Source: an optimization exercise on an open RTL-to-GDS flow (aim: small area). Production flows keep margins and buffers that such runs may drop. Where RTL was checked, it was by simulation tests only, not by an equivalence proof against the original. Some runs may be left out. An edit can pass the tests and still lose a function that they never use. No functional check of the RTL was part of runs 2 to 4. Power figures rest on the tool's default switching activity, not on a simulated workload.

## design/flow/run.sh

```bash
#!/bin/bash
# synth_recipe.tcl (not shown) runs the flow's synth.tcl, then flattens the netlist and writes it again
# the make line also repeats each setting of config.mk as NAME=value (left out here)
make -C /OpenROAD-flow-scripts/flow DESIGN_CONFIG=/design/flow/config.mk WORK_HOME=/design/flow/orfs CLKGATE_MAP_FILE= SYNTH_SCRIPT=/design/flow/synth_recipe.tcl finish
```

## design/flow/design.v

```verilog
`timescale 10 ps / 1ps
`timescale 1ps / 1ps
`timescale 10 ps / 1ps
module WROM64 ( WI ,WR ,ADDR );
	parameter nw=15;	
	input [5:0] ADDR ;
	wire [5:0] ADDR ;
	output [nw-1:0] WI ;
	wire [nw-1:0] WI ;
	output [nw-1:0] WR ;
	wire [nw-1:0] WR ;
	parameter signed  [15:0] c0 = 16'h7fff;  
	parameter signed  [15:0] s0 = 16'h0000;   
	parameter signed  [15:0] c1 = 16'h7f62;   
	parameter signed  [15:0] s1 = 16'h0c8c;   
	parameter signed  [15:0] c2 = 16'h7d8a;   
	parameter signed  [15:0] s2 = 16'h18f9 ;   
	parameter signed  [15:0] c3 = 16'h7a7d;   
	parameter signed  [15:0] s3 = 16'h2528;   
	parameter signed  [15:0] c4 = 16'h7642;   
	parameter signed  [15:0] s4 = 16'h30fc;   
	parameter signed  [15:0] c5 = 16'h70e3;   
	parameter signed  [15:0] s5 = 16'h3c57;   
	parameter signed  [15:0] c6 = 16'h6a6e;   
	parameter signed  [15:0] s6 = 16'h471d ;   
	parameter signed  [15:0] c7 = 16'h62f2;   
	parameter signed  [15:0] s7 = 16'h5134;   
	parameter signed  [15:0] c8 = 16'h5a82;   
	parameter[31:0] w0= {c0,-s0};   
	parameter[31:0] w1= {c1,-s1};
	parameter[31:0] w2= {c2,-s2};
	parameter[31:0] w3= {c3,-s3};
	parameter[31:0] w4= {c4,-s4};
	parameter[31:0] w5= {c5,-s5};
	parameter[31:0] w6= {c6,-s6};
	parameter[31:0] w7= {c7,-s7};
	parameter[31:0] w8= {c8,-c8};
	parameter[31:0] w9= {s7,-c7};
	parameter[31:0] w10= {s6,-c6};
	parameter[31:0] w12= {s4,-c4};
	parameter[31:0] w14= {s2,-c2};
	parameter[31:0] w15= {s1,-c1};
	parameter[31:0] w16= {s0,-c0};
	parameter[31:0] w18= {-s2, -c2};
	parameter[31:0] w20= {-s4, -c4};
	parameter[31:0] w21= {-s5, -c5};
	parameter[31:0] w24= {-c8, -c8};
	parameter[31:0] w25= {-c7, -s7};
	parameter[31:0] w28= {-c4, -s4};
	parameter[31:0] w30= {-c2, -s2};
	parameter[31:0] w35= {-c3, s3};
	parameter[31:0] w36= {-c4, s4};
	parameter[31:0] w42= {-s6, c6};
	parameter[31:0] w49= {s1, c1};
	reg [31:0] wf [0:63] ;	 
	integer	i;
	always@(ADDR) begin
			for( i =0; i<8; i=i+1) 	 wf[i] =w0;					
			for( i =8; i<63; i=i+8)  wf[i] =w0;					
			wf[9] =w1 ; wf[10] =w2 ;    wf[11] =w3 ;wf[12] =w4 ;
			wf[13] =w5 ;wf[14] =w6 ;   wf[15] =w7 ;
			wf[17] =w2 ;wf[18] =w4 ;   wf[19] =w6 ;wf[20] =w8 ;
			wf[21] =w10 ;wf[22] =w12 ;wf[23] =w14;
			wf[25] =w3 ;wf[26] =w6 ;   wf[27] =w9 ;wf[28] =w12 ;
			wf[29] =w15 ;wf[30] =w18 ;wf[31] =w21;
			wf[33] =w4 ;wf[34] =w8 ;	wf[35] =w12 ;wf[36] =w16 ;
			wf[37] =w20 ;wf[38] =w24 ;wf[39] =w28;
			wf[41] =w5 ;wf[42] =w10 ;	wf[43] =w15 ;wf[44] =w20 ;
			wf[45] =w25 ;wf[46] =w30 ;wf[47] =w35;
			wf[49] =w6 ;wf[50] =w12 ;	wf[51] =w18 ;wf[52] =w24 ;
			wf[53] =w30 ;wf[54] =w36 ;wf[55] =w42;
			wf[57] =w7 ;wf[58] =w14 ;	wf[59] =w21 ;wf[60] =w28 ;
			wf[61] =w35 ;wf[62] =w42 ;wf[63] =w49;
		end
	parameter[31:0] wi0= {c0,s0};   
	parameter[31:0] wi1= {c1,s1};
	parameter[31:0] wi2= {c2,s2};
	parameter[31:0] wi3= {c3,s3};
	parameter[31:0] wi4= {c4,s4};
	parameter[31:0] wi5= {c5,s5};
	parameter[31:0] wi6= {c6,s6};
	parameter[31:0] wi7= {c7,s7};
	parameter[31:0] wi8= {c8,c8};
	parameter[31:0] wi9= {s7,c7};
	parameter[31:0] wi10= {s6,c6};
	parameter[31:0] wi12= {s4,c4};
	parameter[31:0] wi14= {s2,c2};
	parameter[31:0] wi15= {s1,c1};
	parameter[31:0] wi16= {s0,c0};
	parameter[31:0] wi18= {-s2, c2};
	parameter[31:0] wi20= {-s4, c4};
	parameter[31:0] wi21= {-s5, c5};
	parameter[31:0] wi24= {-c8, c8};
	parameter[31:0] wi25= {-c7, s7};
	parameter[31:0] wi28= {-c4, s4};
	parameter[31:0] wi30= {-c2, s2};
	parameter[31:0] wi35= {-c3, -s3};
	parameter[31:0] wi36= {-c4, -s4};
	parameter[31:0] wi42= {-s6, -c6};
	parameter[31:0] wi49= {s1, -c1};		 
	reg [31:0] wb [0:63] ;	 
	always@(ADDR) begin
			for( i =0; i<8; i=i+1) 	 wb[i] =wi0;					
			for( i =8; i<63; i=i+8)  wb[i] =wi0;					
			wb[9] =wi1 ; wb[10] =wi2 ;    wb[11] =wi3 ;wb[12] =wi4 ;
			wb[13] =wi5 ;wb[14] =wi6 ;   wb[15] =wi7 ;
			wb[17] =wi2 ;wb[18] =wi4 ;   wb[19] =wi6 ;wb[20] =wi8 ;
			wb[21] =wi10 ;wb[22] =wi12 ;wb[23] =wi14;
			wb[25] =wi3 ;wb[26] =wi6 ;   wb[27] =wi9 ;wb[28] =wi12 ;
			wb[29] =wi15 ;wb[30] =wi18 ;wb[31] =wi21;
			wb[33] =wi4 ;wb[34] =wi8 ;	wb[35] =wi12 ;wb[36] =wi16 ;
			wb[37] =wi20 ;wb[38] =wi24 ;wb[39] =wi28;
			wb[41] =wi5 ;wb[42] =wi10 ;	wb[43] =wi15 ;wb[44] =wi20 ;
			wb[45] =wi25 ;wb[46] =wi30 ;wb[47] =wi35;
			wb[49] =wi6 ;wb[50] =wi12 ;	wb[51] =wi18 ;wb[52] =wi24 ;
			wb[53] =wi30 ;wb[54] =wi36 ;wb[55] =wi42;
			wb[57] =wi7 ;wb[58] =wi14 ;	wb[59] =wi21 ;wb[60] =wi28 ;
			wb[61] =wi35 ;wb[62] =wi42 ;wb[63] =wi49;
		end	  
	wire[31:0] reim;		
	assign reim = wb[ADDR];
	assign WR =reim[31:32-nw];
	assign WI=reim[15 :16-nw];
endmodule
`timescale 1 ns / 1 ps
`timescale 10 ps / 1ps
module BUFRAM64C1 ( CLK ,RST ,ED ,START ,DR ,DI ,RDY ,DOR ,DOI );
	parameter nb=13;
	output RDY ;
	reg RDY ;
	output [nb-1:0] DOR ;
	wire [nb-1:0] DOR ;
	output [nb-1:0] DOI ;
	wire [nb-1:0] DOI ;
	input CLK ;
	wire CLK ;
	input RST ;
	wire RST ;
	input ED ;
	wire ED ;
	input START ;
	wire START ;
	input [nb-1:0] DR ;
	wire [nb-1:0] DR ;
	input [nb-1:0] DI ;
	wire [nb-1:0] DI ;
	reg [5:0] addr;
	reg [7:0] ct2;		 
	always @(posedge CLK)	 
		begin
			if (RST) begin
					addr<=6'b000000;
					ct2<= 7'b1000001;  
				RDY<=1'b0; end
			else if (START) begin 
					addr<=6'b000000;
					ct2<= 6'b000000;  
				RDY<=1'b0;end
			else if (ED)	begin
					RDY<=1'b0;
					addr<=addr+1; 
					if (ct2!=65) 
					ct2<=ct2+1;
					if (ct2==64) 
					RDY<=1'b1;
				end 
		end
	localparam W = 2*nb;
	localparam PAD = 13;
	reg [W-1:0] pad [0:PAD-1];
	reg [W-1:0] dla [0:27];
	reg [W-1:0] dlb [0:13];
	reg [W-1:0] dlc [0:6];
	reg [W-1:0] ra, rb, rc;
	wire [5:0] ia = addr - PAD;
	wire [5:0] ib = addr - (PAD+29);
	wire [5:0] ic = addr - (PAD+29+15);
	wire sa = ia[5] & ~ia[2];
	wire sb = ib[4] & ~ib[1];
	wire sc = ic[3] & ~ic[0];
	wire [W-1:0] xa = pad[PAD-1];
	wire [W-1:0] oa = sa ? xa : dla[27];
	wire [W-1:0] na = sa ? dla[27] : xa;
	wire [W-1:0] ob = sb ? ra : dlb[13];
	wire [W-1:0] nb_ = sb ? dlb[13] : ra;
	wire [W-1:0] oc = sc ? rb : dlc[6];
	wire [W-1:0] nc = sc ? dlc[6] : rb;
	integer k;
	always @(posedge CLK) begin
			if (ED) begin
					pad[0] <= {DR,DI};
					for (k=1; k<PAD; k=k+1) pad[k] <= pad[k-1];
					dla[0] <= na;
					for (k=1; k<28; k=k+1) dla[k] <= dla[k-1];
					ra <= oa;
					dlb[0] <= nb_;
					for (k=1; k<14; k=k+1) dlb[k] <= dlb[k-1];
					rb <= ob;
					dlc[0] <= nc;
					for (k=1; k<7; k=k+1) dlc[k] <= dlc[k-1];
					rc <= oc;
				end
		end
	assign	DOR=rc[W-1:nb];
	assign	DOI=rc[nb-1:0];
endmodule
`timescale 1ps / 1ps  
`timescale 10 ps / 1ps
module FFT8 ( DOR ,DII ,RST ,ED ,CLK ,DOI ,START ,DIR ,RDY );
	parameter nb=13;	
	input ED ;
	wire ED ;
	input RST ;
	wire RST ;
	input CLK ;
	wire CLK ;
	input [nb-1:0] DII ;
	wire [nb-1:0] DII ;
	input START ;
	wire START ;
	input [nb-1:0] DIR ;
	wire [nb-1:0] DIR ;
	output [nb+2:0] DOI ;
	wire [nb+2:0] DOI ;
	output [nb+2:0] DOR ;
	wire [nb+2:0] DOR ;
	output RDY ;
	reg RDY ;		   
	reg [2:0] ct;  
	reg [3:0] ctd;  
	always @(   posedge CLK) begin	 
			if (RST)	begin
					ct<=0; 
					ctd<=15; 
				RDY<=0;  end
			else if (START)	  begin
					ct<=0; 
					ctd<=0;	
				RDY<=0;   end
			else if (ED) begin	
					RDY<=0; 
					ct<=ct+1;	
					if (ctd !=4'b1111)
						ctd<=ctd+1;		
					if (ctd==12 ) 
						RDY<=1;
				end 
		end	   
	reg signed	[nb-1: 0] dr,d1r,d2r,d3r,d4r,di,d1i,d2i,d3i,d4i;
	always @(posedge CLK)	   
		begin
			if (ED) 	begin
					dr<=DIR;  
					d1r<=dr;  
					d2r<=d1r;
					d3r<=d2r;
					d4r<=d3r;				
					di<=DII;  
					d1i<=di;  
					d2i<=d1i;
					d3i<=d2i;
					d4i<=d3i;				
				end
		end 	
	reg signed	[nb:0]	s1r,s2r,s1d1r,s1d2r,s1d3r,s2d1r,s2d2r,s2d3r;
	reg signed	[nb:0]	s1i,s2i,s1d1i,s1d2i,s1d3i,s2d1i,s2d2i,s2d3i;
	always @(posedge CLK)	begin		    
			if (ED && ((ct==5) || (ct==6) || (ct==7) || (ct==0))) begin
					s1r<=d4r + dr ;
					s1i<=d4i + di ;
					s2r<=d4r - dr ;
					s2i<= d4i - di;
				end	
			if	(ED)   begin
					s1d1r<=s1r;
					s1d2r<=s1d1r;	  
					s1d1i<=s1i;
					s1d2i<=s1d1i;	  
					if (ct==0 || ct==1)	 begin	   
							s1d3r<=s1d2r;
							s1d3i<=s1d2i;
						end
					if (ct==6 || ct==7 || ct==0) begin
							s2d1r<=s2r;
							s2d2r<=s2d1r;
							s2d1i<=s2i;
							s2d2i<=s2d1i;
						end		  
					if (ct==0) begin
							s2d3r<=s2d2r;
							s2d3i<=s2d2i;
						end 
				end
		end			  
	reg signed [nb+1:0]	s3r,s4r,s3d1r,s3d2r,s3d3r;
	reg signed [nb+1:0]	s3i,s4i,s3d1i,s3d2i,s3d3i;
	always @(posedge CLK)	begin		   
			if (ED)  
				case (ct) 
					0: begin s3r<=  s1d2r+s1r;	 	    
						s3i<= s1d2i+ s1i ;end  
					1: begin s3r<=  s1d3r - s1d1r;	 	  
						s3i<= s1d3i - s1d1i; end 
					2: begin s3r<= s1d3r +s1r;	 	  
						s3i<= s1d3i+ s1i ; end
					3: begin s3r<=  s1d3r - s1r;	 	 
						s3i<= s1d3i - s1i ; end
				endcase
			if	(ED) begin
					if (ct==1 || ct==2 || ct==3) begin
							s3d1r<=s3r;						 
							s3d1i<=s3i;
						end 
					if ( ct==2 || ct==3) begin
							s3d2r<=s3d1r;	  				 
							s3d3r<=s3d2r;				    
							s3d2i<=s3d1i;	  
							s3d3i<=s3d2i;
						end 
				end 		  
		end 		  		
	always @ (posedge CLK)	begin		   
			if (ED)	begin
					if (ct==1) begin
							s4r<= s2d2r + s2r;
						s4i<= s2d2i + s2i; end
					else if (ct==2) begin
							s4r<=s2d2r - s2r;
							s4i<= s2d2i - s2i;
						end 
				end 
		end 
	assign	em = ((ct==2 || ct==3 || ct==4)&& ED);
	wire signed [nb+1:0] m4m7r,m4m7i;
	MPU707 #(nb) UMR( .CLK(CLK),.EI(em),.DI(s4r),.DO(m4m7r));	  
	MPU707 #(nb) UMI( .CLK(CLK),.EI(em),.DI(s4i),	.DO(m4m7i));	  
	reg signed [nb+1:0]	sjr,sji, m6r,m6i;
	always @ (posedge CLK)	begin		    
			if (ED) begin	
					case  (ct) 
						3: begin sjr<= s2d1i;	                 
							sji<=0 - s2d1r; end
						4: begin sjr<= m4m7i;	 
							sji<=0 - m4m7r;end
						6: begin sjr<= s3i;		 
							sji<=0 - s3r;	  end
					endcase
					if (ct==4) begin
							m6r<=sjr;				  
							m6i<=sji;
						end
				end 
		end 	
	reg 	signed [nb+2:0]	s5r,s5d1r,s5d2r,q1r;
	reg 	signed [nb+2:0]	s5i,s5d1i,s5d2i,q1i;
	always @ (posedge CLK)		      
		if (ED)	  
			case  (ct) 
				5: begin q1r<=s2d3r +m4m7r ;	    
						q1i<=s2d3i +m4m7i ;	 
						s5r<=m6r + sjr;
					s5i<=m6i + sji; end
				6: begin 	s5r<=m6r - sjr;
						s5i<=m6i - sji;								  
						s5d1r<=s5r;
					s5d1i<=s5i; end
				7: begin	 s5r<=s2d3r - m4m7r;
						s5i<=s2d3i - m4m7i;	  
						s5d1r<=s5r;
						s5d1i<=s5i;
						s5d2r<=s5d1r;
						s5d2i<=s5d1i;
					end
			endcase
	reg 	signed [nb+3:0]	s6r,s6i	;
			always @ (posedge CLK)	begin		  
			if (ED)  
				case  (ct) 
					5: begin s6r<=s3d3r +s3d1r ;	   
						s6i<=s3d3i +s3d1i ;end	    
					6:  begin 
								s6r<=q1r + s5r ;	              
							s6i<=q1i + s5i ; end	 
						7:   begin 
								s6r<=s3d2r +sjr ;	          
							s6i<=s3d2i +sji ;	   end
					0:   begin 
								s6r<=s5r - s5d1r ;	                
							s6i<= s5i - s5d1i ;end	   
					1:begin	s6r<=s3d3r - s3d1r ;	     
						s6i<=s3d3i - s3d1i ; end
					2:   begin 
								s6r<=s5r + s5d1r ;	               
							s6i<=s5i + s5d1i ; end	   
					3:  begin 
								s6r<= s3d3r - sjr ;	         
							s6i<=s3d3i - sji ;	end
					4:   begin 
								s6r<= q1r - s5d2r ;	          
							s6i<=  q1i - s5d2i ;	end
				endcase
		end	  
	assign #1	DOR=s6r[nb+2:0];
	assign #1	DOI= s6i[nb+2:0];
endmodule
`timescale 10 ps / 1ps
module MPU707 ( CLK ,DO ,DI ,EI );
parameter nb=13; 
	input CLK ;
	wire CLK ;
	input [nb+1:0] DI ;
	wire signed [nb+1:0] DI ;
	input EI ;
	wire EI ;
	output [nb+1:0] DO ;
	reg [nb+1:0] DO ;	 
	reg signed [nb+5 :0] dx5;	 
	reg signed	[nb+2 : 0] dt;		   
	wire signed [nb+6 : 0]  dx5p; 
	wire  signed  [nb+6 : 0] dot;	
	always @(posedge CLK)
		begin
			if (EI) begin
					dx5<=DI+(DI <<2);	  
					dt<=DI;		  
					DO<=dot >>>4;	
				end 
		end		 
	assign   dot=	(dx5p+(dt>>>4)+(dx5>>>12));	    
		assign	dx5p=(dx5<<1)+(dx5>>>2);		 
endmodule
`timescale 1 ns / 1 ps		 
`timescale 10 ps / 1ps
module CNORM ( CLK ,ED ,START ,DR ,DI ,SHIFT ,OVF ,RDY ,DOR ,DOI );
	parameter nb=13;	
	output OVF ;
	reg OVF ;
	output RDY ;
	reg RDY ;
	output [nb+1:0] DOR ;
	wire [nb+1:0] DOR ;
	output [nb+1:0] DOI ;
	wire [nb+1:0] DOI ;
	input CLK ;
	wire CLK ;
	input ED ;
	wire ED ;
	input START ;
	wire START ;
	input [nb+2:0] DR ;
	wire [nb+2:0] DR ;
	input [nb+2:0] DI ;
	wire [nb+2:0] DI ;
	input [1:0] SHIFT ;
	wire [1:0] SHIFT ;
wire[nb+2:0]	 diri,diii;
assign diri = DR << SHIFT;
assign diii = DI << SHIFT;	 
reg [nb+2:0]	dir,dii;
    always @( posedge CLK )    begin
			if (ED)	  begin
					dir<=diri[nb+2:1];
     				dii<=diii[nb+2:1];
		end 
	end  
 always @( posedge CLK ) 	begin
		  	if (ED)	  begin
				RDY<=START;
				if (START) 
					OVF<=0;
				else   
					case (SHIFT) 
					2'b01 : OVF<= (DR[nb+2] != DR[nb+1]) || (DI[nb+2] != DI[nb+1]);
					2'b10 : OVF<= (DR[nb+2] != DR[nb+1]) || (DI[nb+2] != DI[nb+1]) ||
						(DR[nb+2] != DR[nb]) || (DI[nb+2] != DI[nb]);
					2'b11 : OVF<= (DR[nb+2] != DR[nb+1]) || (DI[nb+2] != DI[nb+1])||
						(DR[nb+2] != DR[nb]) || (DI[nb+2] != DI[nb]) ||
						(DR[nb+2] != DR[nb+1]) || (DI[nb-1] != DI[nb-1]);
					endcase						
				end
			end 
	assign DOR= dir;
	assign DOI= dii;
endmodule
`timescale 1ps / 1ps
`timescale 10 ps / 1ps
module ROTATOR64 (CLK ,RST,ED,START, DR,DI, DOR, DOI,RDY  );
	parameter nb=13;	
	parameter nw=15;	
	input RST ;
	wire RST ;
	input CLK ;
	wire CLK ;
	input ED ;  
	input [nb+1:0] DI;   
	wire [nb+1:0]  DI ;
	input [nb+1:0]  DR ;  
	input START ;		    
	wire START ;
	output [nb+1:0]  DOI ;  
	wire [nb+1:0]  DOI ;
	output [nb+1:0]  DOR ;  
	wire [nb+1:0]  DOR ;
	output RDY ;	    
	reg RDY ;		 
	reg [5:0] addrw;
	reg sd1,sd2;
	always	@( posedge CLK)	   
		begin
			if (RST) begin
					addrw<=0;
					sd1<=0;
					sd2<=0;
					RDY<=1'b0;
				end
			else if (START && ED)  begin
					addrw[5:0]<=0;
					sd1<=START;
					sd2<=0;		 
				end
			else if (ED) 	  begin
					addrw<=addrw+1; 
					sd1<=START;
					sd2<=sd1;
					RDY<=sd2;	 
				end
		end			  
		wire signed [nw-1:0] wr,wi;  
	WROM64 UROM( .ADDR(addrw),	.WR(wr),.WI(wi) );	
	reg signed [nb+1 : 0] drd,did;
	reg signed [nw-1 : 0] wrd,wid;
	wire signed [nw+nb+1 : 0] drri,drii,diri,diii;
	reg signed [nb+2:0] drr,dri,dir,dii,dwr,dwi;
	assign  	drri=drd*wrd;  
	assign	diri=did*wrd;  
	assign	drii=drd*wid;
	assign	diii=did*wid;  
	always @(posedge CLK)	  
		begin
			if (ED) begin	
					drd<=DR;
					did<=DI;
					wrd<=wr;
					wid<=wi;
					drr<=drri[nw+nb+1 :nw-1];  
					dri<=drii[nw+nb+1 : nw-1];
					dir<=diri[nw+nb+1 : nw-1];
					dii<=diii[nw+nb+1 : nw-1];
					dwr<=drr - dii;				
					dwi<=dri + dir;  
				end	 
		end 		
	assign DOR=dwr[nb+2:1];       
	assign DOI=dwi[nb+2 :1];
endmodule
`timescale 1 ns / 1 ps
`timescale 10 ps / 1ps
module USFFT64_2B ( CLK ,RST ,ED ,START ,SHIFT ,DR ,DI ,RDY ,OVF1 ,OVF2 ,ADDR ,DOR ,DOI );
	parameter nb=13;		  	 		 
	output RDY ;   			 
	wire RDY ;
	output OVF1 ;			 
	wire OVF1 ;
	output OVF2 ;			 
	wire OVF2 ;
	output [5:0] ADDR ;	 
	wire [5:0] ADDR ;
	output [nb+2:0] DOR ; 
	wire [nb+2:0] DOR ;	  
	output [nb+2:0] DOI ; 
	wire [nb+2:0] DOI ;
	input CLK ;        			 
	wire CLK ;
	input RST ;				 
	wire RST ;
	input ED ;					 
	wire ED ;
	input START ;  			 
	wire START ;			 	 
	input [3:0] SHIFT ;		 
	wire [3:0] SHIFT ;	   	 
	input [nb-1:0] DR ;		 
	wire [nb-1:0] DR ;	     
	input [nb-1:0] DI ;		 
	wire [nb-1:0] DI ;
	wire [nb-1:0] dr1,di1;
	wire [nb+1:0] dr3,di3,dr4,di4, dr5,di5 ;
	wire [nb+2:0] dr2,di2;
	wire [nb+4:0] dr6,di6; 	
	wire [nb+2:0] dr7,di7,dr8,di8;   
	wire rdy1,rdy2,rdy3,rdy4,rdy5,rdy6,rdy7,rdy8;			 
	reg [5:0] addri ;
	BUFRAM64C1 #(nb) U_BUF1(.CLK(CLK), .RST(RST), .ED(ED),	.START(START),
	.DR(DR),	.DI(DI),			.RDY(rdy1),	.DOR(dr1), .DOI(di1));	   
	FFT8 #(nb) U_FFT1(.CLK(CLK), .RST(RST), .ED(ED),
		.START(rdy1),.DIR(dr1),.DII(di1),
		.RDY(rdy2),	.DOR(dr2),.	DOI(di2));	
	wire	[1:0] shiftl=	 SHIFT[1:0]; 
	CNORM #(nb) U_NORM1( .CLK(CLK),	.ED(ED),   
		.START(rdy2),	 
		.DR(dr2),	.DI(di2),
		.SHIFT(shiftl),  
		.OVF(OVF1),
		.RDY(rdy3),
		.DOR(dr3),.DOI(di3));	
	ROTATOR64 U_MPU (.CLK(CLK),.RST(RST),.ED(ED),
		.START(rdy3),. DR(dr3),.DI(di3),
		.RDY(rdy4), .DOR(dr4),	.DOI(di4));
	BUFRAM64C1 #(nb+2) U_BUF2(.CLK(CLK),.RST(RST),.ED(ED),	 
		.START(rdy4),. DR(dr4),.DI(di4),
		.RDY(rdy5), .DOR(dr5),	.DOI(di5));	 
	FFT8 #(nb+2) U_FFT2(.CLK(CLK), .RST(RST), .ED(ED),
		.START(rdy5),. DIR(dr5),.DII(di5),
		.RDY(rdy6), .DOR(dr6),	.DOI(di6));
	wire	[1:0] shifth=	 SHIFT[3:2]; 
	CNORM #(nb+2) U_NORM2 ( .CLK(CLK),	.ED(ED),
		.START(rdy6),	 
		.DR(dr6),	.DI(di6),
		.SHIFT(shifth),  
		.OVF(OVF2),
		.RDY(rdy7),
		.DOR(dr7),	.DOI(di7));
		BUFRAM64C1  #(nb+3) 	Ubuf3(.CLK(CLK),.RST(RST),.ED(ED),	 
		.START(rdy7),. DR(dr7),.DI(di7),
		.RDY(rdy8), .DOR(dr8),	.DOI(di8));	 	
	always @(posedge CLK)	begin	 
			if (RST)
				addri<=6'b000000;
			else if (rdy8==1 )  
				addri<=6'b000000;
			else if (ED)
				addri<=addri+1; 
		end
		assign ADDR=  addri ;
	assign	DOR=dr8;
	assign	DOI=di8;
	assign	RDY=rdy8;	
endmodule
```

## design/flow/constraint.sdc

```tcl
create_clock -name core_clock -period 10.0 [get_ports {CLK}]
set_input_delay 2.0000 -clock core_clock [delete_from_list [all_inputs] [get_ports {CLK}]]
set_output_delay 2.0000 -clock core_clock [all_outputs]
set_load 0.01 [all_outputs]
```

## design/flow/config.mk

```make
export PLATFORM = sky130hd
export DESIGN_NAME = USFFT64_2B
export DESIGN_NICKNAME = USFFT64_2B
export VERILOG_FILES = /design/flow/design.v
export SDC_FILE = /design/flow/constraint.sdc
export NUM_CORES = 4
export LEC_CHECK = 0
export CAP_MARGIN = 20
export CORE_MARGIN = 2
export CORE_UTILIZATION = 45
export PLACE_DENSITY = 0.55
export SLEW_MARGIN = 20
```

==> run_1/congestion.png <==
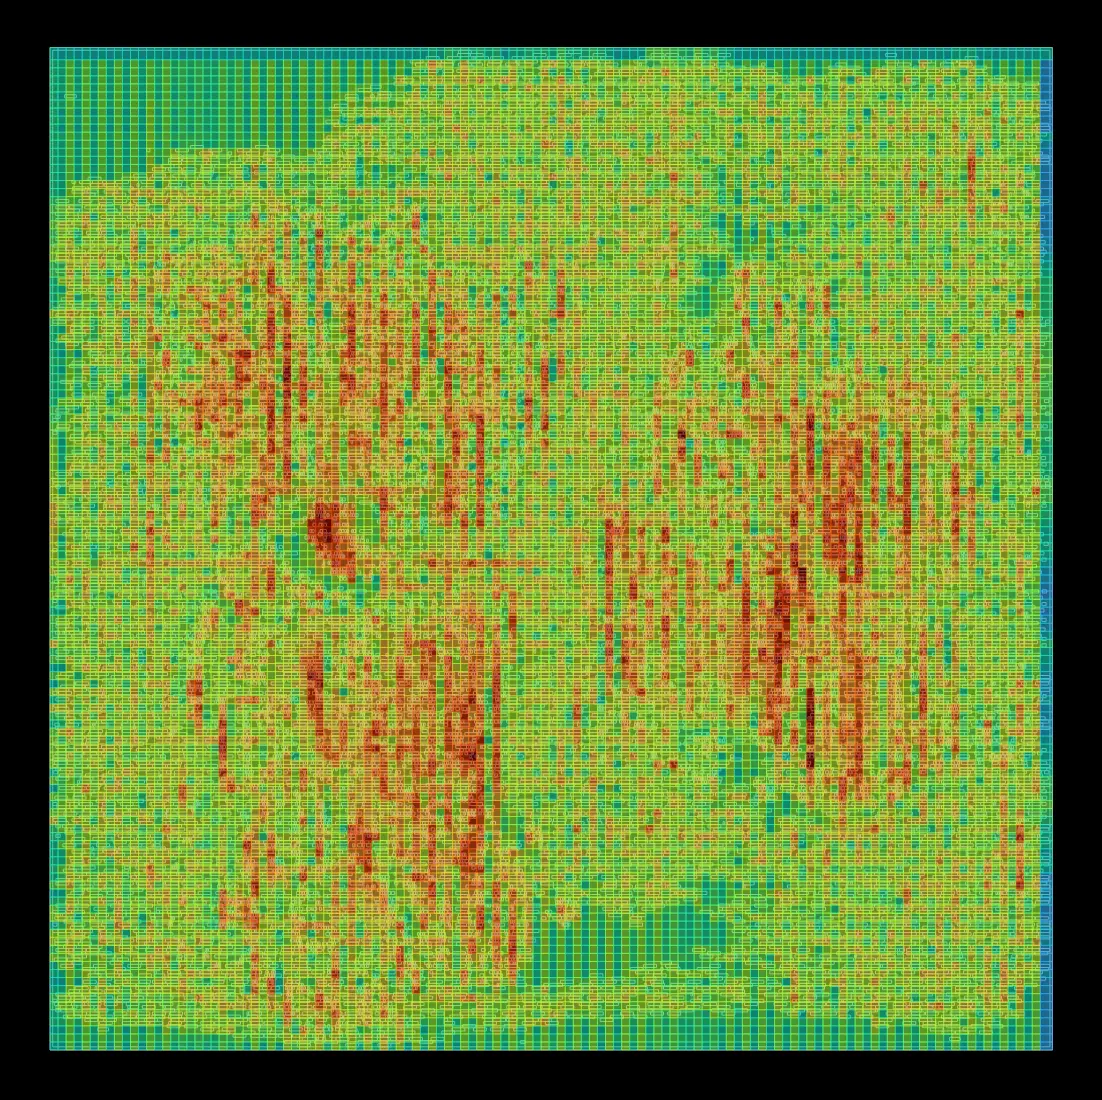
final core occ: 0.505
met1 GRT Util: 0.243
met2 Usage GRT: 0.282
GRT Overall Usage: 0.173

==> run_1/detail.png <==
Window x 420 to 440, y 591 to 611 um. Cells in grey, sequential cells in the stronger grey; small squares are vias.
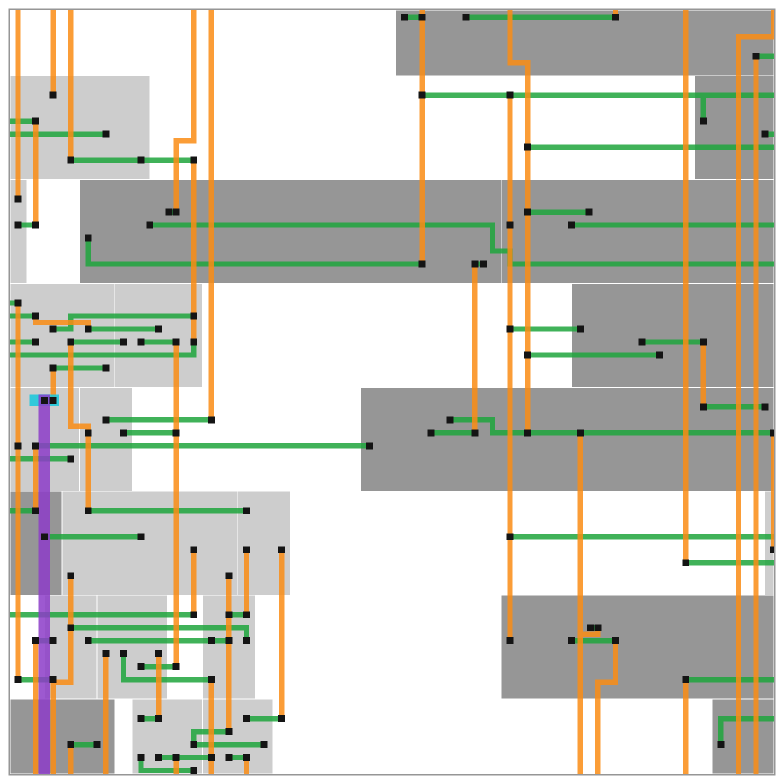
colour	layer
purple	metal 4
cyan	metal 3
green	metal 1
orange	metal 2
netlist names of flops here include	`U_BUF2.dlb` (3)
cells with their middle in the window	17
sequential cells in the window	5
most frequent	edfxtp_1 (5), nor2_1 (3)

==> results.sh, run 1 <==
export IMPL_ant_nets=0
export IMPL_dieArea_um2=738000
export IMPL_grt_ovfl_total=0
export IMPL_crit_path_max_fanout=16
export IMPL_yosysTopAreaCell="edfxtp_1"
export IMPL_crit_type="register to register"
export IMPL_grt_pass1_wl_um=992000
export IMPL_syn_avg_cell_area_um2=15.9
export IMPL_ios=75
export IMPL_post_route_min_period_ns=7.82
export IMPL_pwr_share_clk=0.282
export IMPL_combPwrFrac=0.315
export IMPL_vias_per_cell=5.14
export IMPL_cts_buffer_depth=4
export IMPL_synth_area_leaders="edfxtp_1, fa_1, ha_1, xnor2_1, inv_1"
export IMPL_cp_required_ns=10.83
export IMPL_coreArea_um2=730000
export IMPL_mappedNetlistArea_um2=329000
export IMPL_clkLatencyLatePin_ns=1.15
export IMPL_power_frac_seq=0.403
export IMPL_ys_top_cells_by_count="edfxtp_1, inv_1, nand2_1, ha_1, fa_1"
export IMPL_firstDrtPassIters=7
export IMPL_synth_top_area_frac=0.700
export IMPL_htreeDepth=6
export IMPL_internal_power_mw=71.2
export IMPL_max_cap_violations=0
export IMPL_drt_iter0_markers=13500
export IMPL_relSlewSlack=0.0692
export IMPL_ys_flop_type="edfxtp_1"
export IMPL_cts_inserted_buffers=796
export IMPL_synth_edf_count=7668
export IMPL_rsz0062_at_grt="false"
export IMPL_multi_input_area_um2=89300
export IMPL_grt_max_degree=202
export IMPL_yosysMostFrequentCell="edfxtp_1"
export IMPL_synth_yosys_seq_area_share=0.704
export IMPL_cts_resized_gates=0
export IMPL_finish_net_count=23600
export IMPL_wl_per_cell_um=20.6
export IMPL_cp_arrival_ns=8.64
export IMPL_die_h_um=859
export IMPL_hold_violations=0
export IMPL_via_count=162000
export IMPL_syn_inst=20700
export IMPL_fin_crit_sh=0.782
export IMPL_grt_pass1_vias=164000
export IMPL_chipWidth_um=859
export IMPL_p_per_area_nw_per_um2=282
export IMPL_clk_pin_slew_ns=0.06
export IMPL_grt_antenna_before_repair=34
export IMPL_setup_viol=0
export IMPL_worstMarginPinSlew_ns=1.40
export IMPL_layout_area_seq_um2=232000
export IMPL_startpoint_type="register"
export IMPL_port_buffers=74
export IMPL_outcome="complete, no violations"
export IMPL_power_net_switching_mw=32.8
export IMPL_synthDistinctLibCells=88
export IMPL_synth_fp_nets=23100
export IMPL_fin_setup_tns_ns=0
export IMPL_fin_cells=31600
export IMPL_fill_cells=60500
export IMPL_dp_hpwl_um=437000
==> run_1/placement_by_type.png <==
Drawn at 1 px/um. Fill, decap, tap and diode cells in grey.
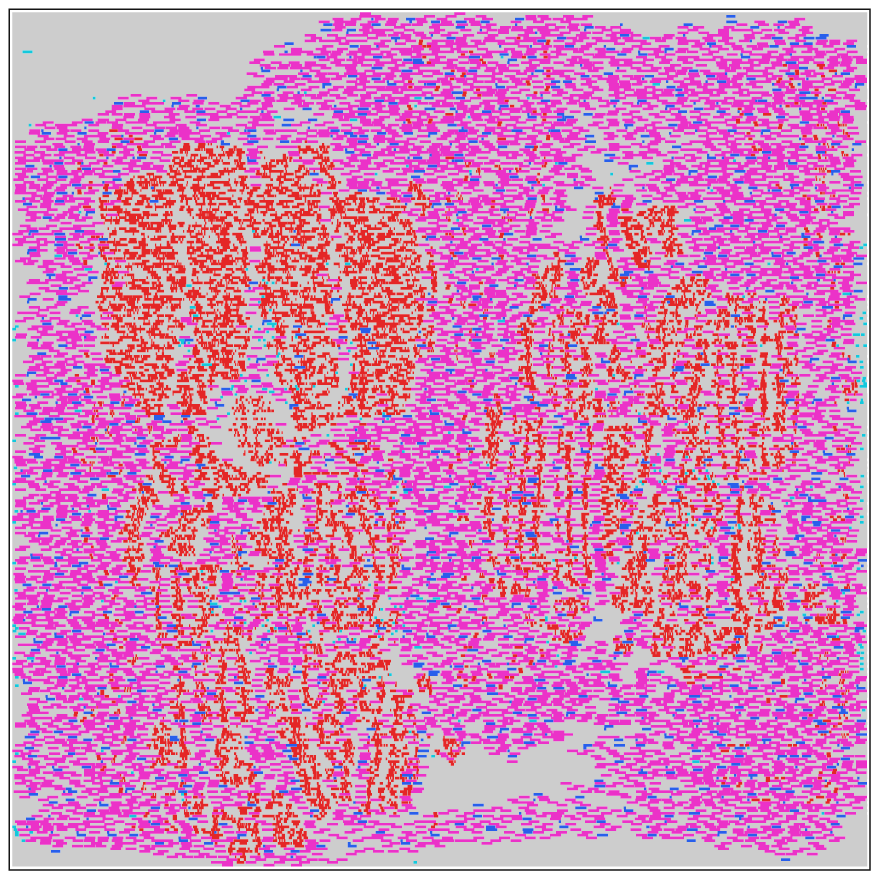
colour	class	cells
red	combinational and other logic	12414
magenta	flops	7744
blue	clock drivers and dummy loads	1461
cyan	other buffers and delay cells	302

==> run 1: worst max-delay path, stage by stage, from the launching register on <==
cell       delay [ns]
edfxtp_1         0.61
buf_4            0.30
and2_1           0.17
fa_1             0.51
inv_1            0.06
fa_1             0.54
inv_1            0.06
fa_1             0.50
inv_1            0.05
fa_1             0.48
inv_1            0.06
fa_1             0.53
inv_1            0.05
fa_1             0.52
inv_1            0.04
ha_1             0.30
a21oi_1          0.13
o21ai_0          0.13
a2111oi_1        0.83
o21a_1           0.33
o21ai_1          0.17
a221o_1          0.38
and2_1           0.20
a31oi_1          0.33
a21oi_1          0.13
xor2_1           0.16
==> run 1: routing by layer <==
| layer | vias to the layer above | share of wire | GRT usage | wire length (um) |
|---|---|---|---|---|
| met4 | 2 | 0.034 | 0.0539 | 21800 |
| met2 | 2943 | 0.47 | 0.282 | 305000 |
| met5 | - | 0.000020 | 0 | 13 |
| met3 | 1089 | 0.042 | 0.0239 | 27300 |
| li1 | 76600 | - | - | - |
| met1 | 81600 | 0.45 | 0.243 | 294000 |
==> run 1: path summary, 6_finish.rpt <==
kind                               startpoint  slack, ns             to
worst min-delay path            U_FFT1.d3i[2]       0.37  U_FFT1.d4i[2]
worst max register to register   U_MPU.drd[6]       2.18  U_MPU.drr[14]
worst min register to register  U_FFT1.d3i[2]       0.37  U_FFT1.d4i[2]
worst max-delay path             U_MPU.drd[6]       2.18  U_MPU.drr[14]
==> run 1: sequential cells by signal, indices dropped and copies added (netlist names), 26 cells and up <==
signal,count
U_BUF1.dla,728
U_BUF1.dlb,364
U_BUF1.dlc,182
U_BUF1.pad,338
U_BUF1.ra,26
U_BUF1.rb,26
U_BUF1.rc,26
U_BUF2.dla,840
U_BUF2.dlb,420
U_BUF2.dlc,210
U_BUF2.pad,390
U_BUF2.ra,30
U_BUF2.rb,30
U_BUF2.rc,30
Ubuf3.dla,896
Ubuf3.dlb,448
Ubuf3.dlc,224
Ubuf3.pad,416
Ubuf3.ra,32
Ubuf3.rb,32
Ubuf3.rc,32
==> run 1: layout by cell type, fill, tap and decap left out, drive strengths merged, types with 131 or more instances in the layout <==
| master | synthesis | layout |
|---|---|---|
| edfxtp | 7668 | 7668 |
| or3 | 179 | 179 |
| a21oi | 799 | 799 |
| clkbuf | 459 | 968 |
| clkinv | 5 | 364 |
| buf | 58 | 234 |
| inv | 1666 | 1693 |
| and2 | 441 | 441 |
| ha | 1310 | 1310 |
| o21bai | 131 | 131 |
| nand2 | 1584 | 1584 |
| nor2 | 871 | 871 |
| nor2b | 145 | 145 |
| xor2 | 382 | 382 |
| fa | 1034 | 1034 |
| a21o | 166 | 166 |
| mux2 | 360 | 360 |
| o21ai | 619 | 619 |
| xnor2 | 748 | 748 |
| nor3 | 321 | 321 |
| nand3 | 165 | 165 |
==> run 1: per-stage QoR <==
step	setup slack, ns	hold slack, ns	utilization	instance area [um^2]	power, mW
floorplan	2.09	0.400	-	329000	66.6
global placement	1.95	0.400	0.469	342000	75.3
detailed placement	2.11	0.405	0.469	342000	75.7
CTS	2.09	0.355	0.504	368000	106
global route	1.77	0.356	0.505	368000	112
finish	2.18	0.367	0.505	368000	104
==> run 1: cell type report <==
class | instances | area share
sequential | 7744 | 0.629
clock inverter | 493 | 0.0142
inverter | 1671 | 0.0170
multi-input combinational | 10700 | 0.243
antenna | 12 | 0.0000815
timing repair buffer | 302 | 0.00780
clock buffer | 968 | 0.0562
tap | 9638 | 0.0327
==> run 1: power by group through the flow <==
stage	Sequential (mW)	Combinational (mW)	Clock, mW
2_1_floorplan	41.8	24.8	0
3_3_place_gp	42.6	32.7	0
3_5_place_dp	42.6	33.0	0
4_1_cts	42.0	33.3	30.3
5_1_grt	42.2	38.0	31.5
6_report	41.9	32.7	29.3
==> run 1: cell families after synthesis <==
group | share of synthesized area
DFF | 0.704
and+or+nand+nor | 0.0596
AOI/OAI and AO/OA | 0.0506
adders and majority gates | 0.113
buffers and inverters | 0.0250
xor gates and xnor gates | 0.0301
muxes | 0.0177
==> run_1/metal_density.png <==
The die is cut into 21 by 21 equal tiles; dark blue is low, red is high, scaled to the fullest tile. Values are wire area over tile area, all layers added.
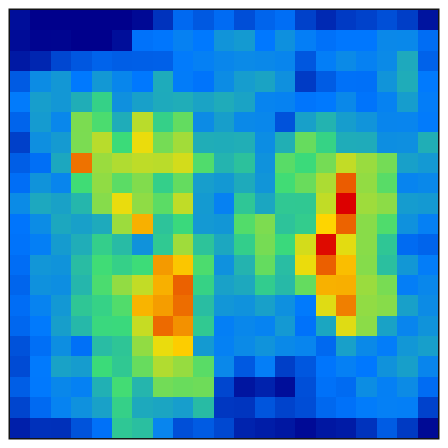

--- run 2 (diff from run 1) ---
--- a/design/flow/design.v
+++ b/design/flow/design.v
@@ -124,6 +124,55 @@
 endmodule
 `timescale 1 ns / 1 ps
 `timescale 10 ps / 1ps
+module RAM2x64C_1 ( CLK ,ED ,WE ,ODD ,ADDRW ,ADDRR ,DR ,DI ,DOR ,DOI );
+	parameter nb=13;	
+	output [nb-1:0] DOR ;
+	wire [nb-1:0] DOR ;
+	output [nb-1:0] DOI ;
+	wire [nb-1:0] DOI ;
+	input CLK ;
+	wire CLK ;
+	input ED ;
+	wire ED ;
+	input WE ;	      
+	wire WE ;
+	input ODD ;	   
+	wire ODD ;
+	input [5:0] ADDRW ;
+	wire [5:0] ADDRW ;
+	input [5:0] ADDRR ;
+	wire [5:0] ADDRR ;
+	input [nb-1:0] DR ;
+	wire [nb-1:0] DR ;
+	input [nb-1:0] DI ;
+	wire [nb-1:0] DI ;	
+	reg	oddd,odd2;
+	always @( posedge CLK) begin  
+			if (ED)	begin
+					oddd<=ODD;
+					odd2<=oddd;
+				end
+		end 
+	wire [6:0] addrr2 = {ODD,ADDRR};
+	wire [6:0] addrw2 = {~ODD,ADDRW};
+	wire [2*nb-1:0] di= {DR,DI} ;	
+	wire [2*nb-1:0] doi;	
+	reg [2*nb-1:0] ram [127:0];
+	reg [6:0] read_addra;
+	always @(posedge CLK) begin
+			if (ED)
+				begin
+					if (WE)
+						ram[addrw2] <= di;
+					read_addra <= addrr2;
+				end
+		end
+	assign doi = ram[read_addra];				 
+	assign	DOR=doi[2*nb-1:nb];		  
+	assign	DOI=doi[nb-1:0];		  
+endmodule
+`timescale 1 ns / 1 ps
+`timescale 10 ps / 1ps
 module BUFRAM64C1 ( CLK ,RST ,ED ,START ,DR ,DI ,RDY ,DOR ,DOI );
 	parameter nb=13;
 	output RDY ;
@@ -144,7 +193,9 @@
 	wire [nb-1:0] DR ;
 	input [nb-1:0] DI ;
 	wire [nb-1:0] DI ;
-	reg [5:0] addr;
+	wire odd, we;
+	wire [5:0] addrw,addrr;
+	reg [6:0] addr;
 	reg [7:0] ct2;		 
 	always @(posedge CLK)	 
 		begin
@@ -165,44 +216,14 @@
 					RDY<=1'b1;
 				end 
 		end
-	localparam W = 2*nb;
-	localparam PAD = 13;
-	reg [W-1:0] pad [0:PAD-1];
-	reg [W-1:0] dla [0:27];
-	reg [W-1:0] dlb [0:13];
-	reg [W-1:0] dlc [0:6];
-	reg [W-1:0] ra, rb, rc;
-	wire [5:0] ia = addr - PAD;
-	wire [5:0] ib = addr - (PAD+29);
-	wire [5:0] ic = addr - (PAD+29+15);
-	wire sa = ia[5] & ~ia[2];
-	wire sb = ib[4] & ~ib[1];
-	wire sc = ic[3] & ~ic[0];
-	wire [W-1:0] xa = pad[PAD-1];
-	wire [W-1:0] oa = sa ? xa : dla[27];
-	wire [W-1:0] na = sa ? dla[27] : xa;
-	wire [W-1:0] ob = sb ? ra : dlb[13];
-	wire [W-1:0] nb_ = sb ? dlb[13] : ra;
-	wire [W-1:0] oc = sc ? rb : dlc[6];
-	wire [W-1:0] nc = sc ? dlc[6] : rb;
-	integer k;
-	always @(posedge CLK) begin
-			if (ED) begin
-					pad[0] <= {DR,DI};
-					for (k=1; k<PAD; k=k+1) pad[k] <= pad[k-1];
-					dla[0] <= na;
-					for (k=1; k<28; k=k+1) dla[k] <= dla[k-1];
-					ra <= oa;
-					dlb[0] <= nb_;
-					for (k=1; k<14; k=k+1) dlb[k] <= dlb[k-1];
-					rb <= ob;
-					dlc[0] <= nc;
-					for (k=1; k<7; k=k+1) dlc[k] <= dlc[k-1];
-					rc <= oc;
-				end
-		end
-	assign	DOR=rc[W-1:nb];
-	assign	DOI=rc[nb-1:0];
+assign	addrw=	addr[5:0];
+assign	odd=addr[6];	   			 
+assign	addrr={addr[2 : 0], addr[5 : 3]};	   
+assign	we = ED;	  
+	RAM2x64C_1 #(nb)	URAM(.CLK(CLK),.ED(ED),.WE(we),.ODD(odd),
+	.ADDRW(addrw),	.ADDRR(addrr),
+	.DR(DR),.DI(DI),
+	.DOR(DOR),	.DOI(DOI));	   
 endmodule
 `timescale 1ps / 1ps  
 `timescale 10 ps / 1ps
==> run_2/metal_density.png <==
The die is cut into 28 by 28 equal tiles; dark blue is low, red is high, scaled to the fullest tile. Values are wire area over tile area, all layers added.
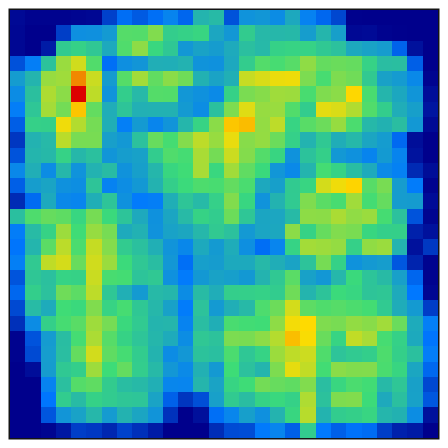
nearly empty tiles	6.2%
fullest tile	0.50
tiles over half the peak	29%
mean over tiles	0.20
Post-Route WL: 1610000 um
GRT Overall Usage: 0.246
Via Count: 297k

==> run_2/placement_by_type.png <==
Drawn at 0.5 px/um. Fill, decap, tap and diode cells in grey.
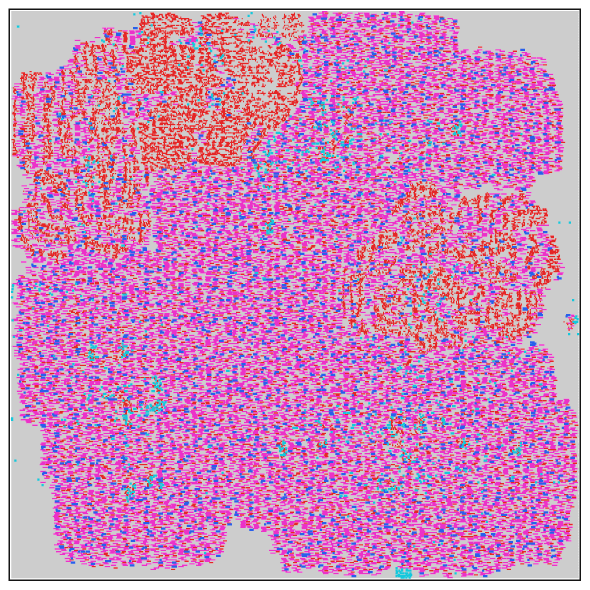
colour	class	cells
red	combinational and other logic	15804
blue	clock drivers and dummy loads	2609
magenta	flops	13319
cyan	other buffers and delay cells	959
final core occ: 0.508
Post-Layout Inst Area: 654000 um^2
sequential cell area share: 0.610
row count: 417

==> run_2/detail.png <==
Window x 560 to 580, y 787 to 807 um. Cells in grey, sequential cells in the stronger grey; small squares are vias.
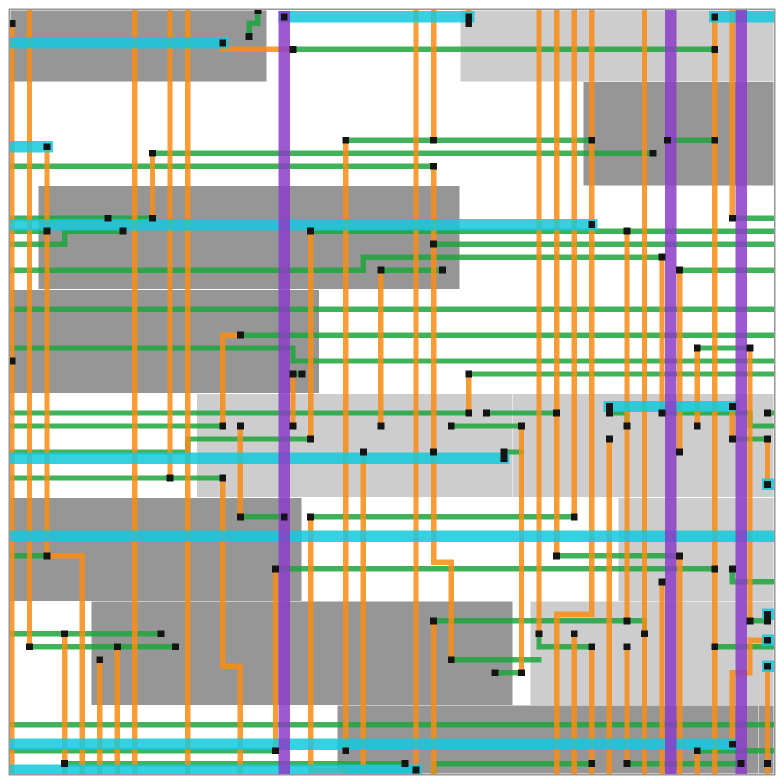
colour	layer
cyan	metal 3
purple	metal 4
orange	metal 2
green	metal 1
sequential cells in the window	6
cells with their middle in the window	10
netlist names of flops here include	`U_BUF2.URAM.ram` (6)
most frequent	edfxtp_1 (6), mux4_2 (3), clkbuf_16 (1)

==> run_2/io_fan.png <==
Drawn at 0.5 px/um.
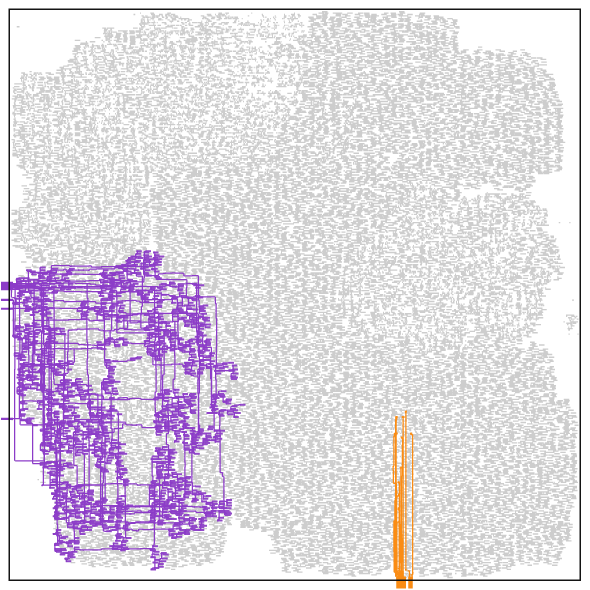
colour	port	bits	direction	end cells	buffers	wire
purple	`DI`	13	input	1664	26	30.3 mm
orange	`DOI`	16	output	16	16	3640 um

==> results.sh, run 2 <==
export IMPL_syn_inst=30500
export IMPL_synth_yosys_seq_area_share=0.688
export IMPL_grt_ovfl_total=0
export IMPL_mappedNetlistArea_um2=580000
export IMPL_ys_top_cells_by_count="edfxtp_1, mux4_2, inv_1, nor2_1, ha_1"
export IMPL_firstDrtPassIters=6
export IMPL_clk_pin_slew_ns=0.06
export IMPL_cp_arrival_ns=6.03
export IMPL_final_common_cell="edfxtp_1"
export IMPL_fin_hold_ws_ns=0.406
export IMPL_startpoint_type="register"
export IMPL_largest_register="Ubuf3.URAM.ram"
export IMPL_r2r_start="U_MPU.drd[14]"
export IMPL_coreArea_um2=1290000
export IMPL_htreeDepth=7
export IMPL_cp_num_buf_inv=3
export IMPL_cts_inserted_buffers=1494
export IMPL_dp_hpwl_um=977000
export IMPL_worstPathCellList="buf_12 > buf_12 > mux4_2 > mux4_2 > mux4_2 > mux2_2 > clkdlybuf4s50_1"
export IMPL_timing_rr_end="U_MPU.drr[14]"
export IMPL_reg2reg_slack_ns=2.11
export IMPL_die_h_um=1140
export IMPL_grt_max_degree=137
export IMPL_clock_sinks=13300
export IMPL_setup_viol=0
export IMPL_chipWidth_um=1140
export IMPL_relSlewSlack=0.166
export IMPL_fmax_mhz=125
export IMPL_synth_area_leaders="edfxtp_1, mux4_2, fa_1, ha_1, xnor2_1"
export IMPL_largest_registers="Ubuf3.URAM.ram (4096), U_BUF2.URAM.ram (3840), U_BUF1.URAM.ram (3328)"
export IMPL_ir_drop_uv=936
export IMPL_ys_flop_type="edfxtp_1"
export IMPL_max_cap_violations=0
export IMPL_outcome="complete, no violations"
export IMPL_rsz0062_at_grt="false"
export IMPL_synth_fp_nets=32800
export IMPL_hold_end="U_FFT2.d2i[8]"
export IMPL_finish_net_count=34000
export IMPL_async_flop_share=0
export IMPL_fin_setup_tns_ns=0
export IMPL_port_buffers=74
export IMPL_post_route_min_period_ns=8.03
export IMPL_ant_nets=0
export IMPL_p_per_area_nw_per_um2=248
export IMPL_fin_crit_sh=0.803
export IMPL_tritoncts="done"
export IMPL_hold_path_startpoint="U_FFT2.d1i[8]"
export IMPL_crit_path_max_fanout=47
export IMPL_hold_depth=0
export IMPL_fill_cells=104000
export IMPL_gp_congestion=0.868
export IMPL_grt_antenna_before_repair=165
export IMPL_yosysTopAreaCell="edfxtp_1"
export IMPL_cts_resized_gates=0
export IMPL_final_cell_mix="edfxtp_1, mux4_2, inv_1"
export IMPL_largest_reg_flops=4096
export IMPL_vias_per_cell=5.95
export IMPL_ios=75
export IMPL_ctsHoldBuffers=0
export IMPL_critPathTopFamily="multiplexers"
export IMPL_yosysMostFrequentCell="edfxtp_1"
export IMPL_static_leakage_power_nw=214
export IMPL_syn_avg_cell_area_um2=19.0
export IMPL_final_layout_size_suffix_gt1_frac=0.224
export IMPL_cp_slowest_cell="dfxtp_4"
export IMPL_synthDistinctLibCells=89
export IMPL_wl_per_cell_um=32.3
export IMPL_cp_required_ns=8.00
export IMPL_grt_pass1_vias=304000
export IMPL_fin_cells=49900
export IMPL_dieArea_um2=1300000
export IMPL_drc=0
export IMPL_clkLatencyLatePin_ns=1.32
export IMPL_worstMarginPinSlew_ns=1.24
export IMPL_crit_top_cell="mux4_2"
export IMPL_slowest_delay_ns=1.07
export IMPL_hp_class="register to register"
export IMPL_synth_top_area_frac=0.685
export IMPL_place_area_um2=608000
export IMPL_synth_edf_count=13200
export IMPL_hold_violations=0
export IMPL_crit_type="register to output pin"
export IMPL_grt_pass1_wl_um=2290000
export IMPL_cts_buffer_depth=6
export IMPL_drt_iter0_markers=33300
[run 2: cell count changes in the layout (fill, tap and decap cells not counted), moves of 104 or more]
cell	before	now
edfxtp_1	7668	13233
mux4_2	50	3746
clkbuf_16	799	1510
buf_4	192	828
nand2_1	1577	1049
nor2_4	6	383
mux2_2	360	101
clkinv_1	162	329
nor2_1	854	1004
clkbuf_1	163	302
clkinv_2	140	244
[run 2: kinds of logic after synthesis]
kind of cell / Yosys count / synth area share
flip-flops: 13300 / 0.688
adder cells (fa/ha/maj): 2349 / 0.0641
AO/OA/AOI/OAI: 2619 / 0.0288
buffers and inverters: 2945 / 0.0193
XOR/XNOR: 1142 / 0.0172
AND/OR/NAND/NOR: 4173 / 0.0338
multiplexers: 3908 / 0.149
[run 2: how the worst max path moves through the flow]
stage	from	end	cells after the start
floorplan	ED	U_FFT2.UMI.DO[0]	5
global placement	U_MPU.drd[4]	U_MPU.drr[14]	22
detailed placement	U_MPU.drd[4]	U_MPU.drr[14]	22
CTS	register	DOR[12]	7
global route	U_MPU.drd[14]	U_MPU.drr[14]	22
finish	register	DOI[10]	7
[run 2: worst reg2reg max path, cell delays in order (launching register included)]
cell	delay [ns]
edfxtp_1	0.36
buf_4	0.24
nand2_1	0.21
inv_1	0.10
fa_1	0.78
fa_1	0.53
fa_1	0.52
fa_1	0.51
fa_1	0.49
inv_1	0.06
fa_1	0.50
inv_1	0.05
ha_1	0.32
a2111oi_0	0.44
o21ai_0	0.15
o21ai_0	0.18
nor3b_1	0.30
a211oi_1	0.19
a311oi_1	0.85
a21oi_1	0.26
a21o_1	0.27
a21oi_1	0.17
xnor2_1	0.09
[run 2: metrics by stage]
step / total power [mW] / setup WS (ns)
6_report: 162 / 1.97
5_1_grt: 170 / 1.55
4_1_cts: 163 / 1.76
3_5_place_dp: 111 / 2.02
3_3_place_gp: 110 / 1.75
2_1_floorplan: 97.4 / 1.93
[run 2: power breakdown]
group          switching, mW  total (mW)  internal [mW]
clock                   22.0        52.6           30.6
combinational           24.9        40.4           15.5
sequential              1.44        69.0           67.5
[run 2: layout make-up]
cell class / count / area, um^2 / area share
antenna: 60 / 150 / 0.000230
clock inverter: 791 / 6950 / 0.0106
sequential: 13300 / 399000 / 0.610
multi-input combinational: 14200 / 173000 / 0.264
inverter: 1613 / 6060 / 0.00927
clock buffer: 1818 / 39000 / 0.0596
timing repair buffer: 959 / 8330 / 0.0127
tap: 17200 / 21500 / 0.0329
[run 2: per-layer routing]
metal,share of wire,global-route usage,up-vias
li1,-,-,124000
met1,0.43,0.356,161000
met2,0.48,0.396,10400
met3,0.068,0.0361,2013
met4,0.027,0.0616,30
met5,0.00012,0,-
==> run_2/congestion.png <==
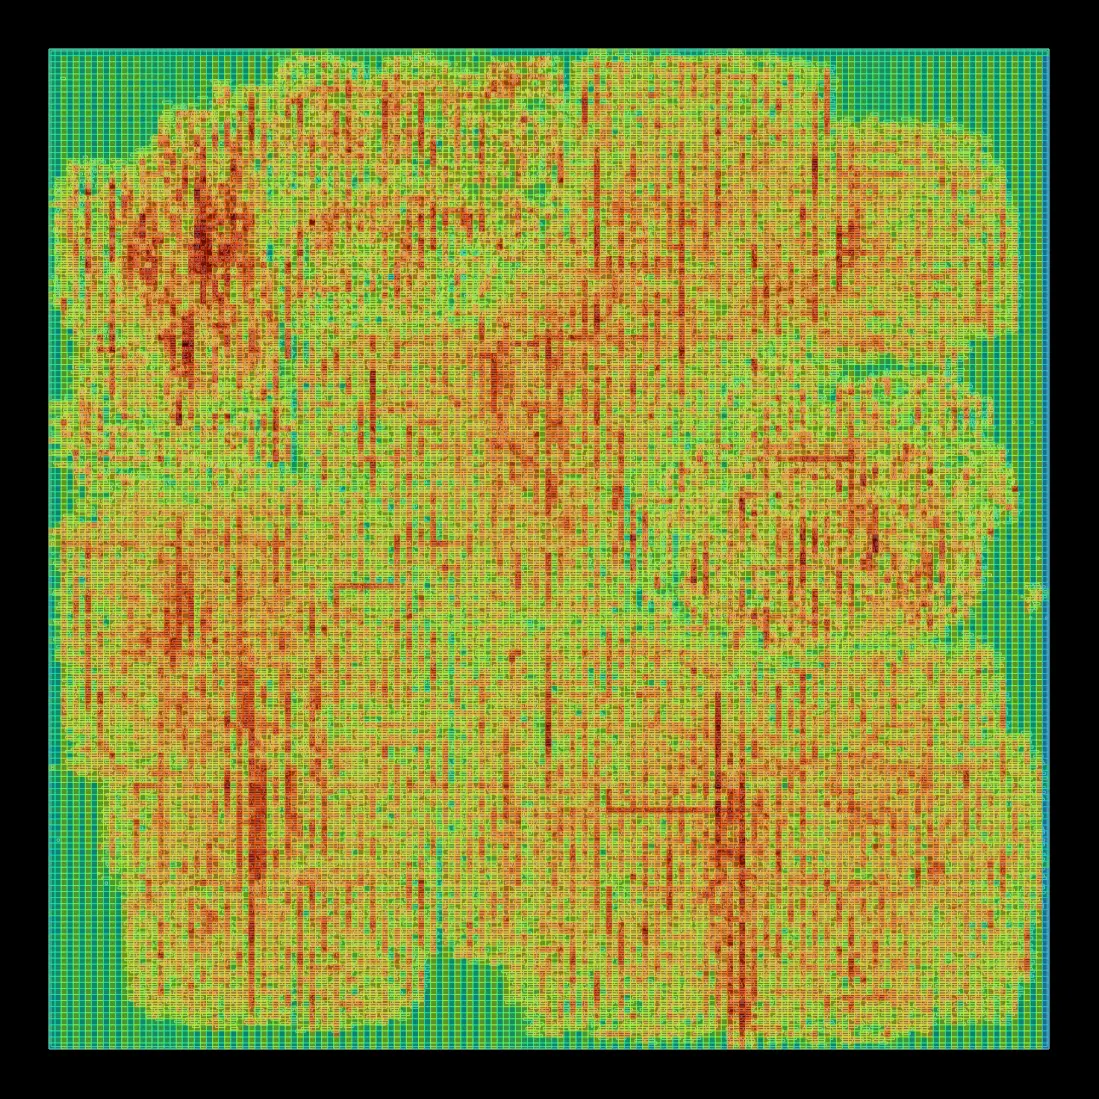

## Run 3: files that changed since run 2, shown whole
==> design/flow/design.v <==
`timescale 10 ps / 1ps
`timescale 1ps / 1ps
`timescale 10 ps / 1ps
module WROM64 ( WI ,WR ,ADDR );
	parameter nw=15;	
	input [5:0] ADDR ;
	wire [5:0] ADDR ;
	output [nw-1:0] WI ;
	wire [nw-1:0] WI ;
	output [nw-1:0] WR ;
	wire [nw-1:0] WR ;
	parameter signed  [15:0] c0 = 16'h7fff;  
	parameter signed  [15:0] s0 = 16'h0000;   
	parameter signed  [15:0] c1 = 16'h7f62;   
	parameter signed  [15:0] s1 = 16'h0c8c;   
	parameter signed  [15:0] c2 = 16'h7d8a;   
	parameter signed  [15:0] s2 = 16'h18f9 ;   
	parameter signed  [15:0] c3 = 16'h7a7d;   
	parameter signed  [15:0] s3 = 16'h2528;   
	parameter signed  [15:0] c4 = 16'h7642;   
	parameter signed  [15:0] s4 = 16'h30fc;   
	parameter signed  [15:0] c5 = 16'h70e3;   
	parameter signed  [15:0] s5 = 16'h3c57;   
	parameter signed  [15:0] c6 = 16'h6a6e;   
	parameter signed  [15:0] s6 = 16'h471d ;   
	parameter signed  [15:0] c7 = 16'h62f2;   
	parameter signed  [15:0] s7 = 16'h5134;   
	parameter signed  [15:0] c8 = 16'h5a82;   
	parameter[31:0] w0= {c0,-s0};   
	parameter[31:0] w1= {c1,-s1};
	parameter[31:0] w2= {c2,-s2};
	parameter[31:0] w3= {c3,-s3};
	parameter[31:0] w4= {c4,-s4};
	parameter[31:0] w5= {c5,-s5};
	parameter[31:0] w6= {c6,-s6};
	parameter[31:0] w7= {c7,-s7};
	parameter[31:0] w8= {c8,-c8};
	parameter[31:0] w9= {s7,-c7};
	parameter[31:0] w10= {s6,-c6};
	parameter[31:0] w12= {s4,-c4};
	parameter[31:0] w14= {s2,-c2};
	parameter[31:0] w15= {s1,-c1};
	parameter[31:0] w16= {s0,-c0};
	parameter[31:0] w18= {-s2, -c2};
	parameter[31:0] w20= {-s4, -c4};
	parameter[31:0] w21= {-s5, -c5};
	parameter[31:0] w24= {-c8, -c8};
	parameter[31:0] w25= {-c7, -s7};
	parameter[31:0] w28= {-c4, -s4};
	parameter[31:0] w30= {-c2, -s2};
	parameter[31:0] w35= {-c3, s3};
	parameter[31:0] w36= {-c4, s4};
	parameter[31:0] w42= {-s6, c6};
	parameter[31:0] w49= {s1, c1};
	reg [31:0] wf [0:63] ;	 
	integer	i;
	always@(ADDR) begin
			for( i =0; i<8; i=i+1) 	 wf[i] =w0;					
			for( i =8; i<63; i=i+8)  wf[i] =w0;					
			wf[9] =w1 ; wf[10] =w2 ;    wf[11] =w3 ;wf[12] =w4 ;
			wf[13] =w5 ;wf[14] =w6 ;   wf[15] =w7 ;
			wf[17] =w2 ;wf[18] =w4 ;   wf[19] =w6 ;wf[20] =w8 ;
			wf[21] =w10 ;wf[22] =w12 ;wf[23] =w14;
			wf[25] =w3 ;wf[26] =w6 ;   wf[27] =w9 ;wf[28] =w12 ;
			wf[29] =w15 ;wf[30] =w18 ;wf[31] =w21;
			wf[33] =w4 ;wf[34] =w8 ;	wf[35] =w12 ;wf[36] =w16 ;
			wf[37] =w20 ;wf[38] =w24 ;wf[39] =w28;
			wf[41] =w5 ;wf[42] =w10 ;	wf[43] =w15 ;wf[44] =w20 ;
			wf[45] =w25 ;wf[46] =w30 ;wf[47] =w35;
			wf[49] =w6 ;wf[50] =w12 ;	wf[51] =w18 ;wf[52] =w24 ;
			wf[53] =w30 ;wf[54] =w36 ;wf[55] =w42;
			wf[57] =w7 ;wf[58] =w14 ;	wf[59] =w21 ;wf[60] =w28 ;
			wf[61] =w35 ;wf[62] =w42 ;wf[63] =w49;
		end
	parameter[31:0] wi0= {c0,s0};   
	parameter[31:0] wi1= {c1,s1};
	parameter[31:0] wi2= {c2,s2};
	parameter[31:0] wi3= {c3,s3};
	parameter[31:0] wi4= {c4,s4};
	parameter[31:0] wi5= {c5,s5};
	parameter[31:0] wi6= {c6,s6};
	parameter[31:0] wi7= {c7,s7};
	parameter[31:0] wi8= {c8,c8};
	parameter[31:0] wi9= {s7,c7};
	parameter[31:0] wi10= {s6,c6};
	parameter[31:0] wi12= {s4,c4};
	parameter[31:0] wi14= {s2,c2};
	parameter[31:0] wi15= {s1,c1};
	parameter[31:0] wi16= {s0,c0};
	parameter[31:0] wi18= {-s2, c2};
	parameter[31:0] wi20= {-s4, c4};
	parameter[31:0] wi21= {-s5, c5};
	parameter[31:0] wi24= {-c8, c8};
	parameter[31:0] wi25= {-c7, s7};
	parameter[31:0] wi28= {-c4, s4};
	parameter[31:0] wi30= {-c2, s2};
	parameter[31:0] wi35= {-c3, -s3};
	parameter[31:0] wi36= {-c4, -s4};
	parameter[31:0] wi42= {-s6, -c6};
	parameter[31:0] wi49= {s1, -c1};		 
	reg [31:0] wb [0:63] ;	 
	always@(ADDR) begin
			for( i =0; i<8; i=i+1) 	 wb[i] =wi0;					
			for( i =8; i<63; i=i+8)  wb[i] =wi0;					
			wb[9] =wi1 ; wb[10] =wi2 ;    wb[11] =wi3 ;wb[12] =wi4 ;
			wb[13] =wi5 ;wb[14] =wi6 ;   wb[15] =wi7 ;
			wb[17] =wi2 ;wb[18] =wi4 ;   wb[19] =wi6 ;wb[20] =wi8 ;
			wb[21] =wi10 ;wb[22] =wi12 ;wb[23] =wi14;
			wb[25] =wi3 ;wb[26] =wi6 ;   wb[27] =wi9 ;wb[28] =wi12 ;
			wb[29] =wi15 ;wb[30] =wi18 ;wb[31] =wi21;
			wb[33] =wi4 ;wb[34] =wi8 ;	wb[35] =wi12 ;wb[36] =wi16 ;
			wb[37] =wi20 ;wb[38] =wi24 ;wb[39] =wi28;
			wb[41] =wi5 ;wb[42] =wi10 ;	wb[43] =wi15 ;wb[44] =wi20 ;
			wb[45] =wi25 ;wb[46] =wi30 ;wb[47] =wi35;
			wb[49] =wi6 ;wb[50] =wi12 ;	wb[51] =wi18 ;wb[52] =wi24 ;
			wb[53] =wi30 ;wb[54] =wi36 ;wb[55] =wi42;
			wb[57] =wi7 ;wb[58] =wi14 ;	wb[59] =wi21 ;wb[60] =wi28 ;
			wb[61] =wi35 ;wb[62] =wi42 ;wb[63] =wi49;
		end	  
	wire[31:0] reim;		
	assign reim = wb[ADDR];
	assign WR =reim[31:32-nw];
	assign WI=reim[15 :16-nw];
endmodule
`timescale 1 ns / 1 ps
`timescale 10 ps / 1ps
module BUFRAM64C1 ( CLK ,RST ,ED ,START ,DR ,DI ,RDY ,DOR ,DOI );
	parameter nb=13;
	parameter PAD = 13;	 
	output RDY ;
	reg RDY ;
	output [nb-1:0] DOR ;
	wire [nb-1:0] DOR ;
	output [nb-1:0] DOI ;
	wire [nb-1:0] DOI ;
	input CLK ;
	wire CLK ;
	input RST ;
	wire RST ;
	input ED ;
	wire ED ;
	input START ;
	wire START ;
	input [nb-1:0] DR ;
	wire [nb-1:0] DR ;
	input [nb-1:0] DI ;
	wire [nb-1:0] DI ;
	reg [5:0] addr;
	reg [7:0] ct2;		 
	always @(posedge CLK)	 
		begin
			if (RST) begin
					addr<=6'b000000;
					ct2<= 7'b1000001;  
				RDY<=1'b0; end
			else if (START) begin 
					addr<=6'b000000;
					ct2<= 6'b000000;  
				RDY<=1'b0;end
			else if (ED)	begin
					RDY<=1'b0;
					addr<=addr+1; 
					if (ct2!=65) 
					ct2<=ct2+1;
					if (ct2==64) 
					RDY<=1'b1;
				end 
		end
	localparam W = 2*nb;
	reg [W-1:0] pad [0:PAD-1];
	reg [W-1:0] dla [0:27];
	reg [W-1:0] dlb [0:13];
	reg [W-1:0] dlc [0:6];
	reg [W-1:0] ra, rb, rc;
	wire [5:0] ia = addr - 13;
	wire [5:0] ib = addr - (13+29);
	wire [5:0] ic = addr - (13+29+15);
	wire sa = ia[5] & ~ia[2];
	wire sb = ib[4] & ~ib[1];
	wire sc = ic[3] & ~ic[0];
	wire [W-1:0] xa = pad[PAD-1];
	wire [W-1:0] oa = sa ? xa : dla[27];
	wire [W-1:0] na = sa ? dla[27] : xa;
	wire [W-1:0] ob = sb ? ra : dlb[13];
	wire [W-1:0] nb_ = sb ? dlb[13] : ra;
	wire [W-1:0] oc = sc ? rb : dlc[6];
	wire [W-1:0] nc = sc ? dlc[6] : rb;
	integer k;
	always @(posedge CLK) begin
			if (ED) begin
					pad[0] <= {DR,DI};
					for (k=1; k<PAD; k=k+1) pad[k] <= pad[k-1];
					dla[0] <= na;
					for (k=1; k<28; k=k+1) dla[k] <= dla[k-1];
					ra <= oa;
					dlb[0] <= nb_;
					for (k=1; k<14; k=k+1) dlb[k] <= dlb[k-1];
					rb <= ob;
					dlc[0] <= nc;
					for (k=1; k<7; k=k+1) dlc[k] <= dlc[k-1];
					rc <= oc;
				end
		end
	assign	DOR=rc[W-1:nb];
	assign	DOI=rc[nb-1:0];
endmodule
`timescale 1ps / 1ps  
`timescale 10 ps / 1ps
module FFT8 ( DOR ,DII ,RST ,ED ,CLK ,DOI ,START ,DIR ,RDY );
	parameter nb=13;	
	input ED ;
	wire ED ;
	input RST ;
	wire RST ;
	input CLK ;
	wire CLK ;
	input [nb-1:0] DII ;
	wire [nb-1:0] DII ;
	input START ;
	wire START ;
	input [nb-1:0] DIR ;
	wire [nb-1:0] DIR ;
	output [nb+2:0] DOI ;
	wire [nb+2:0] DOI ;
	output [nb+2:0] DOR ;
	wire [nb+2:0] DOR ;
	output RDY ;
	reg RDY ;		   
	reg [2:0] ct;  
	reg [3:0] ctd;  
	always @(   posedge CLK) begin	 
			if (RST)	begin
					ct<=0; 
					ctd<=15; 
				RDY<=0;  end
			else if (START)	  begin
					ct<=0; 
					ctd<=0;	
				RDY<=0;   end
			else if (ED) begin	
					RDY<=0; 
					ct<=ct+1;	
					if (ctd !=4'b1111)
						ctd<=ctd+1;		
					if (ctd==12 ) 
						RDY<=1;
				end 
		end	   
	localparam W = nb+3;
	function [W-1:0] radd;
		input [W-1:0] x, y;
		input c0;
		reg c;
		integer i;
		begin
			c = c0;
			for (i=0; i<W; i=i+1) begin
					radd[i] = x[i] ^ y[i] ^ c;
					c = (x[i] & y[i]) | (c & (x[i] ^ y[i]));
				end
		end
	endfunction
	reg [2*nb-1:0] dl [0:7];
	integer k;
	always @(posedge CLK)
		if (ED) begin
				dl[0] <= {DIR, DII};
				for (k=1; k<8; k=k+1) dl[k] <= dl[k-1];
			end
	wire signed [nb-1:0] inr = dl[3][2*nb-1:nb], ini = dl[3][nb-1:0];
	wire signed [nb-1:0] xr = dl[7][2*nb-1:nb],  xi = dl[7][nb-1:0];
	wire signed [W-1:0] sr = radd(xr, inr, 1'b0), si = radd(xi, ini, 1'b0);
	wire signed [W-1:0] qr = radd(xr, ~inr, 1'b1), qi = radd(xi, ~ini, 1'b1);
	reg signed [W-1:0] ar, ai, br, bi, m3r, m3i, m2r, m2i, ur, ui;
	reg signed [W-1:0] d35r, d35i, v1r, v1i, v2r, v2i, zr, zi;
	reg signed [nb:0] t4r, t4i;
	reg signed [W-1:0] or_, oi;
	wire signed [nb+1:0] mir = (ct==4) ? v2r[nb+1:0] : v1r[nb+1:0];
	wire signed [nb+1:0] mii = (ct==4) ? v2i[nb+1:0] : v1i[nb+1:0];
	wire signed [nb+1:0] mvr, mvi;
	MPU707 #(nb) UMR( .DI(mir), .DO(mvr));
	MPU707 #(nb) UMI( .DI(mii), .DO(mvi));
	wire signed [W-1:0] wr = radd(ur, v1r, 1'b0), wi = radd(ui, v1i, 1'b0);
	always @(posedge CLK) 
		if (ED) 
			case (ct)
				0: begin
						ar <= sr; ai <= si;								 
						m3r <= qr; m3i <= qi;							 
						or_ <= radd(v2r, ~ui, 1'b1); oi <= radd(v2i, ur, 1'b0);	 
						v2r <= radd(v2r, ui, 1'b0); v2i <= radd(v2i, ~ur, 1'b1);	 
					end
				1: begin
						br <= sr; bi <= si;								 
						t4r <= qr; t4i <= qi;							 
						or_ <= br; oi <= bi;							 
					end
				2: begin
						ar <= radd(ar, sr, 1'b0); ai <= radd(ai, si, 1'b0);		 
						m2r <= radd(ar, ~sr, 1'b1); m2i <= radd(ai, ~si, 1'b1);	 
						ur <= qr; ui <= qi;								 
						or_ <= v2r; oi <= v2i;							 
					end
				3: begin
						br <= radd(br, sr, 1'b0); bi <= radd(bi, si, 1'b0);		 
						d35r <= radd(br, ~sr, 1'b1); d35i <= radd(bi, ~si, 1'b1);
						v1r <= radd(t4r, qr, 1'b0); v1i <= radd(t4i, qi, 1'b0);
						v2r <= radd(t4r, ~qr, 1'b1); v2i <= radd(t4i, ~qi, 1'b1);
						or_ <= d35r; oi <= d35i;						 
					end
				4: begin
						v2r <= mvr; v2i <= mvi;							 
						or_ <= zr; oi <= zi;							 
					end
				5: begin
						or_ <= radd(ar, br, 1'b0); oi <= radd(ai, bi, 1'b0);		 
						br <= radd(ar, ~br, 1'b1); bi <= radd(ai, ~bi, 1'b1);	 
						v1r <= mvr; v1i <= mvi;							 
						m3r <= radd(m3r, v2r, 1'b0); m3i <= radd(m3i, v2i, 1'b0);	 
						v2r <= radd(m3r, ~v2r, 1'b1); v2i <= radd(m3i, ~v2i, 1'b1);	 
					end
				6: begin
						or_ <= radd(m3r, wi, 1'b0); oi <= radd(m3i, ~wr, 1'b1);	 
						zr <= radd(m3r, ~wi, 1'b1); zi <= radd(m3i, wr, 1'b0);	 
						ur <= radd(ur, ~v1r, 1'b1); ui <= radd(ui, ~v1i, 1'b1);	 
					end
				7: begin
						or_ <= radd(m2r, d35i, 1'b0); oi <= radd(m2i, ~d35r, 1'b1);	 
						d35r <= radd(m2r, ~d35i, 1'b1); d35i <= radd(m2i, d35r, 1'b0);	 
					end
			endcase
	assign	DOR=or_;
	assign	DOI=oi;
endmodule
`timescale 10 ps / 1ps
module MPU707 ( DO ,DI );
parameter nb=13; 
	input [nb+1:0] DI ;
	wire signed [nb+1:0] DI ;
	output [nb+1:0] DO ;
	wire [nb+1:0] DO ;	 
	wire signed [nb+5 :0] dx5 = DI+(DI <<2);	  
	wire signed	[nb+2 : 0] dt = DI;		   
	wire signed [nb+6 : 0]  dx5p; 
	wire  signed  [nb+6 : 0] dot;	
	assign   dot=	(dx5p+(dt>>>4)+(dx5>>>12));	    
	assign	dx5p=(dx5<<1)+(dx5>>>2);		 
	assign	DO=dot >>>4;	
endmodule
`timescale 1 ns / 1 ps		 
`timescale 10 ps / 1ps
module CNORM ( CLK ,ED ,START ,DR ,DI ,SHIFT ,OVF ,RDY ,DOR ,DOI );
	parameter nb=13;	
	output OVF ;
	reg OVF ;
	output RDY ;
	reg RDY ;
	output [nb+1:0] DOR ;
	wire [nb+1:0] DOR ;
	output [nb+1:0] DOI ;
	wire [nb+1:0] DOI ;
	input CLK ;
	wire CLK ;
	input ED ;
	wire ED ;
	input START ;
	wire START ;
	input [nb+2:0] DR ;
	wire [nb+2:0] DR ;
	input [nb+2:0] DI ;
	wire [nb+2:0] DI ;
	input [1:0] SHIFT ;
	wire [1:0] SHIFT ;
wire[nb+2:0]	 diri,diii;
assign diri = DR << SHIFT;
assign diii = DI << SHIFT;	 
reg [nb+2:0]	dir,dii;
    always @( posedge CLK )    begin
			if (ED)	  begin
					dir<=diri[nb+2:1];
     				dii<=diii[nb+2:1];
		end 
	end  
 always @( posedge CLK ) 	begin
		  	if (ED)	  begin
				RDY<=START;
				if (START) 
					OVF<=0;
				else   
					case (SHIFT) 
					2'b01 : OVF<= (DR[nb+2] != DR[nb+1]) || (DI[nb+2] != DI[nb+1]);
					2'b10 : OVF<= (DR[nb+2] != DR[nb+1]) || (DI[nb+2] != DI[nb+1]) ||
						(DR[nb+2] != DR[nb]) || (DI[nb+2] != DI[nb]);
					2'b11 : OVF<= (DR[nb+2] != DR[nb+1]) || (DI[nb+2] != DI[nb+1])||
						(DR[nb+2] != DR[nb]) || (DI[nb+2] != DI[nb]) ||
						(DR[nb+2] != DR[nb+1]) || (DI[nb-1] != DI[nb-1]);
					endcase						
				end
			end 
	assign DOR= dir;
	assign DOI= dii;
endmodule
`timescale 1ps / 1ps
`timescale 10 ps / 1ps
module ROTATOR64 (CLK ,RST,ED,START, DR,DI, DOR, DOI,RDY  );
	parameter nb=13;	
	parameter nw=15;	
	input RST ;
	wire RST ;
	input CLK ;
	wire CLK ;
	input ED ;  
	input [nb+1:0] DI;   
	wire [nb+1:0]  DI ;
	input [nb+1:0]  DR ;  
	input START ;		    
	wire START ;
	output [nb+1:0]  DOI ;  
	wire [nb+1:0]  DOI ;
	output [nb+1:0]  DOR ;  
	wire [nb+1:0]  DOR ;
	output RDY ;	    
	reg RDY ;		 
	reg [5:0] addrw;
	reg sd1,sd2;
	always	@( posedge CLK)	   
		begin
			if (RST) begin
					addrw<=0;
					sd1<=0;
					sd2<=0;
					RDY<=1'b0;
				end
			else if (START && ED)  begin
					addrw[5:0]<=0;
					sd1<=START;
					sd2<=0;		 
				end
			else if (ED) 	  begin
					addrw<=addrw+1; 
					sd1<=START;
					sd2<=sd1;
					RDY<=sd2;	 
				end
		end			  
	wire [5:0] addrn = (RST || START) ? 6'd0 : addrw + 1;
	wire signed [nw-1:0] wrn,win;
	WROM64 UROM( .ADDR(addrn),	.WR(wrn),.WI(win) );	
	reg signed [nw-1:0] wrd,wid;  
	always	@( posedge CLK)
		if (RST || ED) begin
				wrd <= wrn;
				wid <= win;
			end
	localparam PW = nb+5;            
	localparam FW = nw+nb+2;         
	localparam HW = nb+3;            
	function [6*FW-1:0] brows;
		input signed [nb+1:0] x;
		input signed [nb+3:0] x3;
		input signed [nw-1:0] w;
		reg [nw:0] we;
		reg [FW-1:0] nk;
		reg [PW-1:0] pp, m1, m2, m3, m4;
		reg neg, s1, s2, s3, s4;
		reg [3:0] g;
		integer i;
		begin
			we = {w, 1'b0};
			m1 = {{3{x[nb+1]}}, x};
			m2 = {{2{x[nb+1]}}, x, 1'b0};
			m3 = {x3[nb+3], x3};
			m4 = {x[nb+1], x, 2'b00};
			nk = 0;
			for (i=0; i<nw/3; i=i+1) begin
				g = we[3*i+3 -: 4];
				neg = g[3];
				s1 = (g==4'b0001)||(g==4'b0010)||(g==4'b1101)||(g==4'b1110);
				s2 = (g==4'b0011)||(g==4'b0100)||(g==4'b1011)||(g==4'b1100);
				s3 = (g==4'b0101)||(g==4'b0110)||(g==4'b1001)||(g==4'b1010);
				s4 = (g==4'b0111)||(g==4'b1000);
				pp = ({PW{s1}} & m1) | ({PW{s2}} & m2) | ({PW{s3}} & m3) | ({PW{s4}} & m4);
				pp = pp ^ {PW{neg}};
				brows[i*FW +: FW] = {{(FW-PW){1'b0}}, ~pp[PW-1], pp[PW-2:0]} << (3*i);
				nk = nk | (neg << (3*i));
			end
			for (i=0; i<nw/3; i=i+1) 
				nk = nk - ({{(FW-1){1'b0}},1'b1} << (3*i+PW-1));
			brows[5*FW +: FW] = nk;
		end
	endfunction
	function [2*FW-1:0] csa;
		input [FW-1:0] a, b, c;
		begin
			csa[FW-1:0] = a ^ b ^ c;
			csa[2*FW-1:FW] = ((a & b) | (a & c) | (b & c)) << 1;
		end
	endfunction
	function [2*FW-1:0] bmul8;
		input signed [nb+1:0] x;
		input signed [nb+3:0] x3;
		input signed [nw-1:0] w;
		reg [6*FW-1:0] r;
		reg [2*FW-1:0] l1a, l1b, l2, l3;
		begin
			r = brows(x, x3, w);
			l1a = csa(r[0 +: FW], r[FW +: FW], r[2*FW +: FW]);
			l1b = csa(r[3*FW +: FW], r[4*FW +: FW], r[5*FW +: FW]);
			l2 = csa(l1a[0 +: FW], l1a[FW +: FW], l1b[0 +: FW]);
			l3 = csa(l2[0 +: FW], l2[FW +: FW], l1b[FW +: FW]);
			bmul8 = l3;
		end
	endfunction
	wire signed [nb+1:0] drs = DR, dis = DI;
	wire signed [nb+3:0] dr3 = drs + (drs <<< 1);
	wire signed [nb+3:0] di3 = dis + (dis <<< 1);
	wire [2*FW-1:0] prr = bmul8(drs, dr3, wrd);		 
	wire [2*FW-1:0] pii = bmul8(dis, di3, wid);		 
	wire [2*FW-1:0] pri = bmul8(drs, dr3, wid);		 
	wire [2*FW-1:0] pir = bmul8(dis, di3, wrd);		 
	wire [nw-1:0] lrr = prr[0 +: nw-1] + prr[FW +: nw-1];
	wire [nw-1:0] lii = pii[0 +: nw-1] + pii[FW +: nw-1];
	wire [nw-1:0] lri = pri[0 +: nw-1] + pri[FW +: nw-1];
	wire [nw-1:0] lir = pir[0 +: nw-1] + pir[FW +: nw-1];
	wire [HW-1:0] hrr_s = prr[nw-1 +: HW], hrr_c = prr[FW+nw-1 +: HW];
	wire [HW-1:0] hii_s = pii[nw-1 +: HW], hii_c = pii[FW+nw-1 +: HW];
	wire [HW-1:0] hri_s = pri[nw-1 +: HW], hri_c = pri[FW+nw-1 +: HW];
	wire [HW-1:0] hir_s = pir[nw-1 +: HW], hir_c = pir[FW+nw-1 +: HW];
	wire [HW-1:0] ra = hrr_s ^ hrr_c ^ ~hii_s;
	wire [HW-1:0] rb = {((hrr_s & hrr_c) | (hrr_s & ~hii_s) | (hrr_c & ~hii_s)), lrr[nw-1]};
	wire [HW-1:0] rc = ra ^ rb ^ ~hii_c;
	wire [HW-1:0] rd = {((ra & rb) | (ra & ~hii_c) | (rb & ~hii_c)), ~lii[nw-1]};
	wire [HW:0] rsum = {rc, 1'b1} + {rd, 1'b1};
	wire [nb+2:0] dwr = rsum[HW:1];
	wire [HW-1:0] ia = hri_s ^ hri_c ^ hir_s;
	wire [HW-1:0] ib = {((hri_s & hri_c) | (hri_s & hir_s) | (hri_c & hir_s)), lri[nw-1]};
	wire [HW-1:0] ic = ia ^ ib ^ hir_c;
	wire [HW-1:0] id = {((ia & ib) | (ia & hir_c) | (ib & hir_c)), lir[nw-1]};
	wire [nb+2:0] dwi = ic + id;
	assign DOR=dwr[nb+2:1];       
	assign DOI=dwi[nb+2 :1];
endmodule
`timescale 1 ns / 1 ps
`timescale 10 ps / 1ps
module USFFT64_2B ( CLK ,RST ,ED ,START ,SHIFT ,DR ,DI ,RDY ,OVF1 ,OVF2 ,ADDR ,DOR ,DOI );
	parameter nb=13;		  	 		 
	output RDY ;   			 
	wire RDY ;
	output OVF1 ;			 
	wire OVF1 ;
	output OVF2 ;			 
	wire OVF2 ;
	output [5:0] ADDR ;	 
	wire [5:0] ADDR ;
	output [nb+2:0] DOR ; 
	wire [nb+2:0] DOR ;	  
	output [nb+2:0] DOI ; 
	wire [nb+2:0] DOI ;
	input CLK ;        			 
	wire CLK ;
	input RST ;				 
	wire RST ;
	input ED ;					 
	wire ED ;
	input START ;  			 
	wire START ;			 	 
	input [3:0] SHIFT ;		 
	wire [3:0] SHIFT ;	   	 
	input [nb-1:0] DR ;		 
	wire [nb-1:0] DR ;	     
	input [nb-1:0] DI ;		 
	wire [nb-1:0] DI ;
	wire [nb-1:0] dr1,di1;
	wire [nb+1:0] dr3,di3,dr4,di4, dr5,di5 ;
	wire [nb+2:0] dr2,di2;
	wire [nb+4:0] dr6,di6; 	
	wire [nb+2:0] dr7,di7,dr8,di8;   
	wire rdy1,rdy2,rdy3,rdy4,rdy5,rdy6,rdy7,rdy8;			 
	reg [5:0] addri ;
	BUFRAM64C1 #(nb) U_BUF1(.CLK(CLK), .RST(RST), .ED(ED),	.START(START),
	.DR(DR),	.DI(DI),			.RDY(rdy1),	.DOR(dr1), .DOI(di1));	   
	FFT8 #(nb) U_FFT1(.CLK(CLK), .RST(RST), .ED(ED),
		.START(rdy1),.DIR(dr1),.DII(di1),
		.RDY(rdy2),	.DOR(dr2),.	DOI(di2));	
	wire	[1:0] shiftl=	 SHIFT[1:0]; 
	CNORM #(nb) U_NORM1( .CLK(CLK),	.ED(ED),   
		.START(rdy2),	 
		.DR(dr2),	.DI(di2),
		.SHIFT(shiftl),  
		.OVF(OVF1),
		.RDY(rdy3),
		.DOR(dr3),.DOI(di3));	
	ROTATOR64 U_MPU (.CLK(CLK),.RST(RST),.ED(ED),
		.START(rdy3),. DR(dr3),.DI(di3),
		.RDY(rdy4), .DOR(dr4),	.DOI(di4));
	BUFRAM64C1 #(.nb(nb+2), .PAD(16)) U_BUF2(.CLK(CLK),.RST(RST),.ED(ED),	 
		.START(rdy4),. DR(dr4),.DI(di4),
		.RDY(rdy5), .DOR(dr5),	.DOI(di5));	 
	FFT8 #(nb+2) U_FFT2(.CLK(CLK), .RST(RST), .ED(ED),
		.START(rdy5),. DIR(dr5),.DII(di5),
		.RDY(rdy6), .DOR(dr6),	.DOI(di6));
	wire	[1:0] shifth=	 SHIFT[3:2]; 
	CNORM #(nb+2) U_NORM2 ( .CLK(CLK),	.ED(ED),
		.START(rdy6),	 
		.DR(dr6),	.DI(di6),
		.SHIFT(shifth),  
		.OVF(OVF2),
		.RDY(rdy7),
		.DOR(dr7),	.DOI(di7));
		BUFRAM64C1  #(nb+3) 	Ubuf3(.CLK(CLK),.RST(RST),.ED(ED),	 
		.START(rdy7),. DR(dr7),.DI(di7),
		.RDY(rdy8), .DOR(dr8),	.DOI(di8));	 	
	always @(posedge CLK)	begin	 
			if (RST)
				addri<=6'b000000;
			else if (rdy8==1 )  
				addri<=6'b000000;
			else if (ED)
				addri<=addri+1; 
		end
		assign ADDR=  addri ;
	assign	DOR=dr8;
	assign	DOI=di8;
	assign	RDY=rdy8;	
endmodule
==> design/flow/config.mk <==
export PLATFORM = sky130hd
export DESIGN_NAME = USFFT64_2B
export DESIGN_NICKNAME = USFFT64_2B
export VERILOG_FILES = /design/flow/design.v
export SDC_FILE = /design/flow/constraint.sdc
export NUM_CORES = 4
export LEC_CHECK = 0
export CAP_MARGIN = 20
export CORE_MARGIN = 2
export CORE_UTILIZATION = 45
export CTS_BUF_LIST = sky130_fd_sc_hd__clkbuf_4
export PLACE_DENSITY = 0.55
export SLEW_MARGIN = 20
==> run_3/congestion.png <==
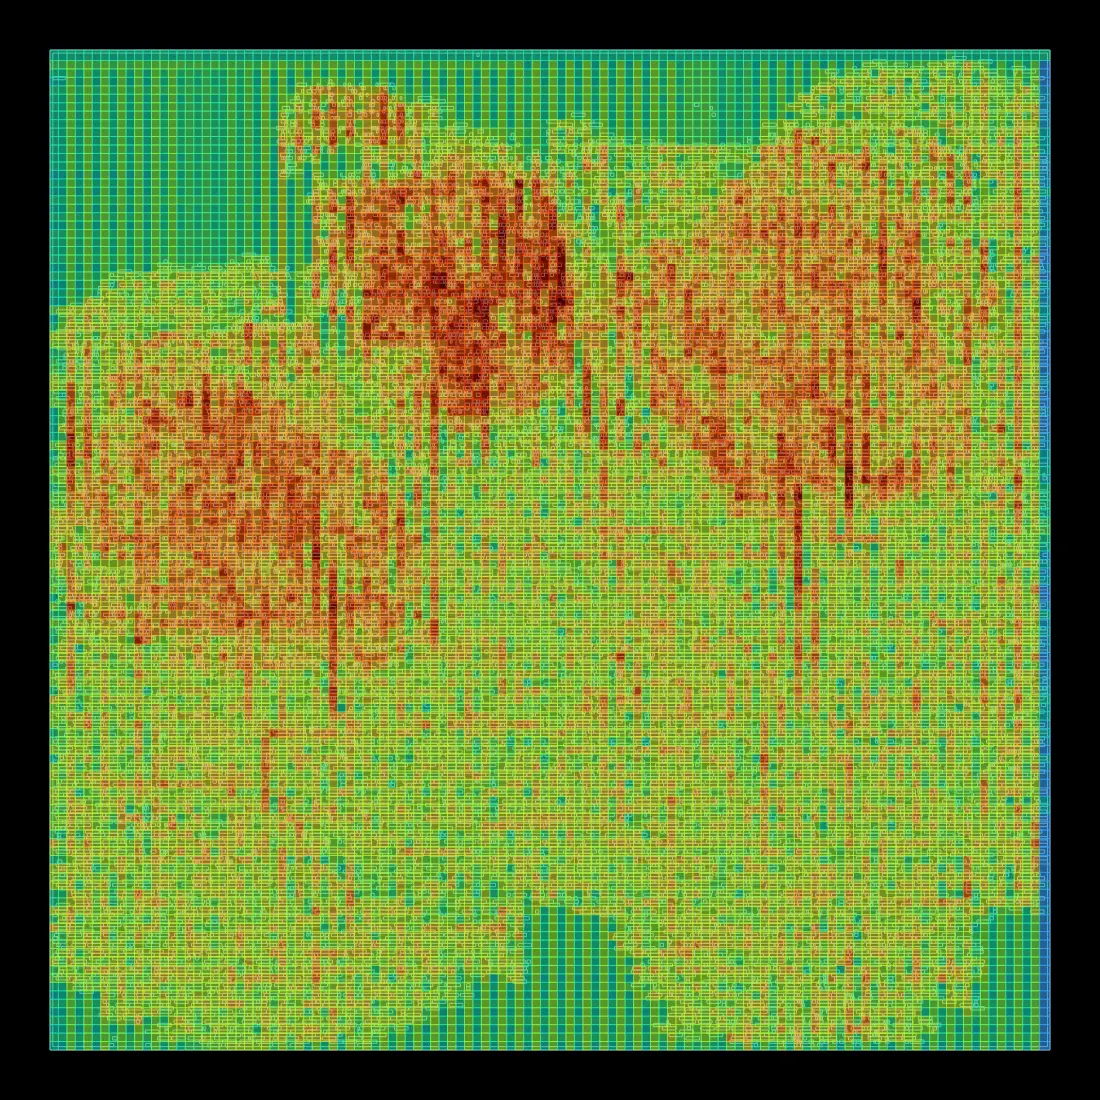
met1 GRT Util: 0.265
final core occ: 0.504
busiest grt layer: met2
GRT Overall Usage: 0.191
met2 Usage GRT: 0.294

==> run_3/io_fan.png <==
Drawn at 1 px/um.
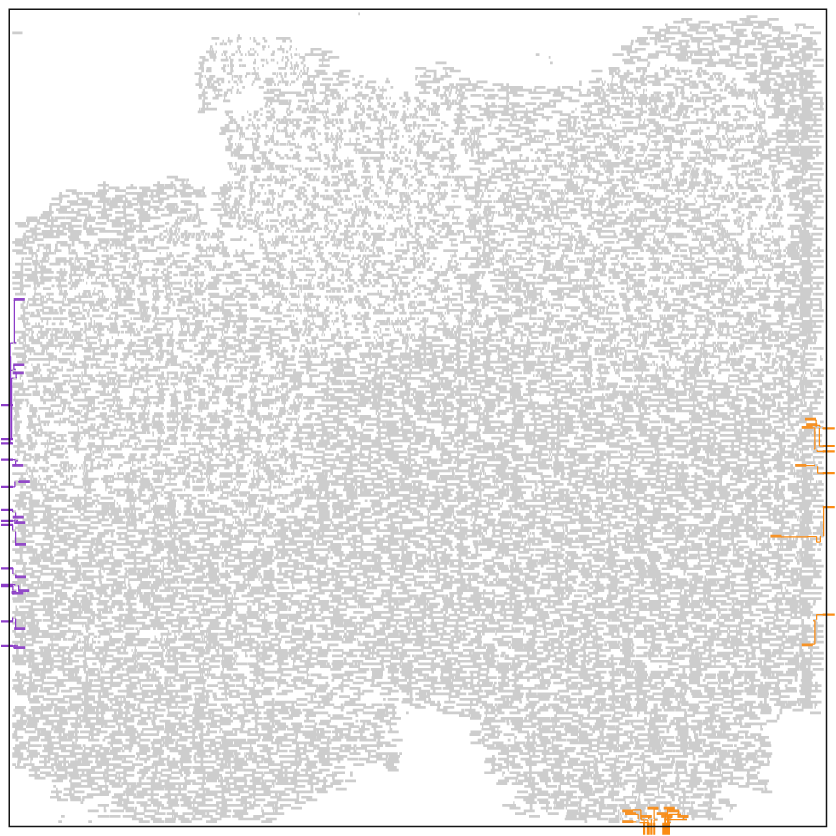
colour	port	bits	direction	end cells	buffers	wire
purple	`DI`	13	input	13	13	404 um
orange	`DOI`	16	output	16	16	429 um

==> results.sh, run 3 <==
export IMPL_outcome="complete, no violations"
export IMPL_synth_top_area_frac=0.718
export IMPL_synth_edf_count=7094
export IMPL_p_per_area_nw_per_um2=276
export IMPL_cts_setup_buffers=0
export IMPL_htreeDepth=7
export IMPL_tritoncts="done"
export IMPL_die_h_um=816
export IMPL_hold_path_startpoint="U_BUF1.dlb[2][15]"
export IMPL_hold_violations=0
export IMPL_setup_worst_path_end_class="register"
export IMPL_final_cell_mix="edfxtp_1, clkbuf_4, inv_1"
export IMPL_cts_resized_gates=0
export IMPL_cts_buffer_depth=5
export IMPL_ys_flop_type="edfxtp_1"
export IMPL_syn_inst=16900
export IMPL_ctsHoldBuffers=0
export IMPL_hp_class="register to register"
export IMPL_port_buffers=74
export IMPL_chipWidth_um=816
export IMPL_synthDistinctLibCells=104
export IMPL_async_flop_share=0
export IMPL_fin_cells=28400
export IMPL_ys_top_cells_by_count="edfxtp_1, inv_1, fa_1, nand2_1, o21ai_0"
export IMPL_fin_hold_ws_ns=0.262
export IMPL_startpoint_type="register"
export IMPL_largest_register="Ubuf3.dla"
export IMPL_finish_net_count=20600
export IMPL_layout_area_seq_um2=215000
export IMPL_multi_input_area_um2=74000
export IMPL_cts_inserted_buffers=1828
export IMPL_syn_avg_cell_area_um2=17.6
export IMPL_grt_antenna_before_repair=25
export IMPL_ios=75
export IMPL_ant_nets=0
export IMPL_final_layout_size_suffix_gt1_frac=0.187
export IMPL_worstMarginPinSlew_ns=1.21
export IMPL_dp_hpwl_um=410000
export IMPL_place_ws_ns=0.462
export IMPL_cp_arrival_ns=10.98
export IMPL_ir_drop_uv=661
export IMPL_fmax_mhz=105
export IMPL_grt_pass1_vias=151000
export IMPL_drt_iter0_markers=13900
export IMPL_synth_area_leaders="edfxtp_1, fa_1, ha_1, inv_1, nand2_1"
export IMPL_crit_type="register to register"
export IMPL_grt_pass1_wl_um=956000
export IMPL_routed_wl_um=634000
export IMPL_worst_slack_ns=0.496
export IMPL_post_route_min_period_ns=9.50
export IMPL_fin_setup_tns_ns=0
export IMPL_setup_viol=0
export IMPL_dieArea_um2=666000
export IMPL_fill_cells=55100
export IMPL_rsz0062_at_grt="false"
export IMPL_cp_required_ns=11.47
export IMPL_grt_ovfl_total=0
export IMPL_clock_sinks=7170
export IMPL_synth_fp_nets=19000
export IMPL_r2r_start="U_FFT2.ur[0]"
export IMPL_vias_per_cell=5.16
export IMPL_via_count=147000
export IMPL_fin_crit_sh=0.950
export IMPL_static_leakage_power_nw=122
export IMPL_max_cap_violations=0
export IMPL_mappedNetlistArea_um2=297000
export IMPL_clkLatencyLatePin_ns=1.80
export IMPL_relSlewSlack=0.189
export IMPL_gp_congestion=0.907
export IMPL_wl_per_cell_um=22.3
==> run_3/detail.png <==
Window x 398 to 418, y 561 to 581 um. Cells in grey, sequential cells in the stronger grey; small squares are vias.
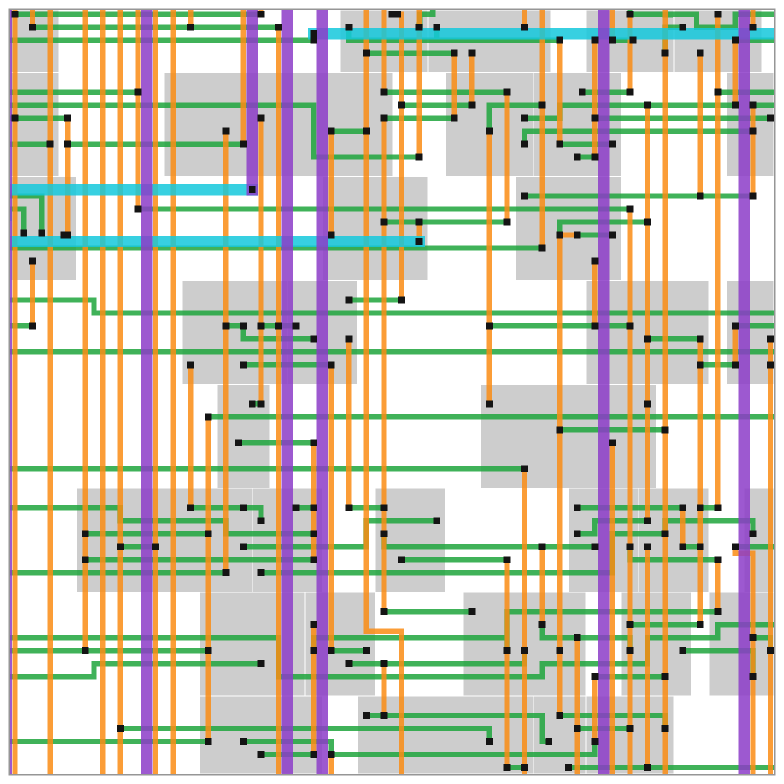
colour	layer
purple	metal 4
orange	metal 2
cyan	metal 3
green	metal 1
most frequent	a21oi_1 (3), a31oi_1 (3), ha_1 (3)
sequential cells in the window	0
cells with their middle in the window	29

==> run_3/placement_by_type.png <==
Drawn at 1 px/um. Fill, decap, tap and diode cells in grey.
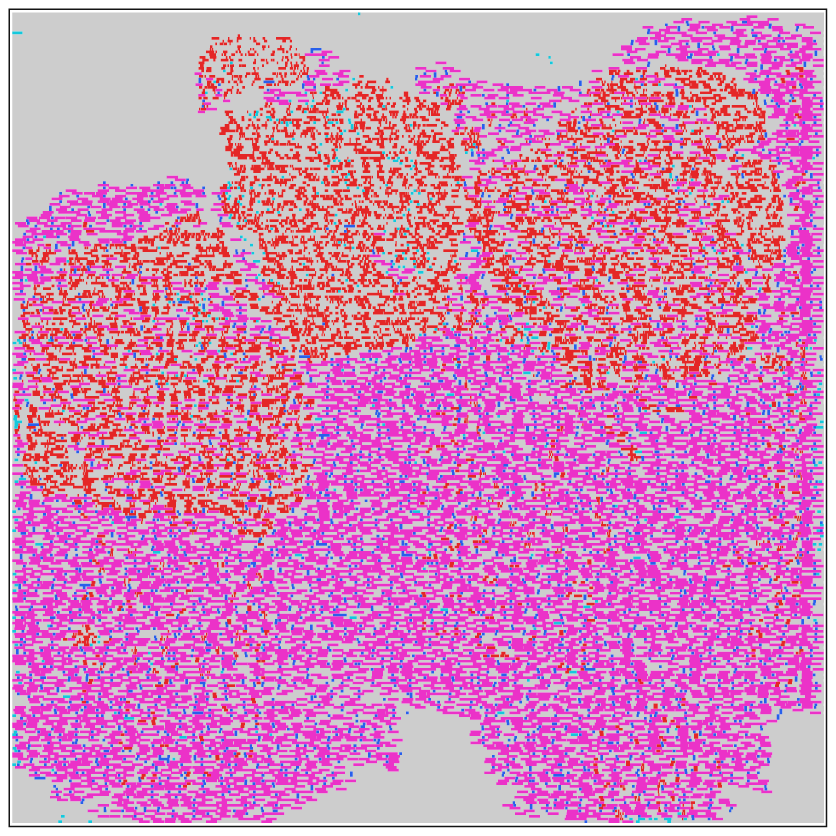
colour	class	cells
red	combinational and other logic	9050
blue	clock drivers and dummy loads	3060
cyan	other buffers and delay cells	428
magenta	flops	7170
Post-Layout Inst Area: 331000 um^2
row count: 298
total core area: 658000 um^2
sequential cell area share: 0.648

[run 3: cell count changes in the layout (fill, tap and decap cells not counted), moves of 417 or more]
cell       delta
a21oi_1     -458
and2_1      -417
buf_4       -501
clkbuf_16  -1510
clkbuf_4   +2637
edfxtp_1   -6139
fa_1        +522
ha_1        -802
mux4_2     -3694
nor2_1      -659
[run 3: cell type report]
type,count,share of cell area
clock buffer,2637,0.0598
tap,8700,0.0329
inverter,1594,0.0181
timing repair buffer,428,0.0113
multi-input combinational,7456,0.224
antenna,35,0.000264
sequential,7170,0.648
clock inverter,423,0.00650
[run 3: through the flow]
step,instance area (um^2),power [mW]
CTS,331000,92.9
global placement,309000,68.2
global route,331000,97.3
detailed placement,309000,68.4
floorplan,297000,56.5
finish,331000,91.3
[run 3: path summary, 6_finish.rpt]
path                                           to  slack (ns)  cells past startpoint
worst min-delay path            U_BUF1.dlb[3][15]        0.26                      0
worst max-delay path                U_FFT2.oi[17]        0.50                     26
worst min register to register  U_BUF1.dlb[3][15]        0.26                      0
worst max register to register      U_FFT2.oi[17]        0.50                     26
[run 3: power by group]
| group | total (mW) | switching [mW] | leakage (nW) | internal, mW |
|---|---|---|---|---|
| Combinational | 29.6 | 18.5 | 39.4 | 11.0 |
| Clock | 23.8 | 11.4 | 13.2 | 12.4 |
| Sequential | 37.9 | 1.23 | 69.7 | 36.6 |
[run 3: per-layer routing]
metal | GRT usage | up-vias | part of all wire | routed length (um)
met1 | 0.265 | 74400 | 0.44 | 277000
met3 | 0.0451 | 1271 | 0.062 | 39500
li1 | - | 66200 | - | -
met2 | 0.294 | 4792 | 0.47 | 295000
met5 | 0 | - | 0.00011 | 69
met4 | 0.0785 | 10 | 0.035 | 22400
[run 3: kinds of logic (layout without fill, tap and decap cells)]
| logic type | Yosys count | in the layout | synth area share |
|---|---|---|---|
| and+or+nand+nor | 2160 | 2160 | 0.0316 |
| buffers and inverters | 2228 | 5082 | 0.0283 |
| DFF | 7170 | 7170 | 0.723 |
| other | 0 | 35 | 0 |
| adders and majority gates | 2071 | 2071 | 0.127 |
| muxes | 652 | 652 | 0.0259 |
| xor gates and xnor gates | 630 | 630 | 0.0187 |
| AOI/OAI and AO/OA | 1943 | 1943 | 0.0453 |
[run 3: critical path, stage by stage, from the launching register on]
cell	delay [ns]
edfxtp_1	0.41
ha_1	0.17
inv_1	0.05
fa_1	0.45
fa_1	0.50
fa_1	0.48
fa_1	0.48
fa_1	0.50
fa_1	0.49
fa_1	0.49
fa_1	0.47
fa_1	0.47
fa_1	0.47
fa_1	0.47
fa_1	0.50
fa_1	0.47
fa_1	0.43
inv_1	0.09
fa_1	0.17
inv_1	0.06
fa_1	0.60
inv_1	0.08
fa_1	0.43
xor2_1	0.16
nor2_1	0.06
a211oi_1	0.20
a21oi_1	0.06
==> run_3/metal_density.png <==
Drawn at 0.5 px/um. The die is cut into 20 by 20 equal tiles; dark blue is low, red is high, scaled to the fullest tile. Values are wire area over tile area, all layers added.
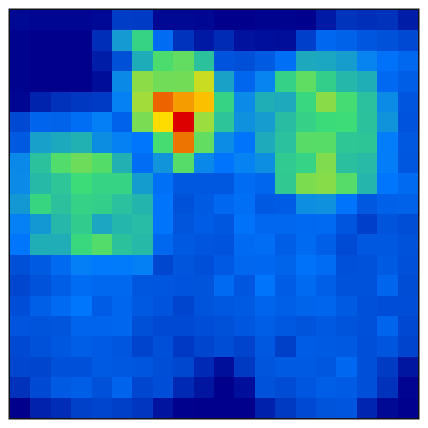

--- run 4 (diff from run 3) ---
--- a/design/flow/design.v
+++ b/design/flow/design.v
@@ -271,8 +271,9 @@
 	wire signed [nb-1:0] xr = dl[7][2*nb-1:nb],  xi = dl[7][nb-1:0];
 	wire signed [W-1:0] sr = radd(xr, inr, 1'b0), si = radd(xi, ini, 1'b0);
 	wire signed [W-1:0] qr = radd(xr, ~inr, 1'b1), qi = radd(xi, ~ini, 1'b1);
-	reg signed [W-1:0] ar, ai, br, bi, m3r, m3i, m2r, m2i, ur, ui;
-	reg signed [W-1:0] d35r, d35i, v1r, v1i, v2r, v2i, zr, zi;
+	reg signed [nb+1:0] ar, ai, m2r, m2i, v1r, v1i;
+	reg signed [W-1:0] br, bi, m3r, m3i, ur, ui;
+	reg signed [W-1:0] d35r, d35i, v2r, v2i, zr, zi;
 	reg signed [nb:0] t4r, t4i;
 	reg signed [W-1:0] or_, oi;
 	wire signed [nb+1:0] mir = (ct==4) ? v2r[nb+1:0] : v1r[nb+1:0];
--- a/design/flow/config.mk
+++ b/design/flow/config.mk
@@ -8,6 +8,8 @@
 export CAP_MARGIN = 20
 export CORE_MARGIN = 2
 export CORE_UTILIZATION = 45
-export CTS_BUF_LIST = sky130_fd_sc_hd__clkbuf_4
+export CTS_BUF_LIST = sky130_fd_sc_hd__clkbuf_16
+export CTS_CLUSTER_DIAMETER = 60
+export CTS_CLUSTER_SIZE = 30
 export PLACE_DENSITY = 0.55
 export SLEW_MARGIN = 20
==> run_4/metal_density.png <==
Drawn at 0.5 px/um. The die is cut into 20 by 20 equal tiles; dark blue is low, red is high, scaled to the fullest tile. Values are wire area over tile area, all layers added.
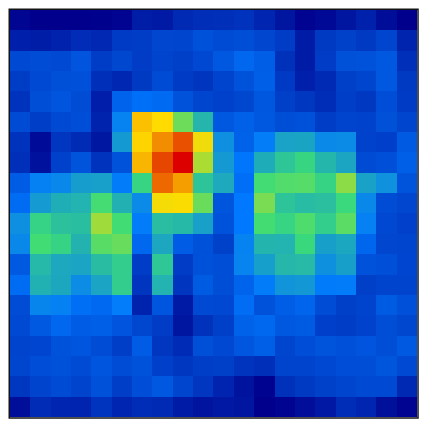
mean over tiles	0.15
fullest tile	0.67
tiles over half the peak	7.5%
nearly empty tiles	3.3%
densest ninth of the die	middle

==> run_4/detail.png <==
Window x 397 to 417, y 560 to 580 um. Cells in grey, sequential cells in the stronger grey; small squares are vias.
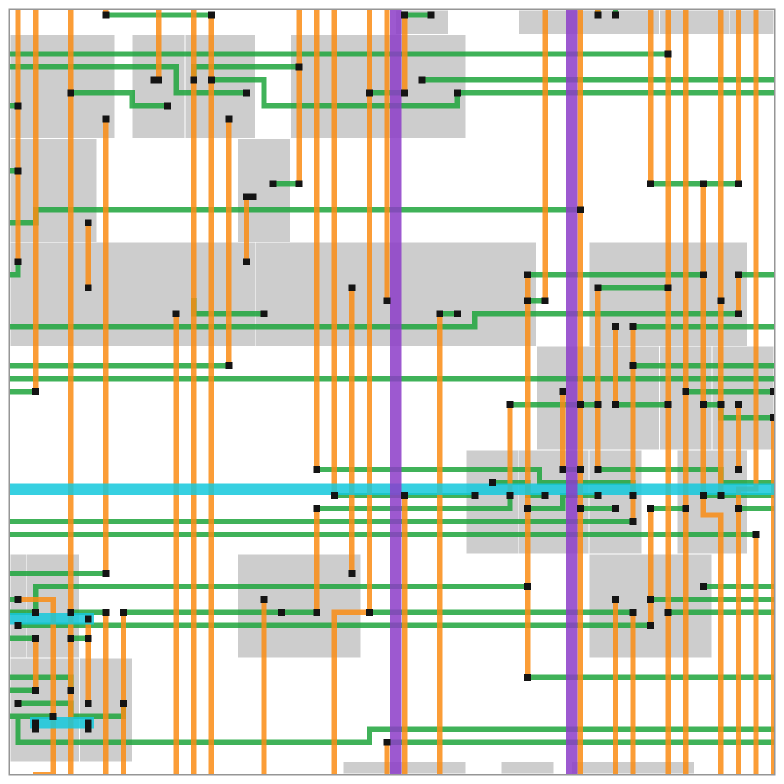
colour	layer
purple	metal 4
cyan	metal 3
green	metal 1
orange	metal 2
cells with their middle in the window	20
sequential cells in the window	0
most frequent	nand2_1 (4), o21ai_0 (3)

==> results.sh, run 4 <==
export IMPL_cp_num_buf_inv=3
export IMPL_final_max_slew_violation_count=0
export IMPL_synth_top_family_by_area="adder cells"
export IMPL_fmax_mhz=105
export IMPL_chipWidth_um=815
export IMPL_synth_xor_area_frac=0.0187
export IMPL_rsz0062_at_grt="false"
export IMPL_slowest_delay_ns=0.57
export IMPL_syn_inst=16900
export IMPL_clock_root_buffer="clkbuf_16"
export IMPL_clock_sinks=7158
export IMPL_cp_required_ns=10.87
export IMPL_setup_worst_path_end_class="register"
export IMPL_clkLatencyLatePin_ns=1.11
export IMPL_via_count=138000
export IMPL_largest_registers="Ubuf3.dla (896), U_BUF2.dla (840), U_BUF1.dla (728)"
export IMPL_mappedNetlistArea_um2=296000
export IMPL_critPathTopFamily="compound AO/OA/AOI/OAI gates"
export IMPL_synth_area_leaders="edfxtp_1, fa_1, ha_1, inv_1, nand2_1"
export IMPL_cp_slowest_cell="fa_1"
export IMPL_htreeDepth=6
export IMPL_relSlewSlack=0.194
export IMPL_area_growth_pct=10.6
export IMPL_timing_rr_end="U_BUF2.pad[0][28]"
export IMPL_crit_top_cell="fa_1"
export IMPL_fin_setup_tns_ns=0
export IMPL_ys_seq_elements=7158
export IMPL_gp_congestion=0.899
export IMPL_max_cap_violations=0
export IMPL_grt_max_degree=203
export IMPL_worstRegToRegCells=34
export IMPL_fin_skew_ns=0.0558
export IMPL_dpl_cell_count=25300
export IMPL_cts_resized_gates=0
export IMPL_crit_type="register to register"
export IMPL_finish_net_count=19300
export IMPL_final_common_cell="edfxtp_1"
export IMPL_drt_iter0_markers=14700
export IMPL_synth_fa_ha_area_frac=0.126
export IMPL_wl_per_cell_um=23.1
export IMPL_synth_fp_nets=18900
export IMPL_ant_nets=0
export IMPL_yosysMostFrequentCell="edfxtp_1"
export IMPL_ys_top_cells_by_count="edfxtp_1, fa_1, inv_1, nand2_1, o21ai_0"
export IMPL_synthMuxAreaShare=0.0234
export IMPL_firstDrtPassIters=14
export IMPL_hold_depth=0
export IMPL_drc=0
export IMPL_synth_compound_area_frac=0.0480
export IMPL_reg2reg_slack_ns=0.46
export IMPL_synth_simple_area_share=0.0323
export IMPL_yosysTopAreaCell="edfxtp_1"
export IMPL_grt_ovfl_total=0
export IMPL_startpoint_type="register"
export IMPL_final_layout_size_suffix_gt1_frac=0.108
export IMPL_async_flop_share=0
export IMPL_ios=75
export IMPL_p_per_area_nw_per_um2=266
export IMPL_port_buffers=74
export IMPL_core_rowCount=297
export IMPL_setup_viol=0
export IMPL_coreArea_um2=654000
export IMPL_cts_setup_buffers=0
export IMPL_cp_arrival_ns=10.41
export IMPL_synth_yosys_seq_area_share=0.724
export IMPL_hold_violations=0
export IMPL_fin_cells=26300
export IMPL_dp_hpwl_um=403000
export IMPL_fin_crit_sh=0.954
export IMPL_tritoncts="done"
export IMPL_worst_slack_ns=0.462
export IMPL_synth_edf_count=7082
export IMPL_static_leakage_power_nw=117
export IMPL_ys_flop_type="edfxtp_1"
export IMPL_ctsHoldBuffers=0
export IMPL_grt_pass1_wl_um=916000
export IMPL_clk_pin_slew_ns=0.10
export IMPL_synth_top_area_frac=0.719
export IMPL_r2r_start="U_NORM1.dii[1]"
export IMPL_initial_core_util=0.452
export IMPL_post_route_min_period_ns=9.54
export IMPL_syn_avg_cell_area_um2=17.5
export IMPL_worstMarginPinSlew_ns=1.20
export IMPL_die_h_um=815
export IMPL_cts_inserted_buffers=521
export IMPL_vias_per_cell=5.25
export IMPL_place_ws_ns=0.529
export IMPL_cts_buffer_depth=4
export IMPL_ys_warn_count=28
export IMPL_grt_pass1_vias=141000
export IMPL_hold_path_startpoint="U_FFT1.dl[4][16]"
export IMPL_hold_end="U_FFT1.dl[5][16]"
export IMPL_crit_path_max_fanout=12
export IMPL_grt_antenna_before_repair=32
export IMPL_final_cell_mix="edfxtp_1, fa_1, inv_1"
export IMPL_largest_reg_flops=896
export IMPL_dieArea_um2=664000
export IMPL_largest_register="Ubuf3.dla"
export IMPL_outcome="complete, no violations"
export IMPL_ir_drop_uv=846
export IMPL_hp_class="register to register"
export IMPL_routed_wl_um=609000
export IMPL_synthDistinctLibCells=106
==> run_4/congestion.png <==
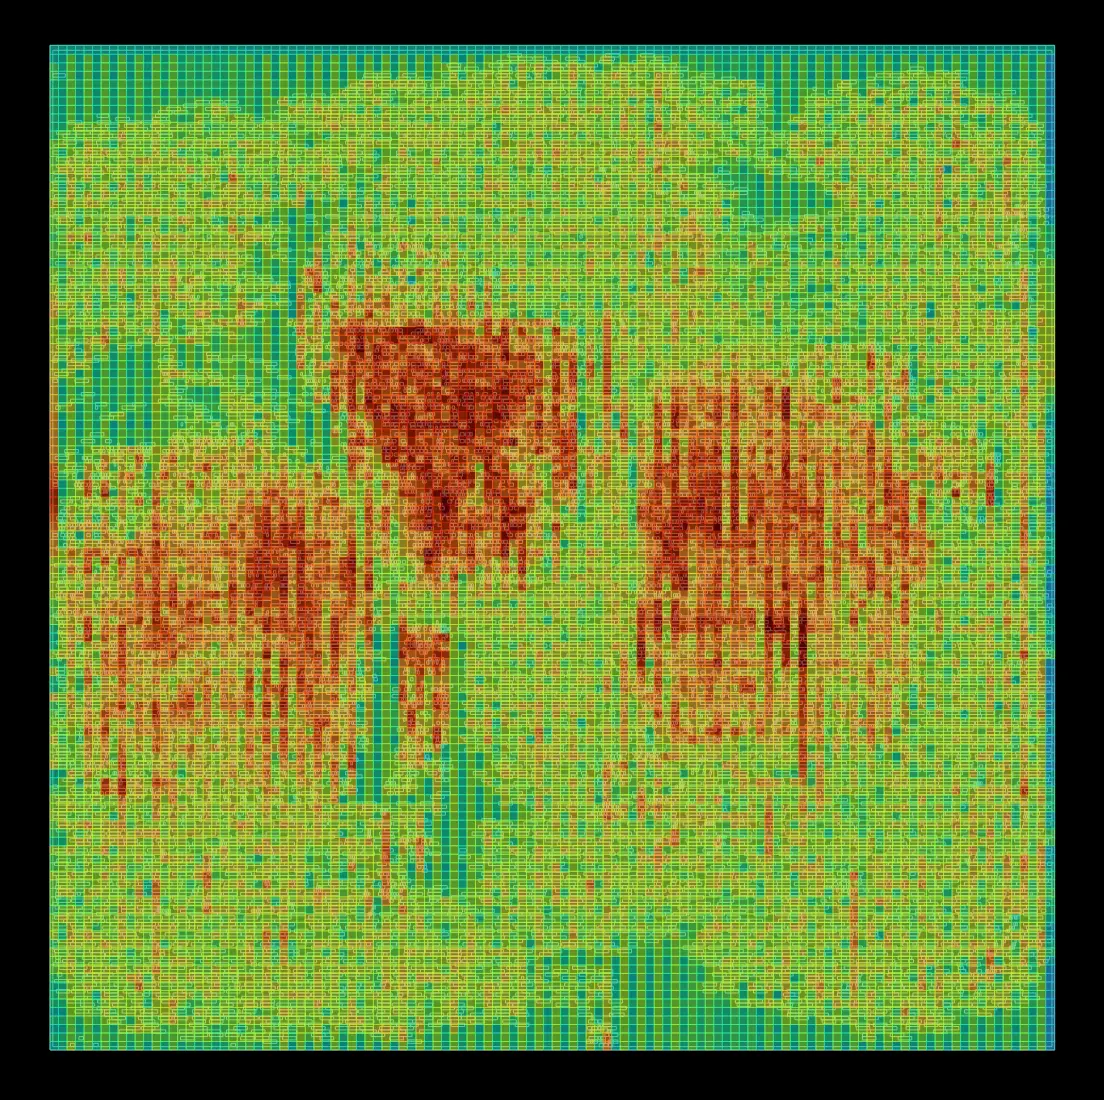
GRT Overall Usage: 0.182
final core occ: 0.500
routing usage on met3: 0.0275

==> run_4/io_fan.png <==
Drawn at 1 px/um.
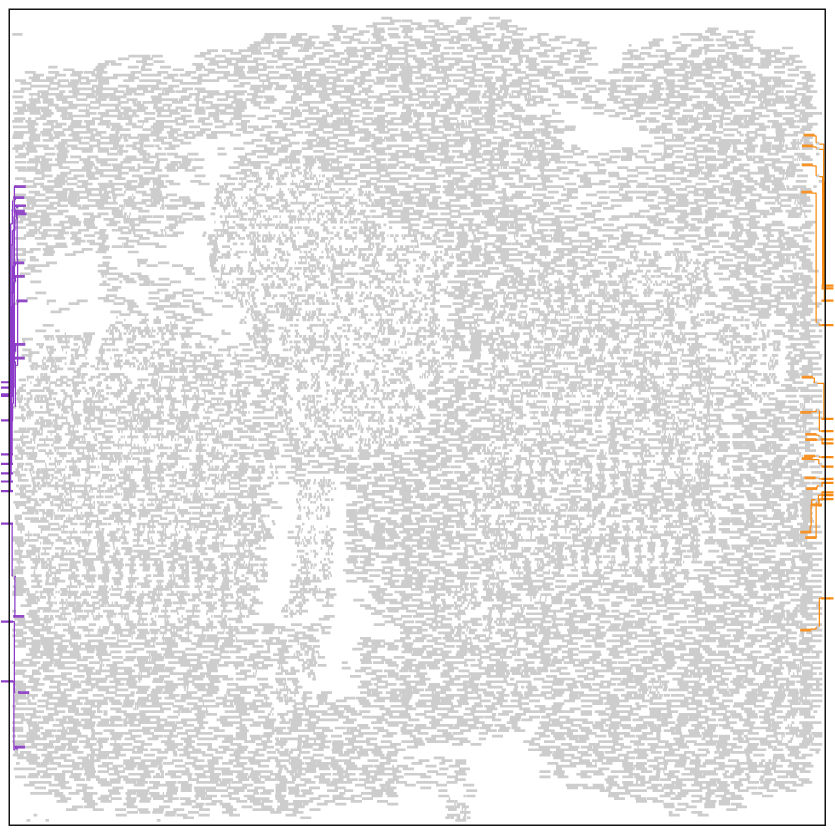
colour	port	bits	direction	end cells	buffers	wire
purple	`DI`	13	input	13	13	2080 um
orange	`DOI`	16	output	16	16	877 um

-- run 4: stage by stage --
stage	total power, mW	instance area, um^2	hold WS, ns
after detailed placement	64.6	308000	0.405
after global placement	64.3	308000	0.400
final	86.9	327000	0.372
after CTS	87.7	327000	0.358
after global routing	91.8	327000	0.366
after floorplan	54.1	296000	0.400
-- run 4: power by group --
group	internal (mW)	leakage [nW]	switching (mW)	total, mW
logic	9.75	38.6	16.9	26.6
registers	36.3	69.6	1.13	37.4
clock network	11.1	8.99	11.6	22.8
total	57.2	117	29.7	86.9
-- run 4: how the worst max path moves through the flow --
stage | start | endpoint | slack, ns | cells past startpoint
3_5_place_dp | U_FFT2.dl[7][15] | U_FFT2.v2r[17] | 0.53 | 27
4_1_cts | U_FFT2.dl[7][15] | U_FFT2.v2r[17] | 0.52 | 27
5_1_grt | U_NORM1.dii[1] | U_BUF2.pad[0][13] | 0.008 | 34
2_1_floorplan | U_FFT2.dl[3][0] | U_FFT2.bi[16] | 0.98 | 23
3_3_place_gp | U_FFT2.dl[7][15] | U_FFT2.v2r[17] | 0.51 | 27
6_report | U_NORM1.dii[1] | U_BUF2.pad[0][28] | 0.46 | 34
-- run 4: routing by layer --
metal / track usage / share of wire / vias to the layer above
li1: - / - / 62500
met1: 0.250 / 0.43 / 70700
met2: 0.287 / 0.46 / 3683
met3: 0.0275 / 0.053 / 1376
met4: 0.0862 / 0.057 / 8
met5: 0.000575 / 0.00013 / -
-- run 4: cell families (layout without fill, tap and decap cells) --
logic type      after synthesis  after routing
other cells                   0             17
xor+xnor                    627            627
fa+ha+maj                  2057           2057
compound gates             2076           2076
simple gates               2226           2226
flops                      7158           7158
buf+inv                    2133           2903
mux                         578            578
-- run 4: area by class of cell --
type,count,area [um^2]
fillers,53900,327000
flip-flops and latches,7158,214000
multi-input cells,7564,73800
clock buffers,536,13400
well taps,8671,10800
inverters,1507,5660
clock inverters,419,5200
repair buffers,441,3800
diodes,17,42.5

==> static timing again, ports no longer ideal <==
The results above use ideal ports. As a check the final layouts listed here were re-extracted and re-timed, cells and wires unchanged.
Step 1 (the two cells are an assumption about what drives the block):
set clk [get_ports {CLK}]
set_driving_cell -lib_cell sky130_fd_sc_hd__clkbuf_16 $clk
set_driving_cell -lib_cell sky130_fd_sc_hd__buf_2 [delete_from_list [all_inputs] $clk]
Step 2 moves the port delays by t, midway between the first and last clock arrival at a register: inputs arrive t later, outputs are due t later. That takes back most of the time a late clock gives input paths.
a / b / c = ideal / step 1 / step 2; a / b = the first two.
run | t (ns) | setup WS [ns] | hold slack, ns
run 1 | 1.239 | 2.184 / 2.184 / 2.184 | 0.367 / 0.367 / 0.367
run 2 | 1.433 | 1.972 / 1.807 / 2.110 | 0.406 / 0.406 / 0.406
run 3 | 1.869 | 0.496 / 0.496 / 0.496 | 0.262 / 0.262 / 0.262
run 4 | 1.228 | 0.462 / 0.462 / 0.462 | 0.372 / 0.372 / 0.372
After both steps setup and hold are still met in every run listed.
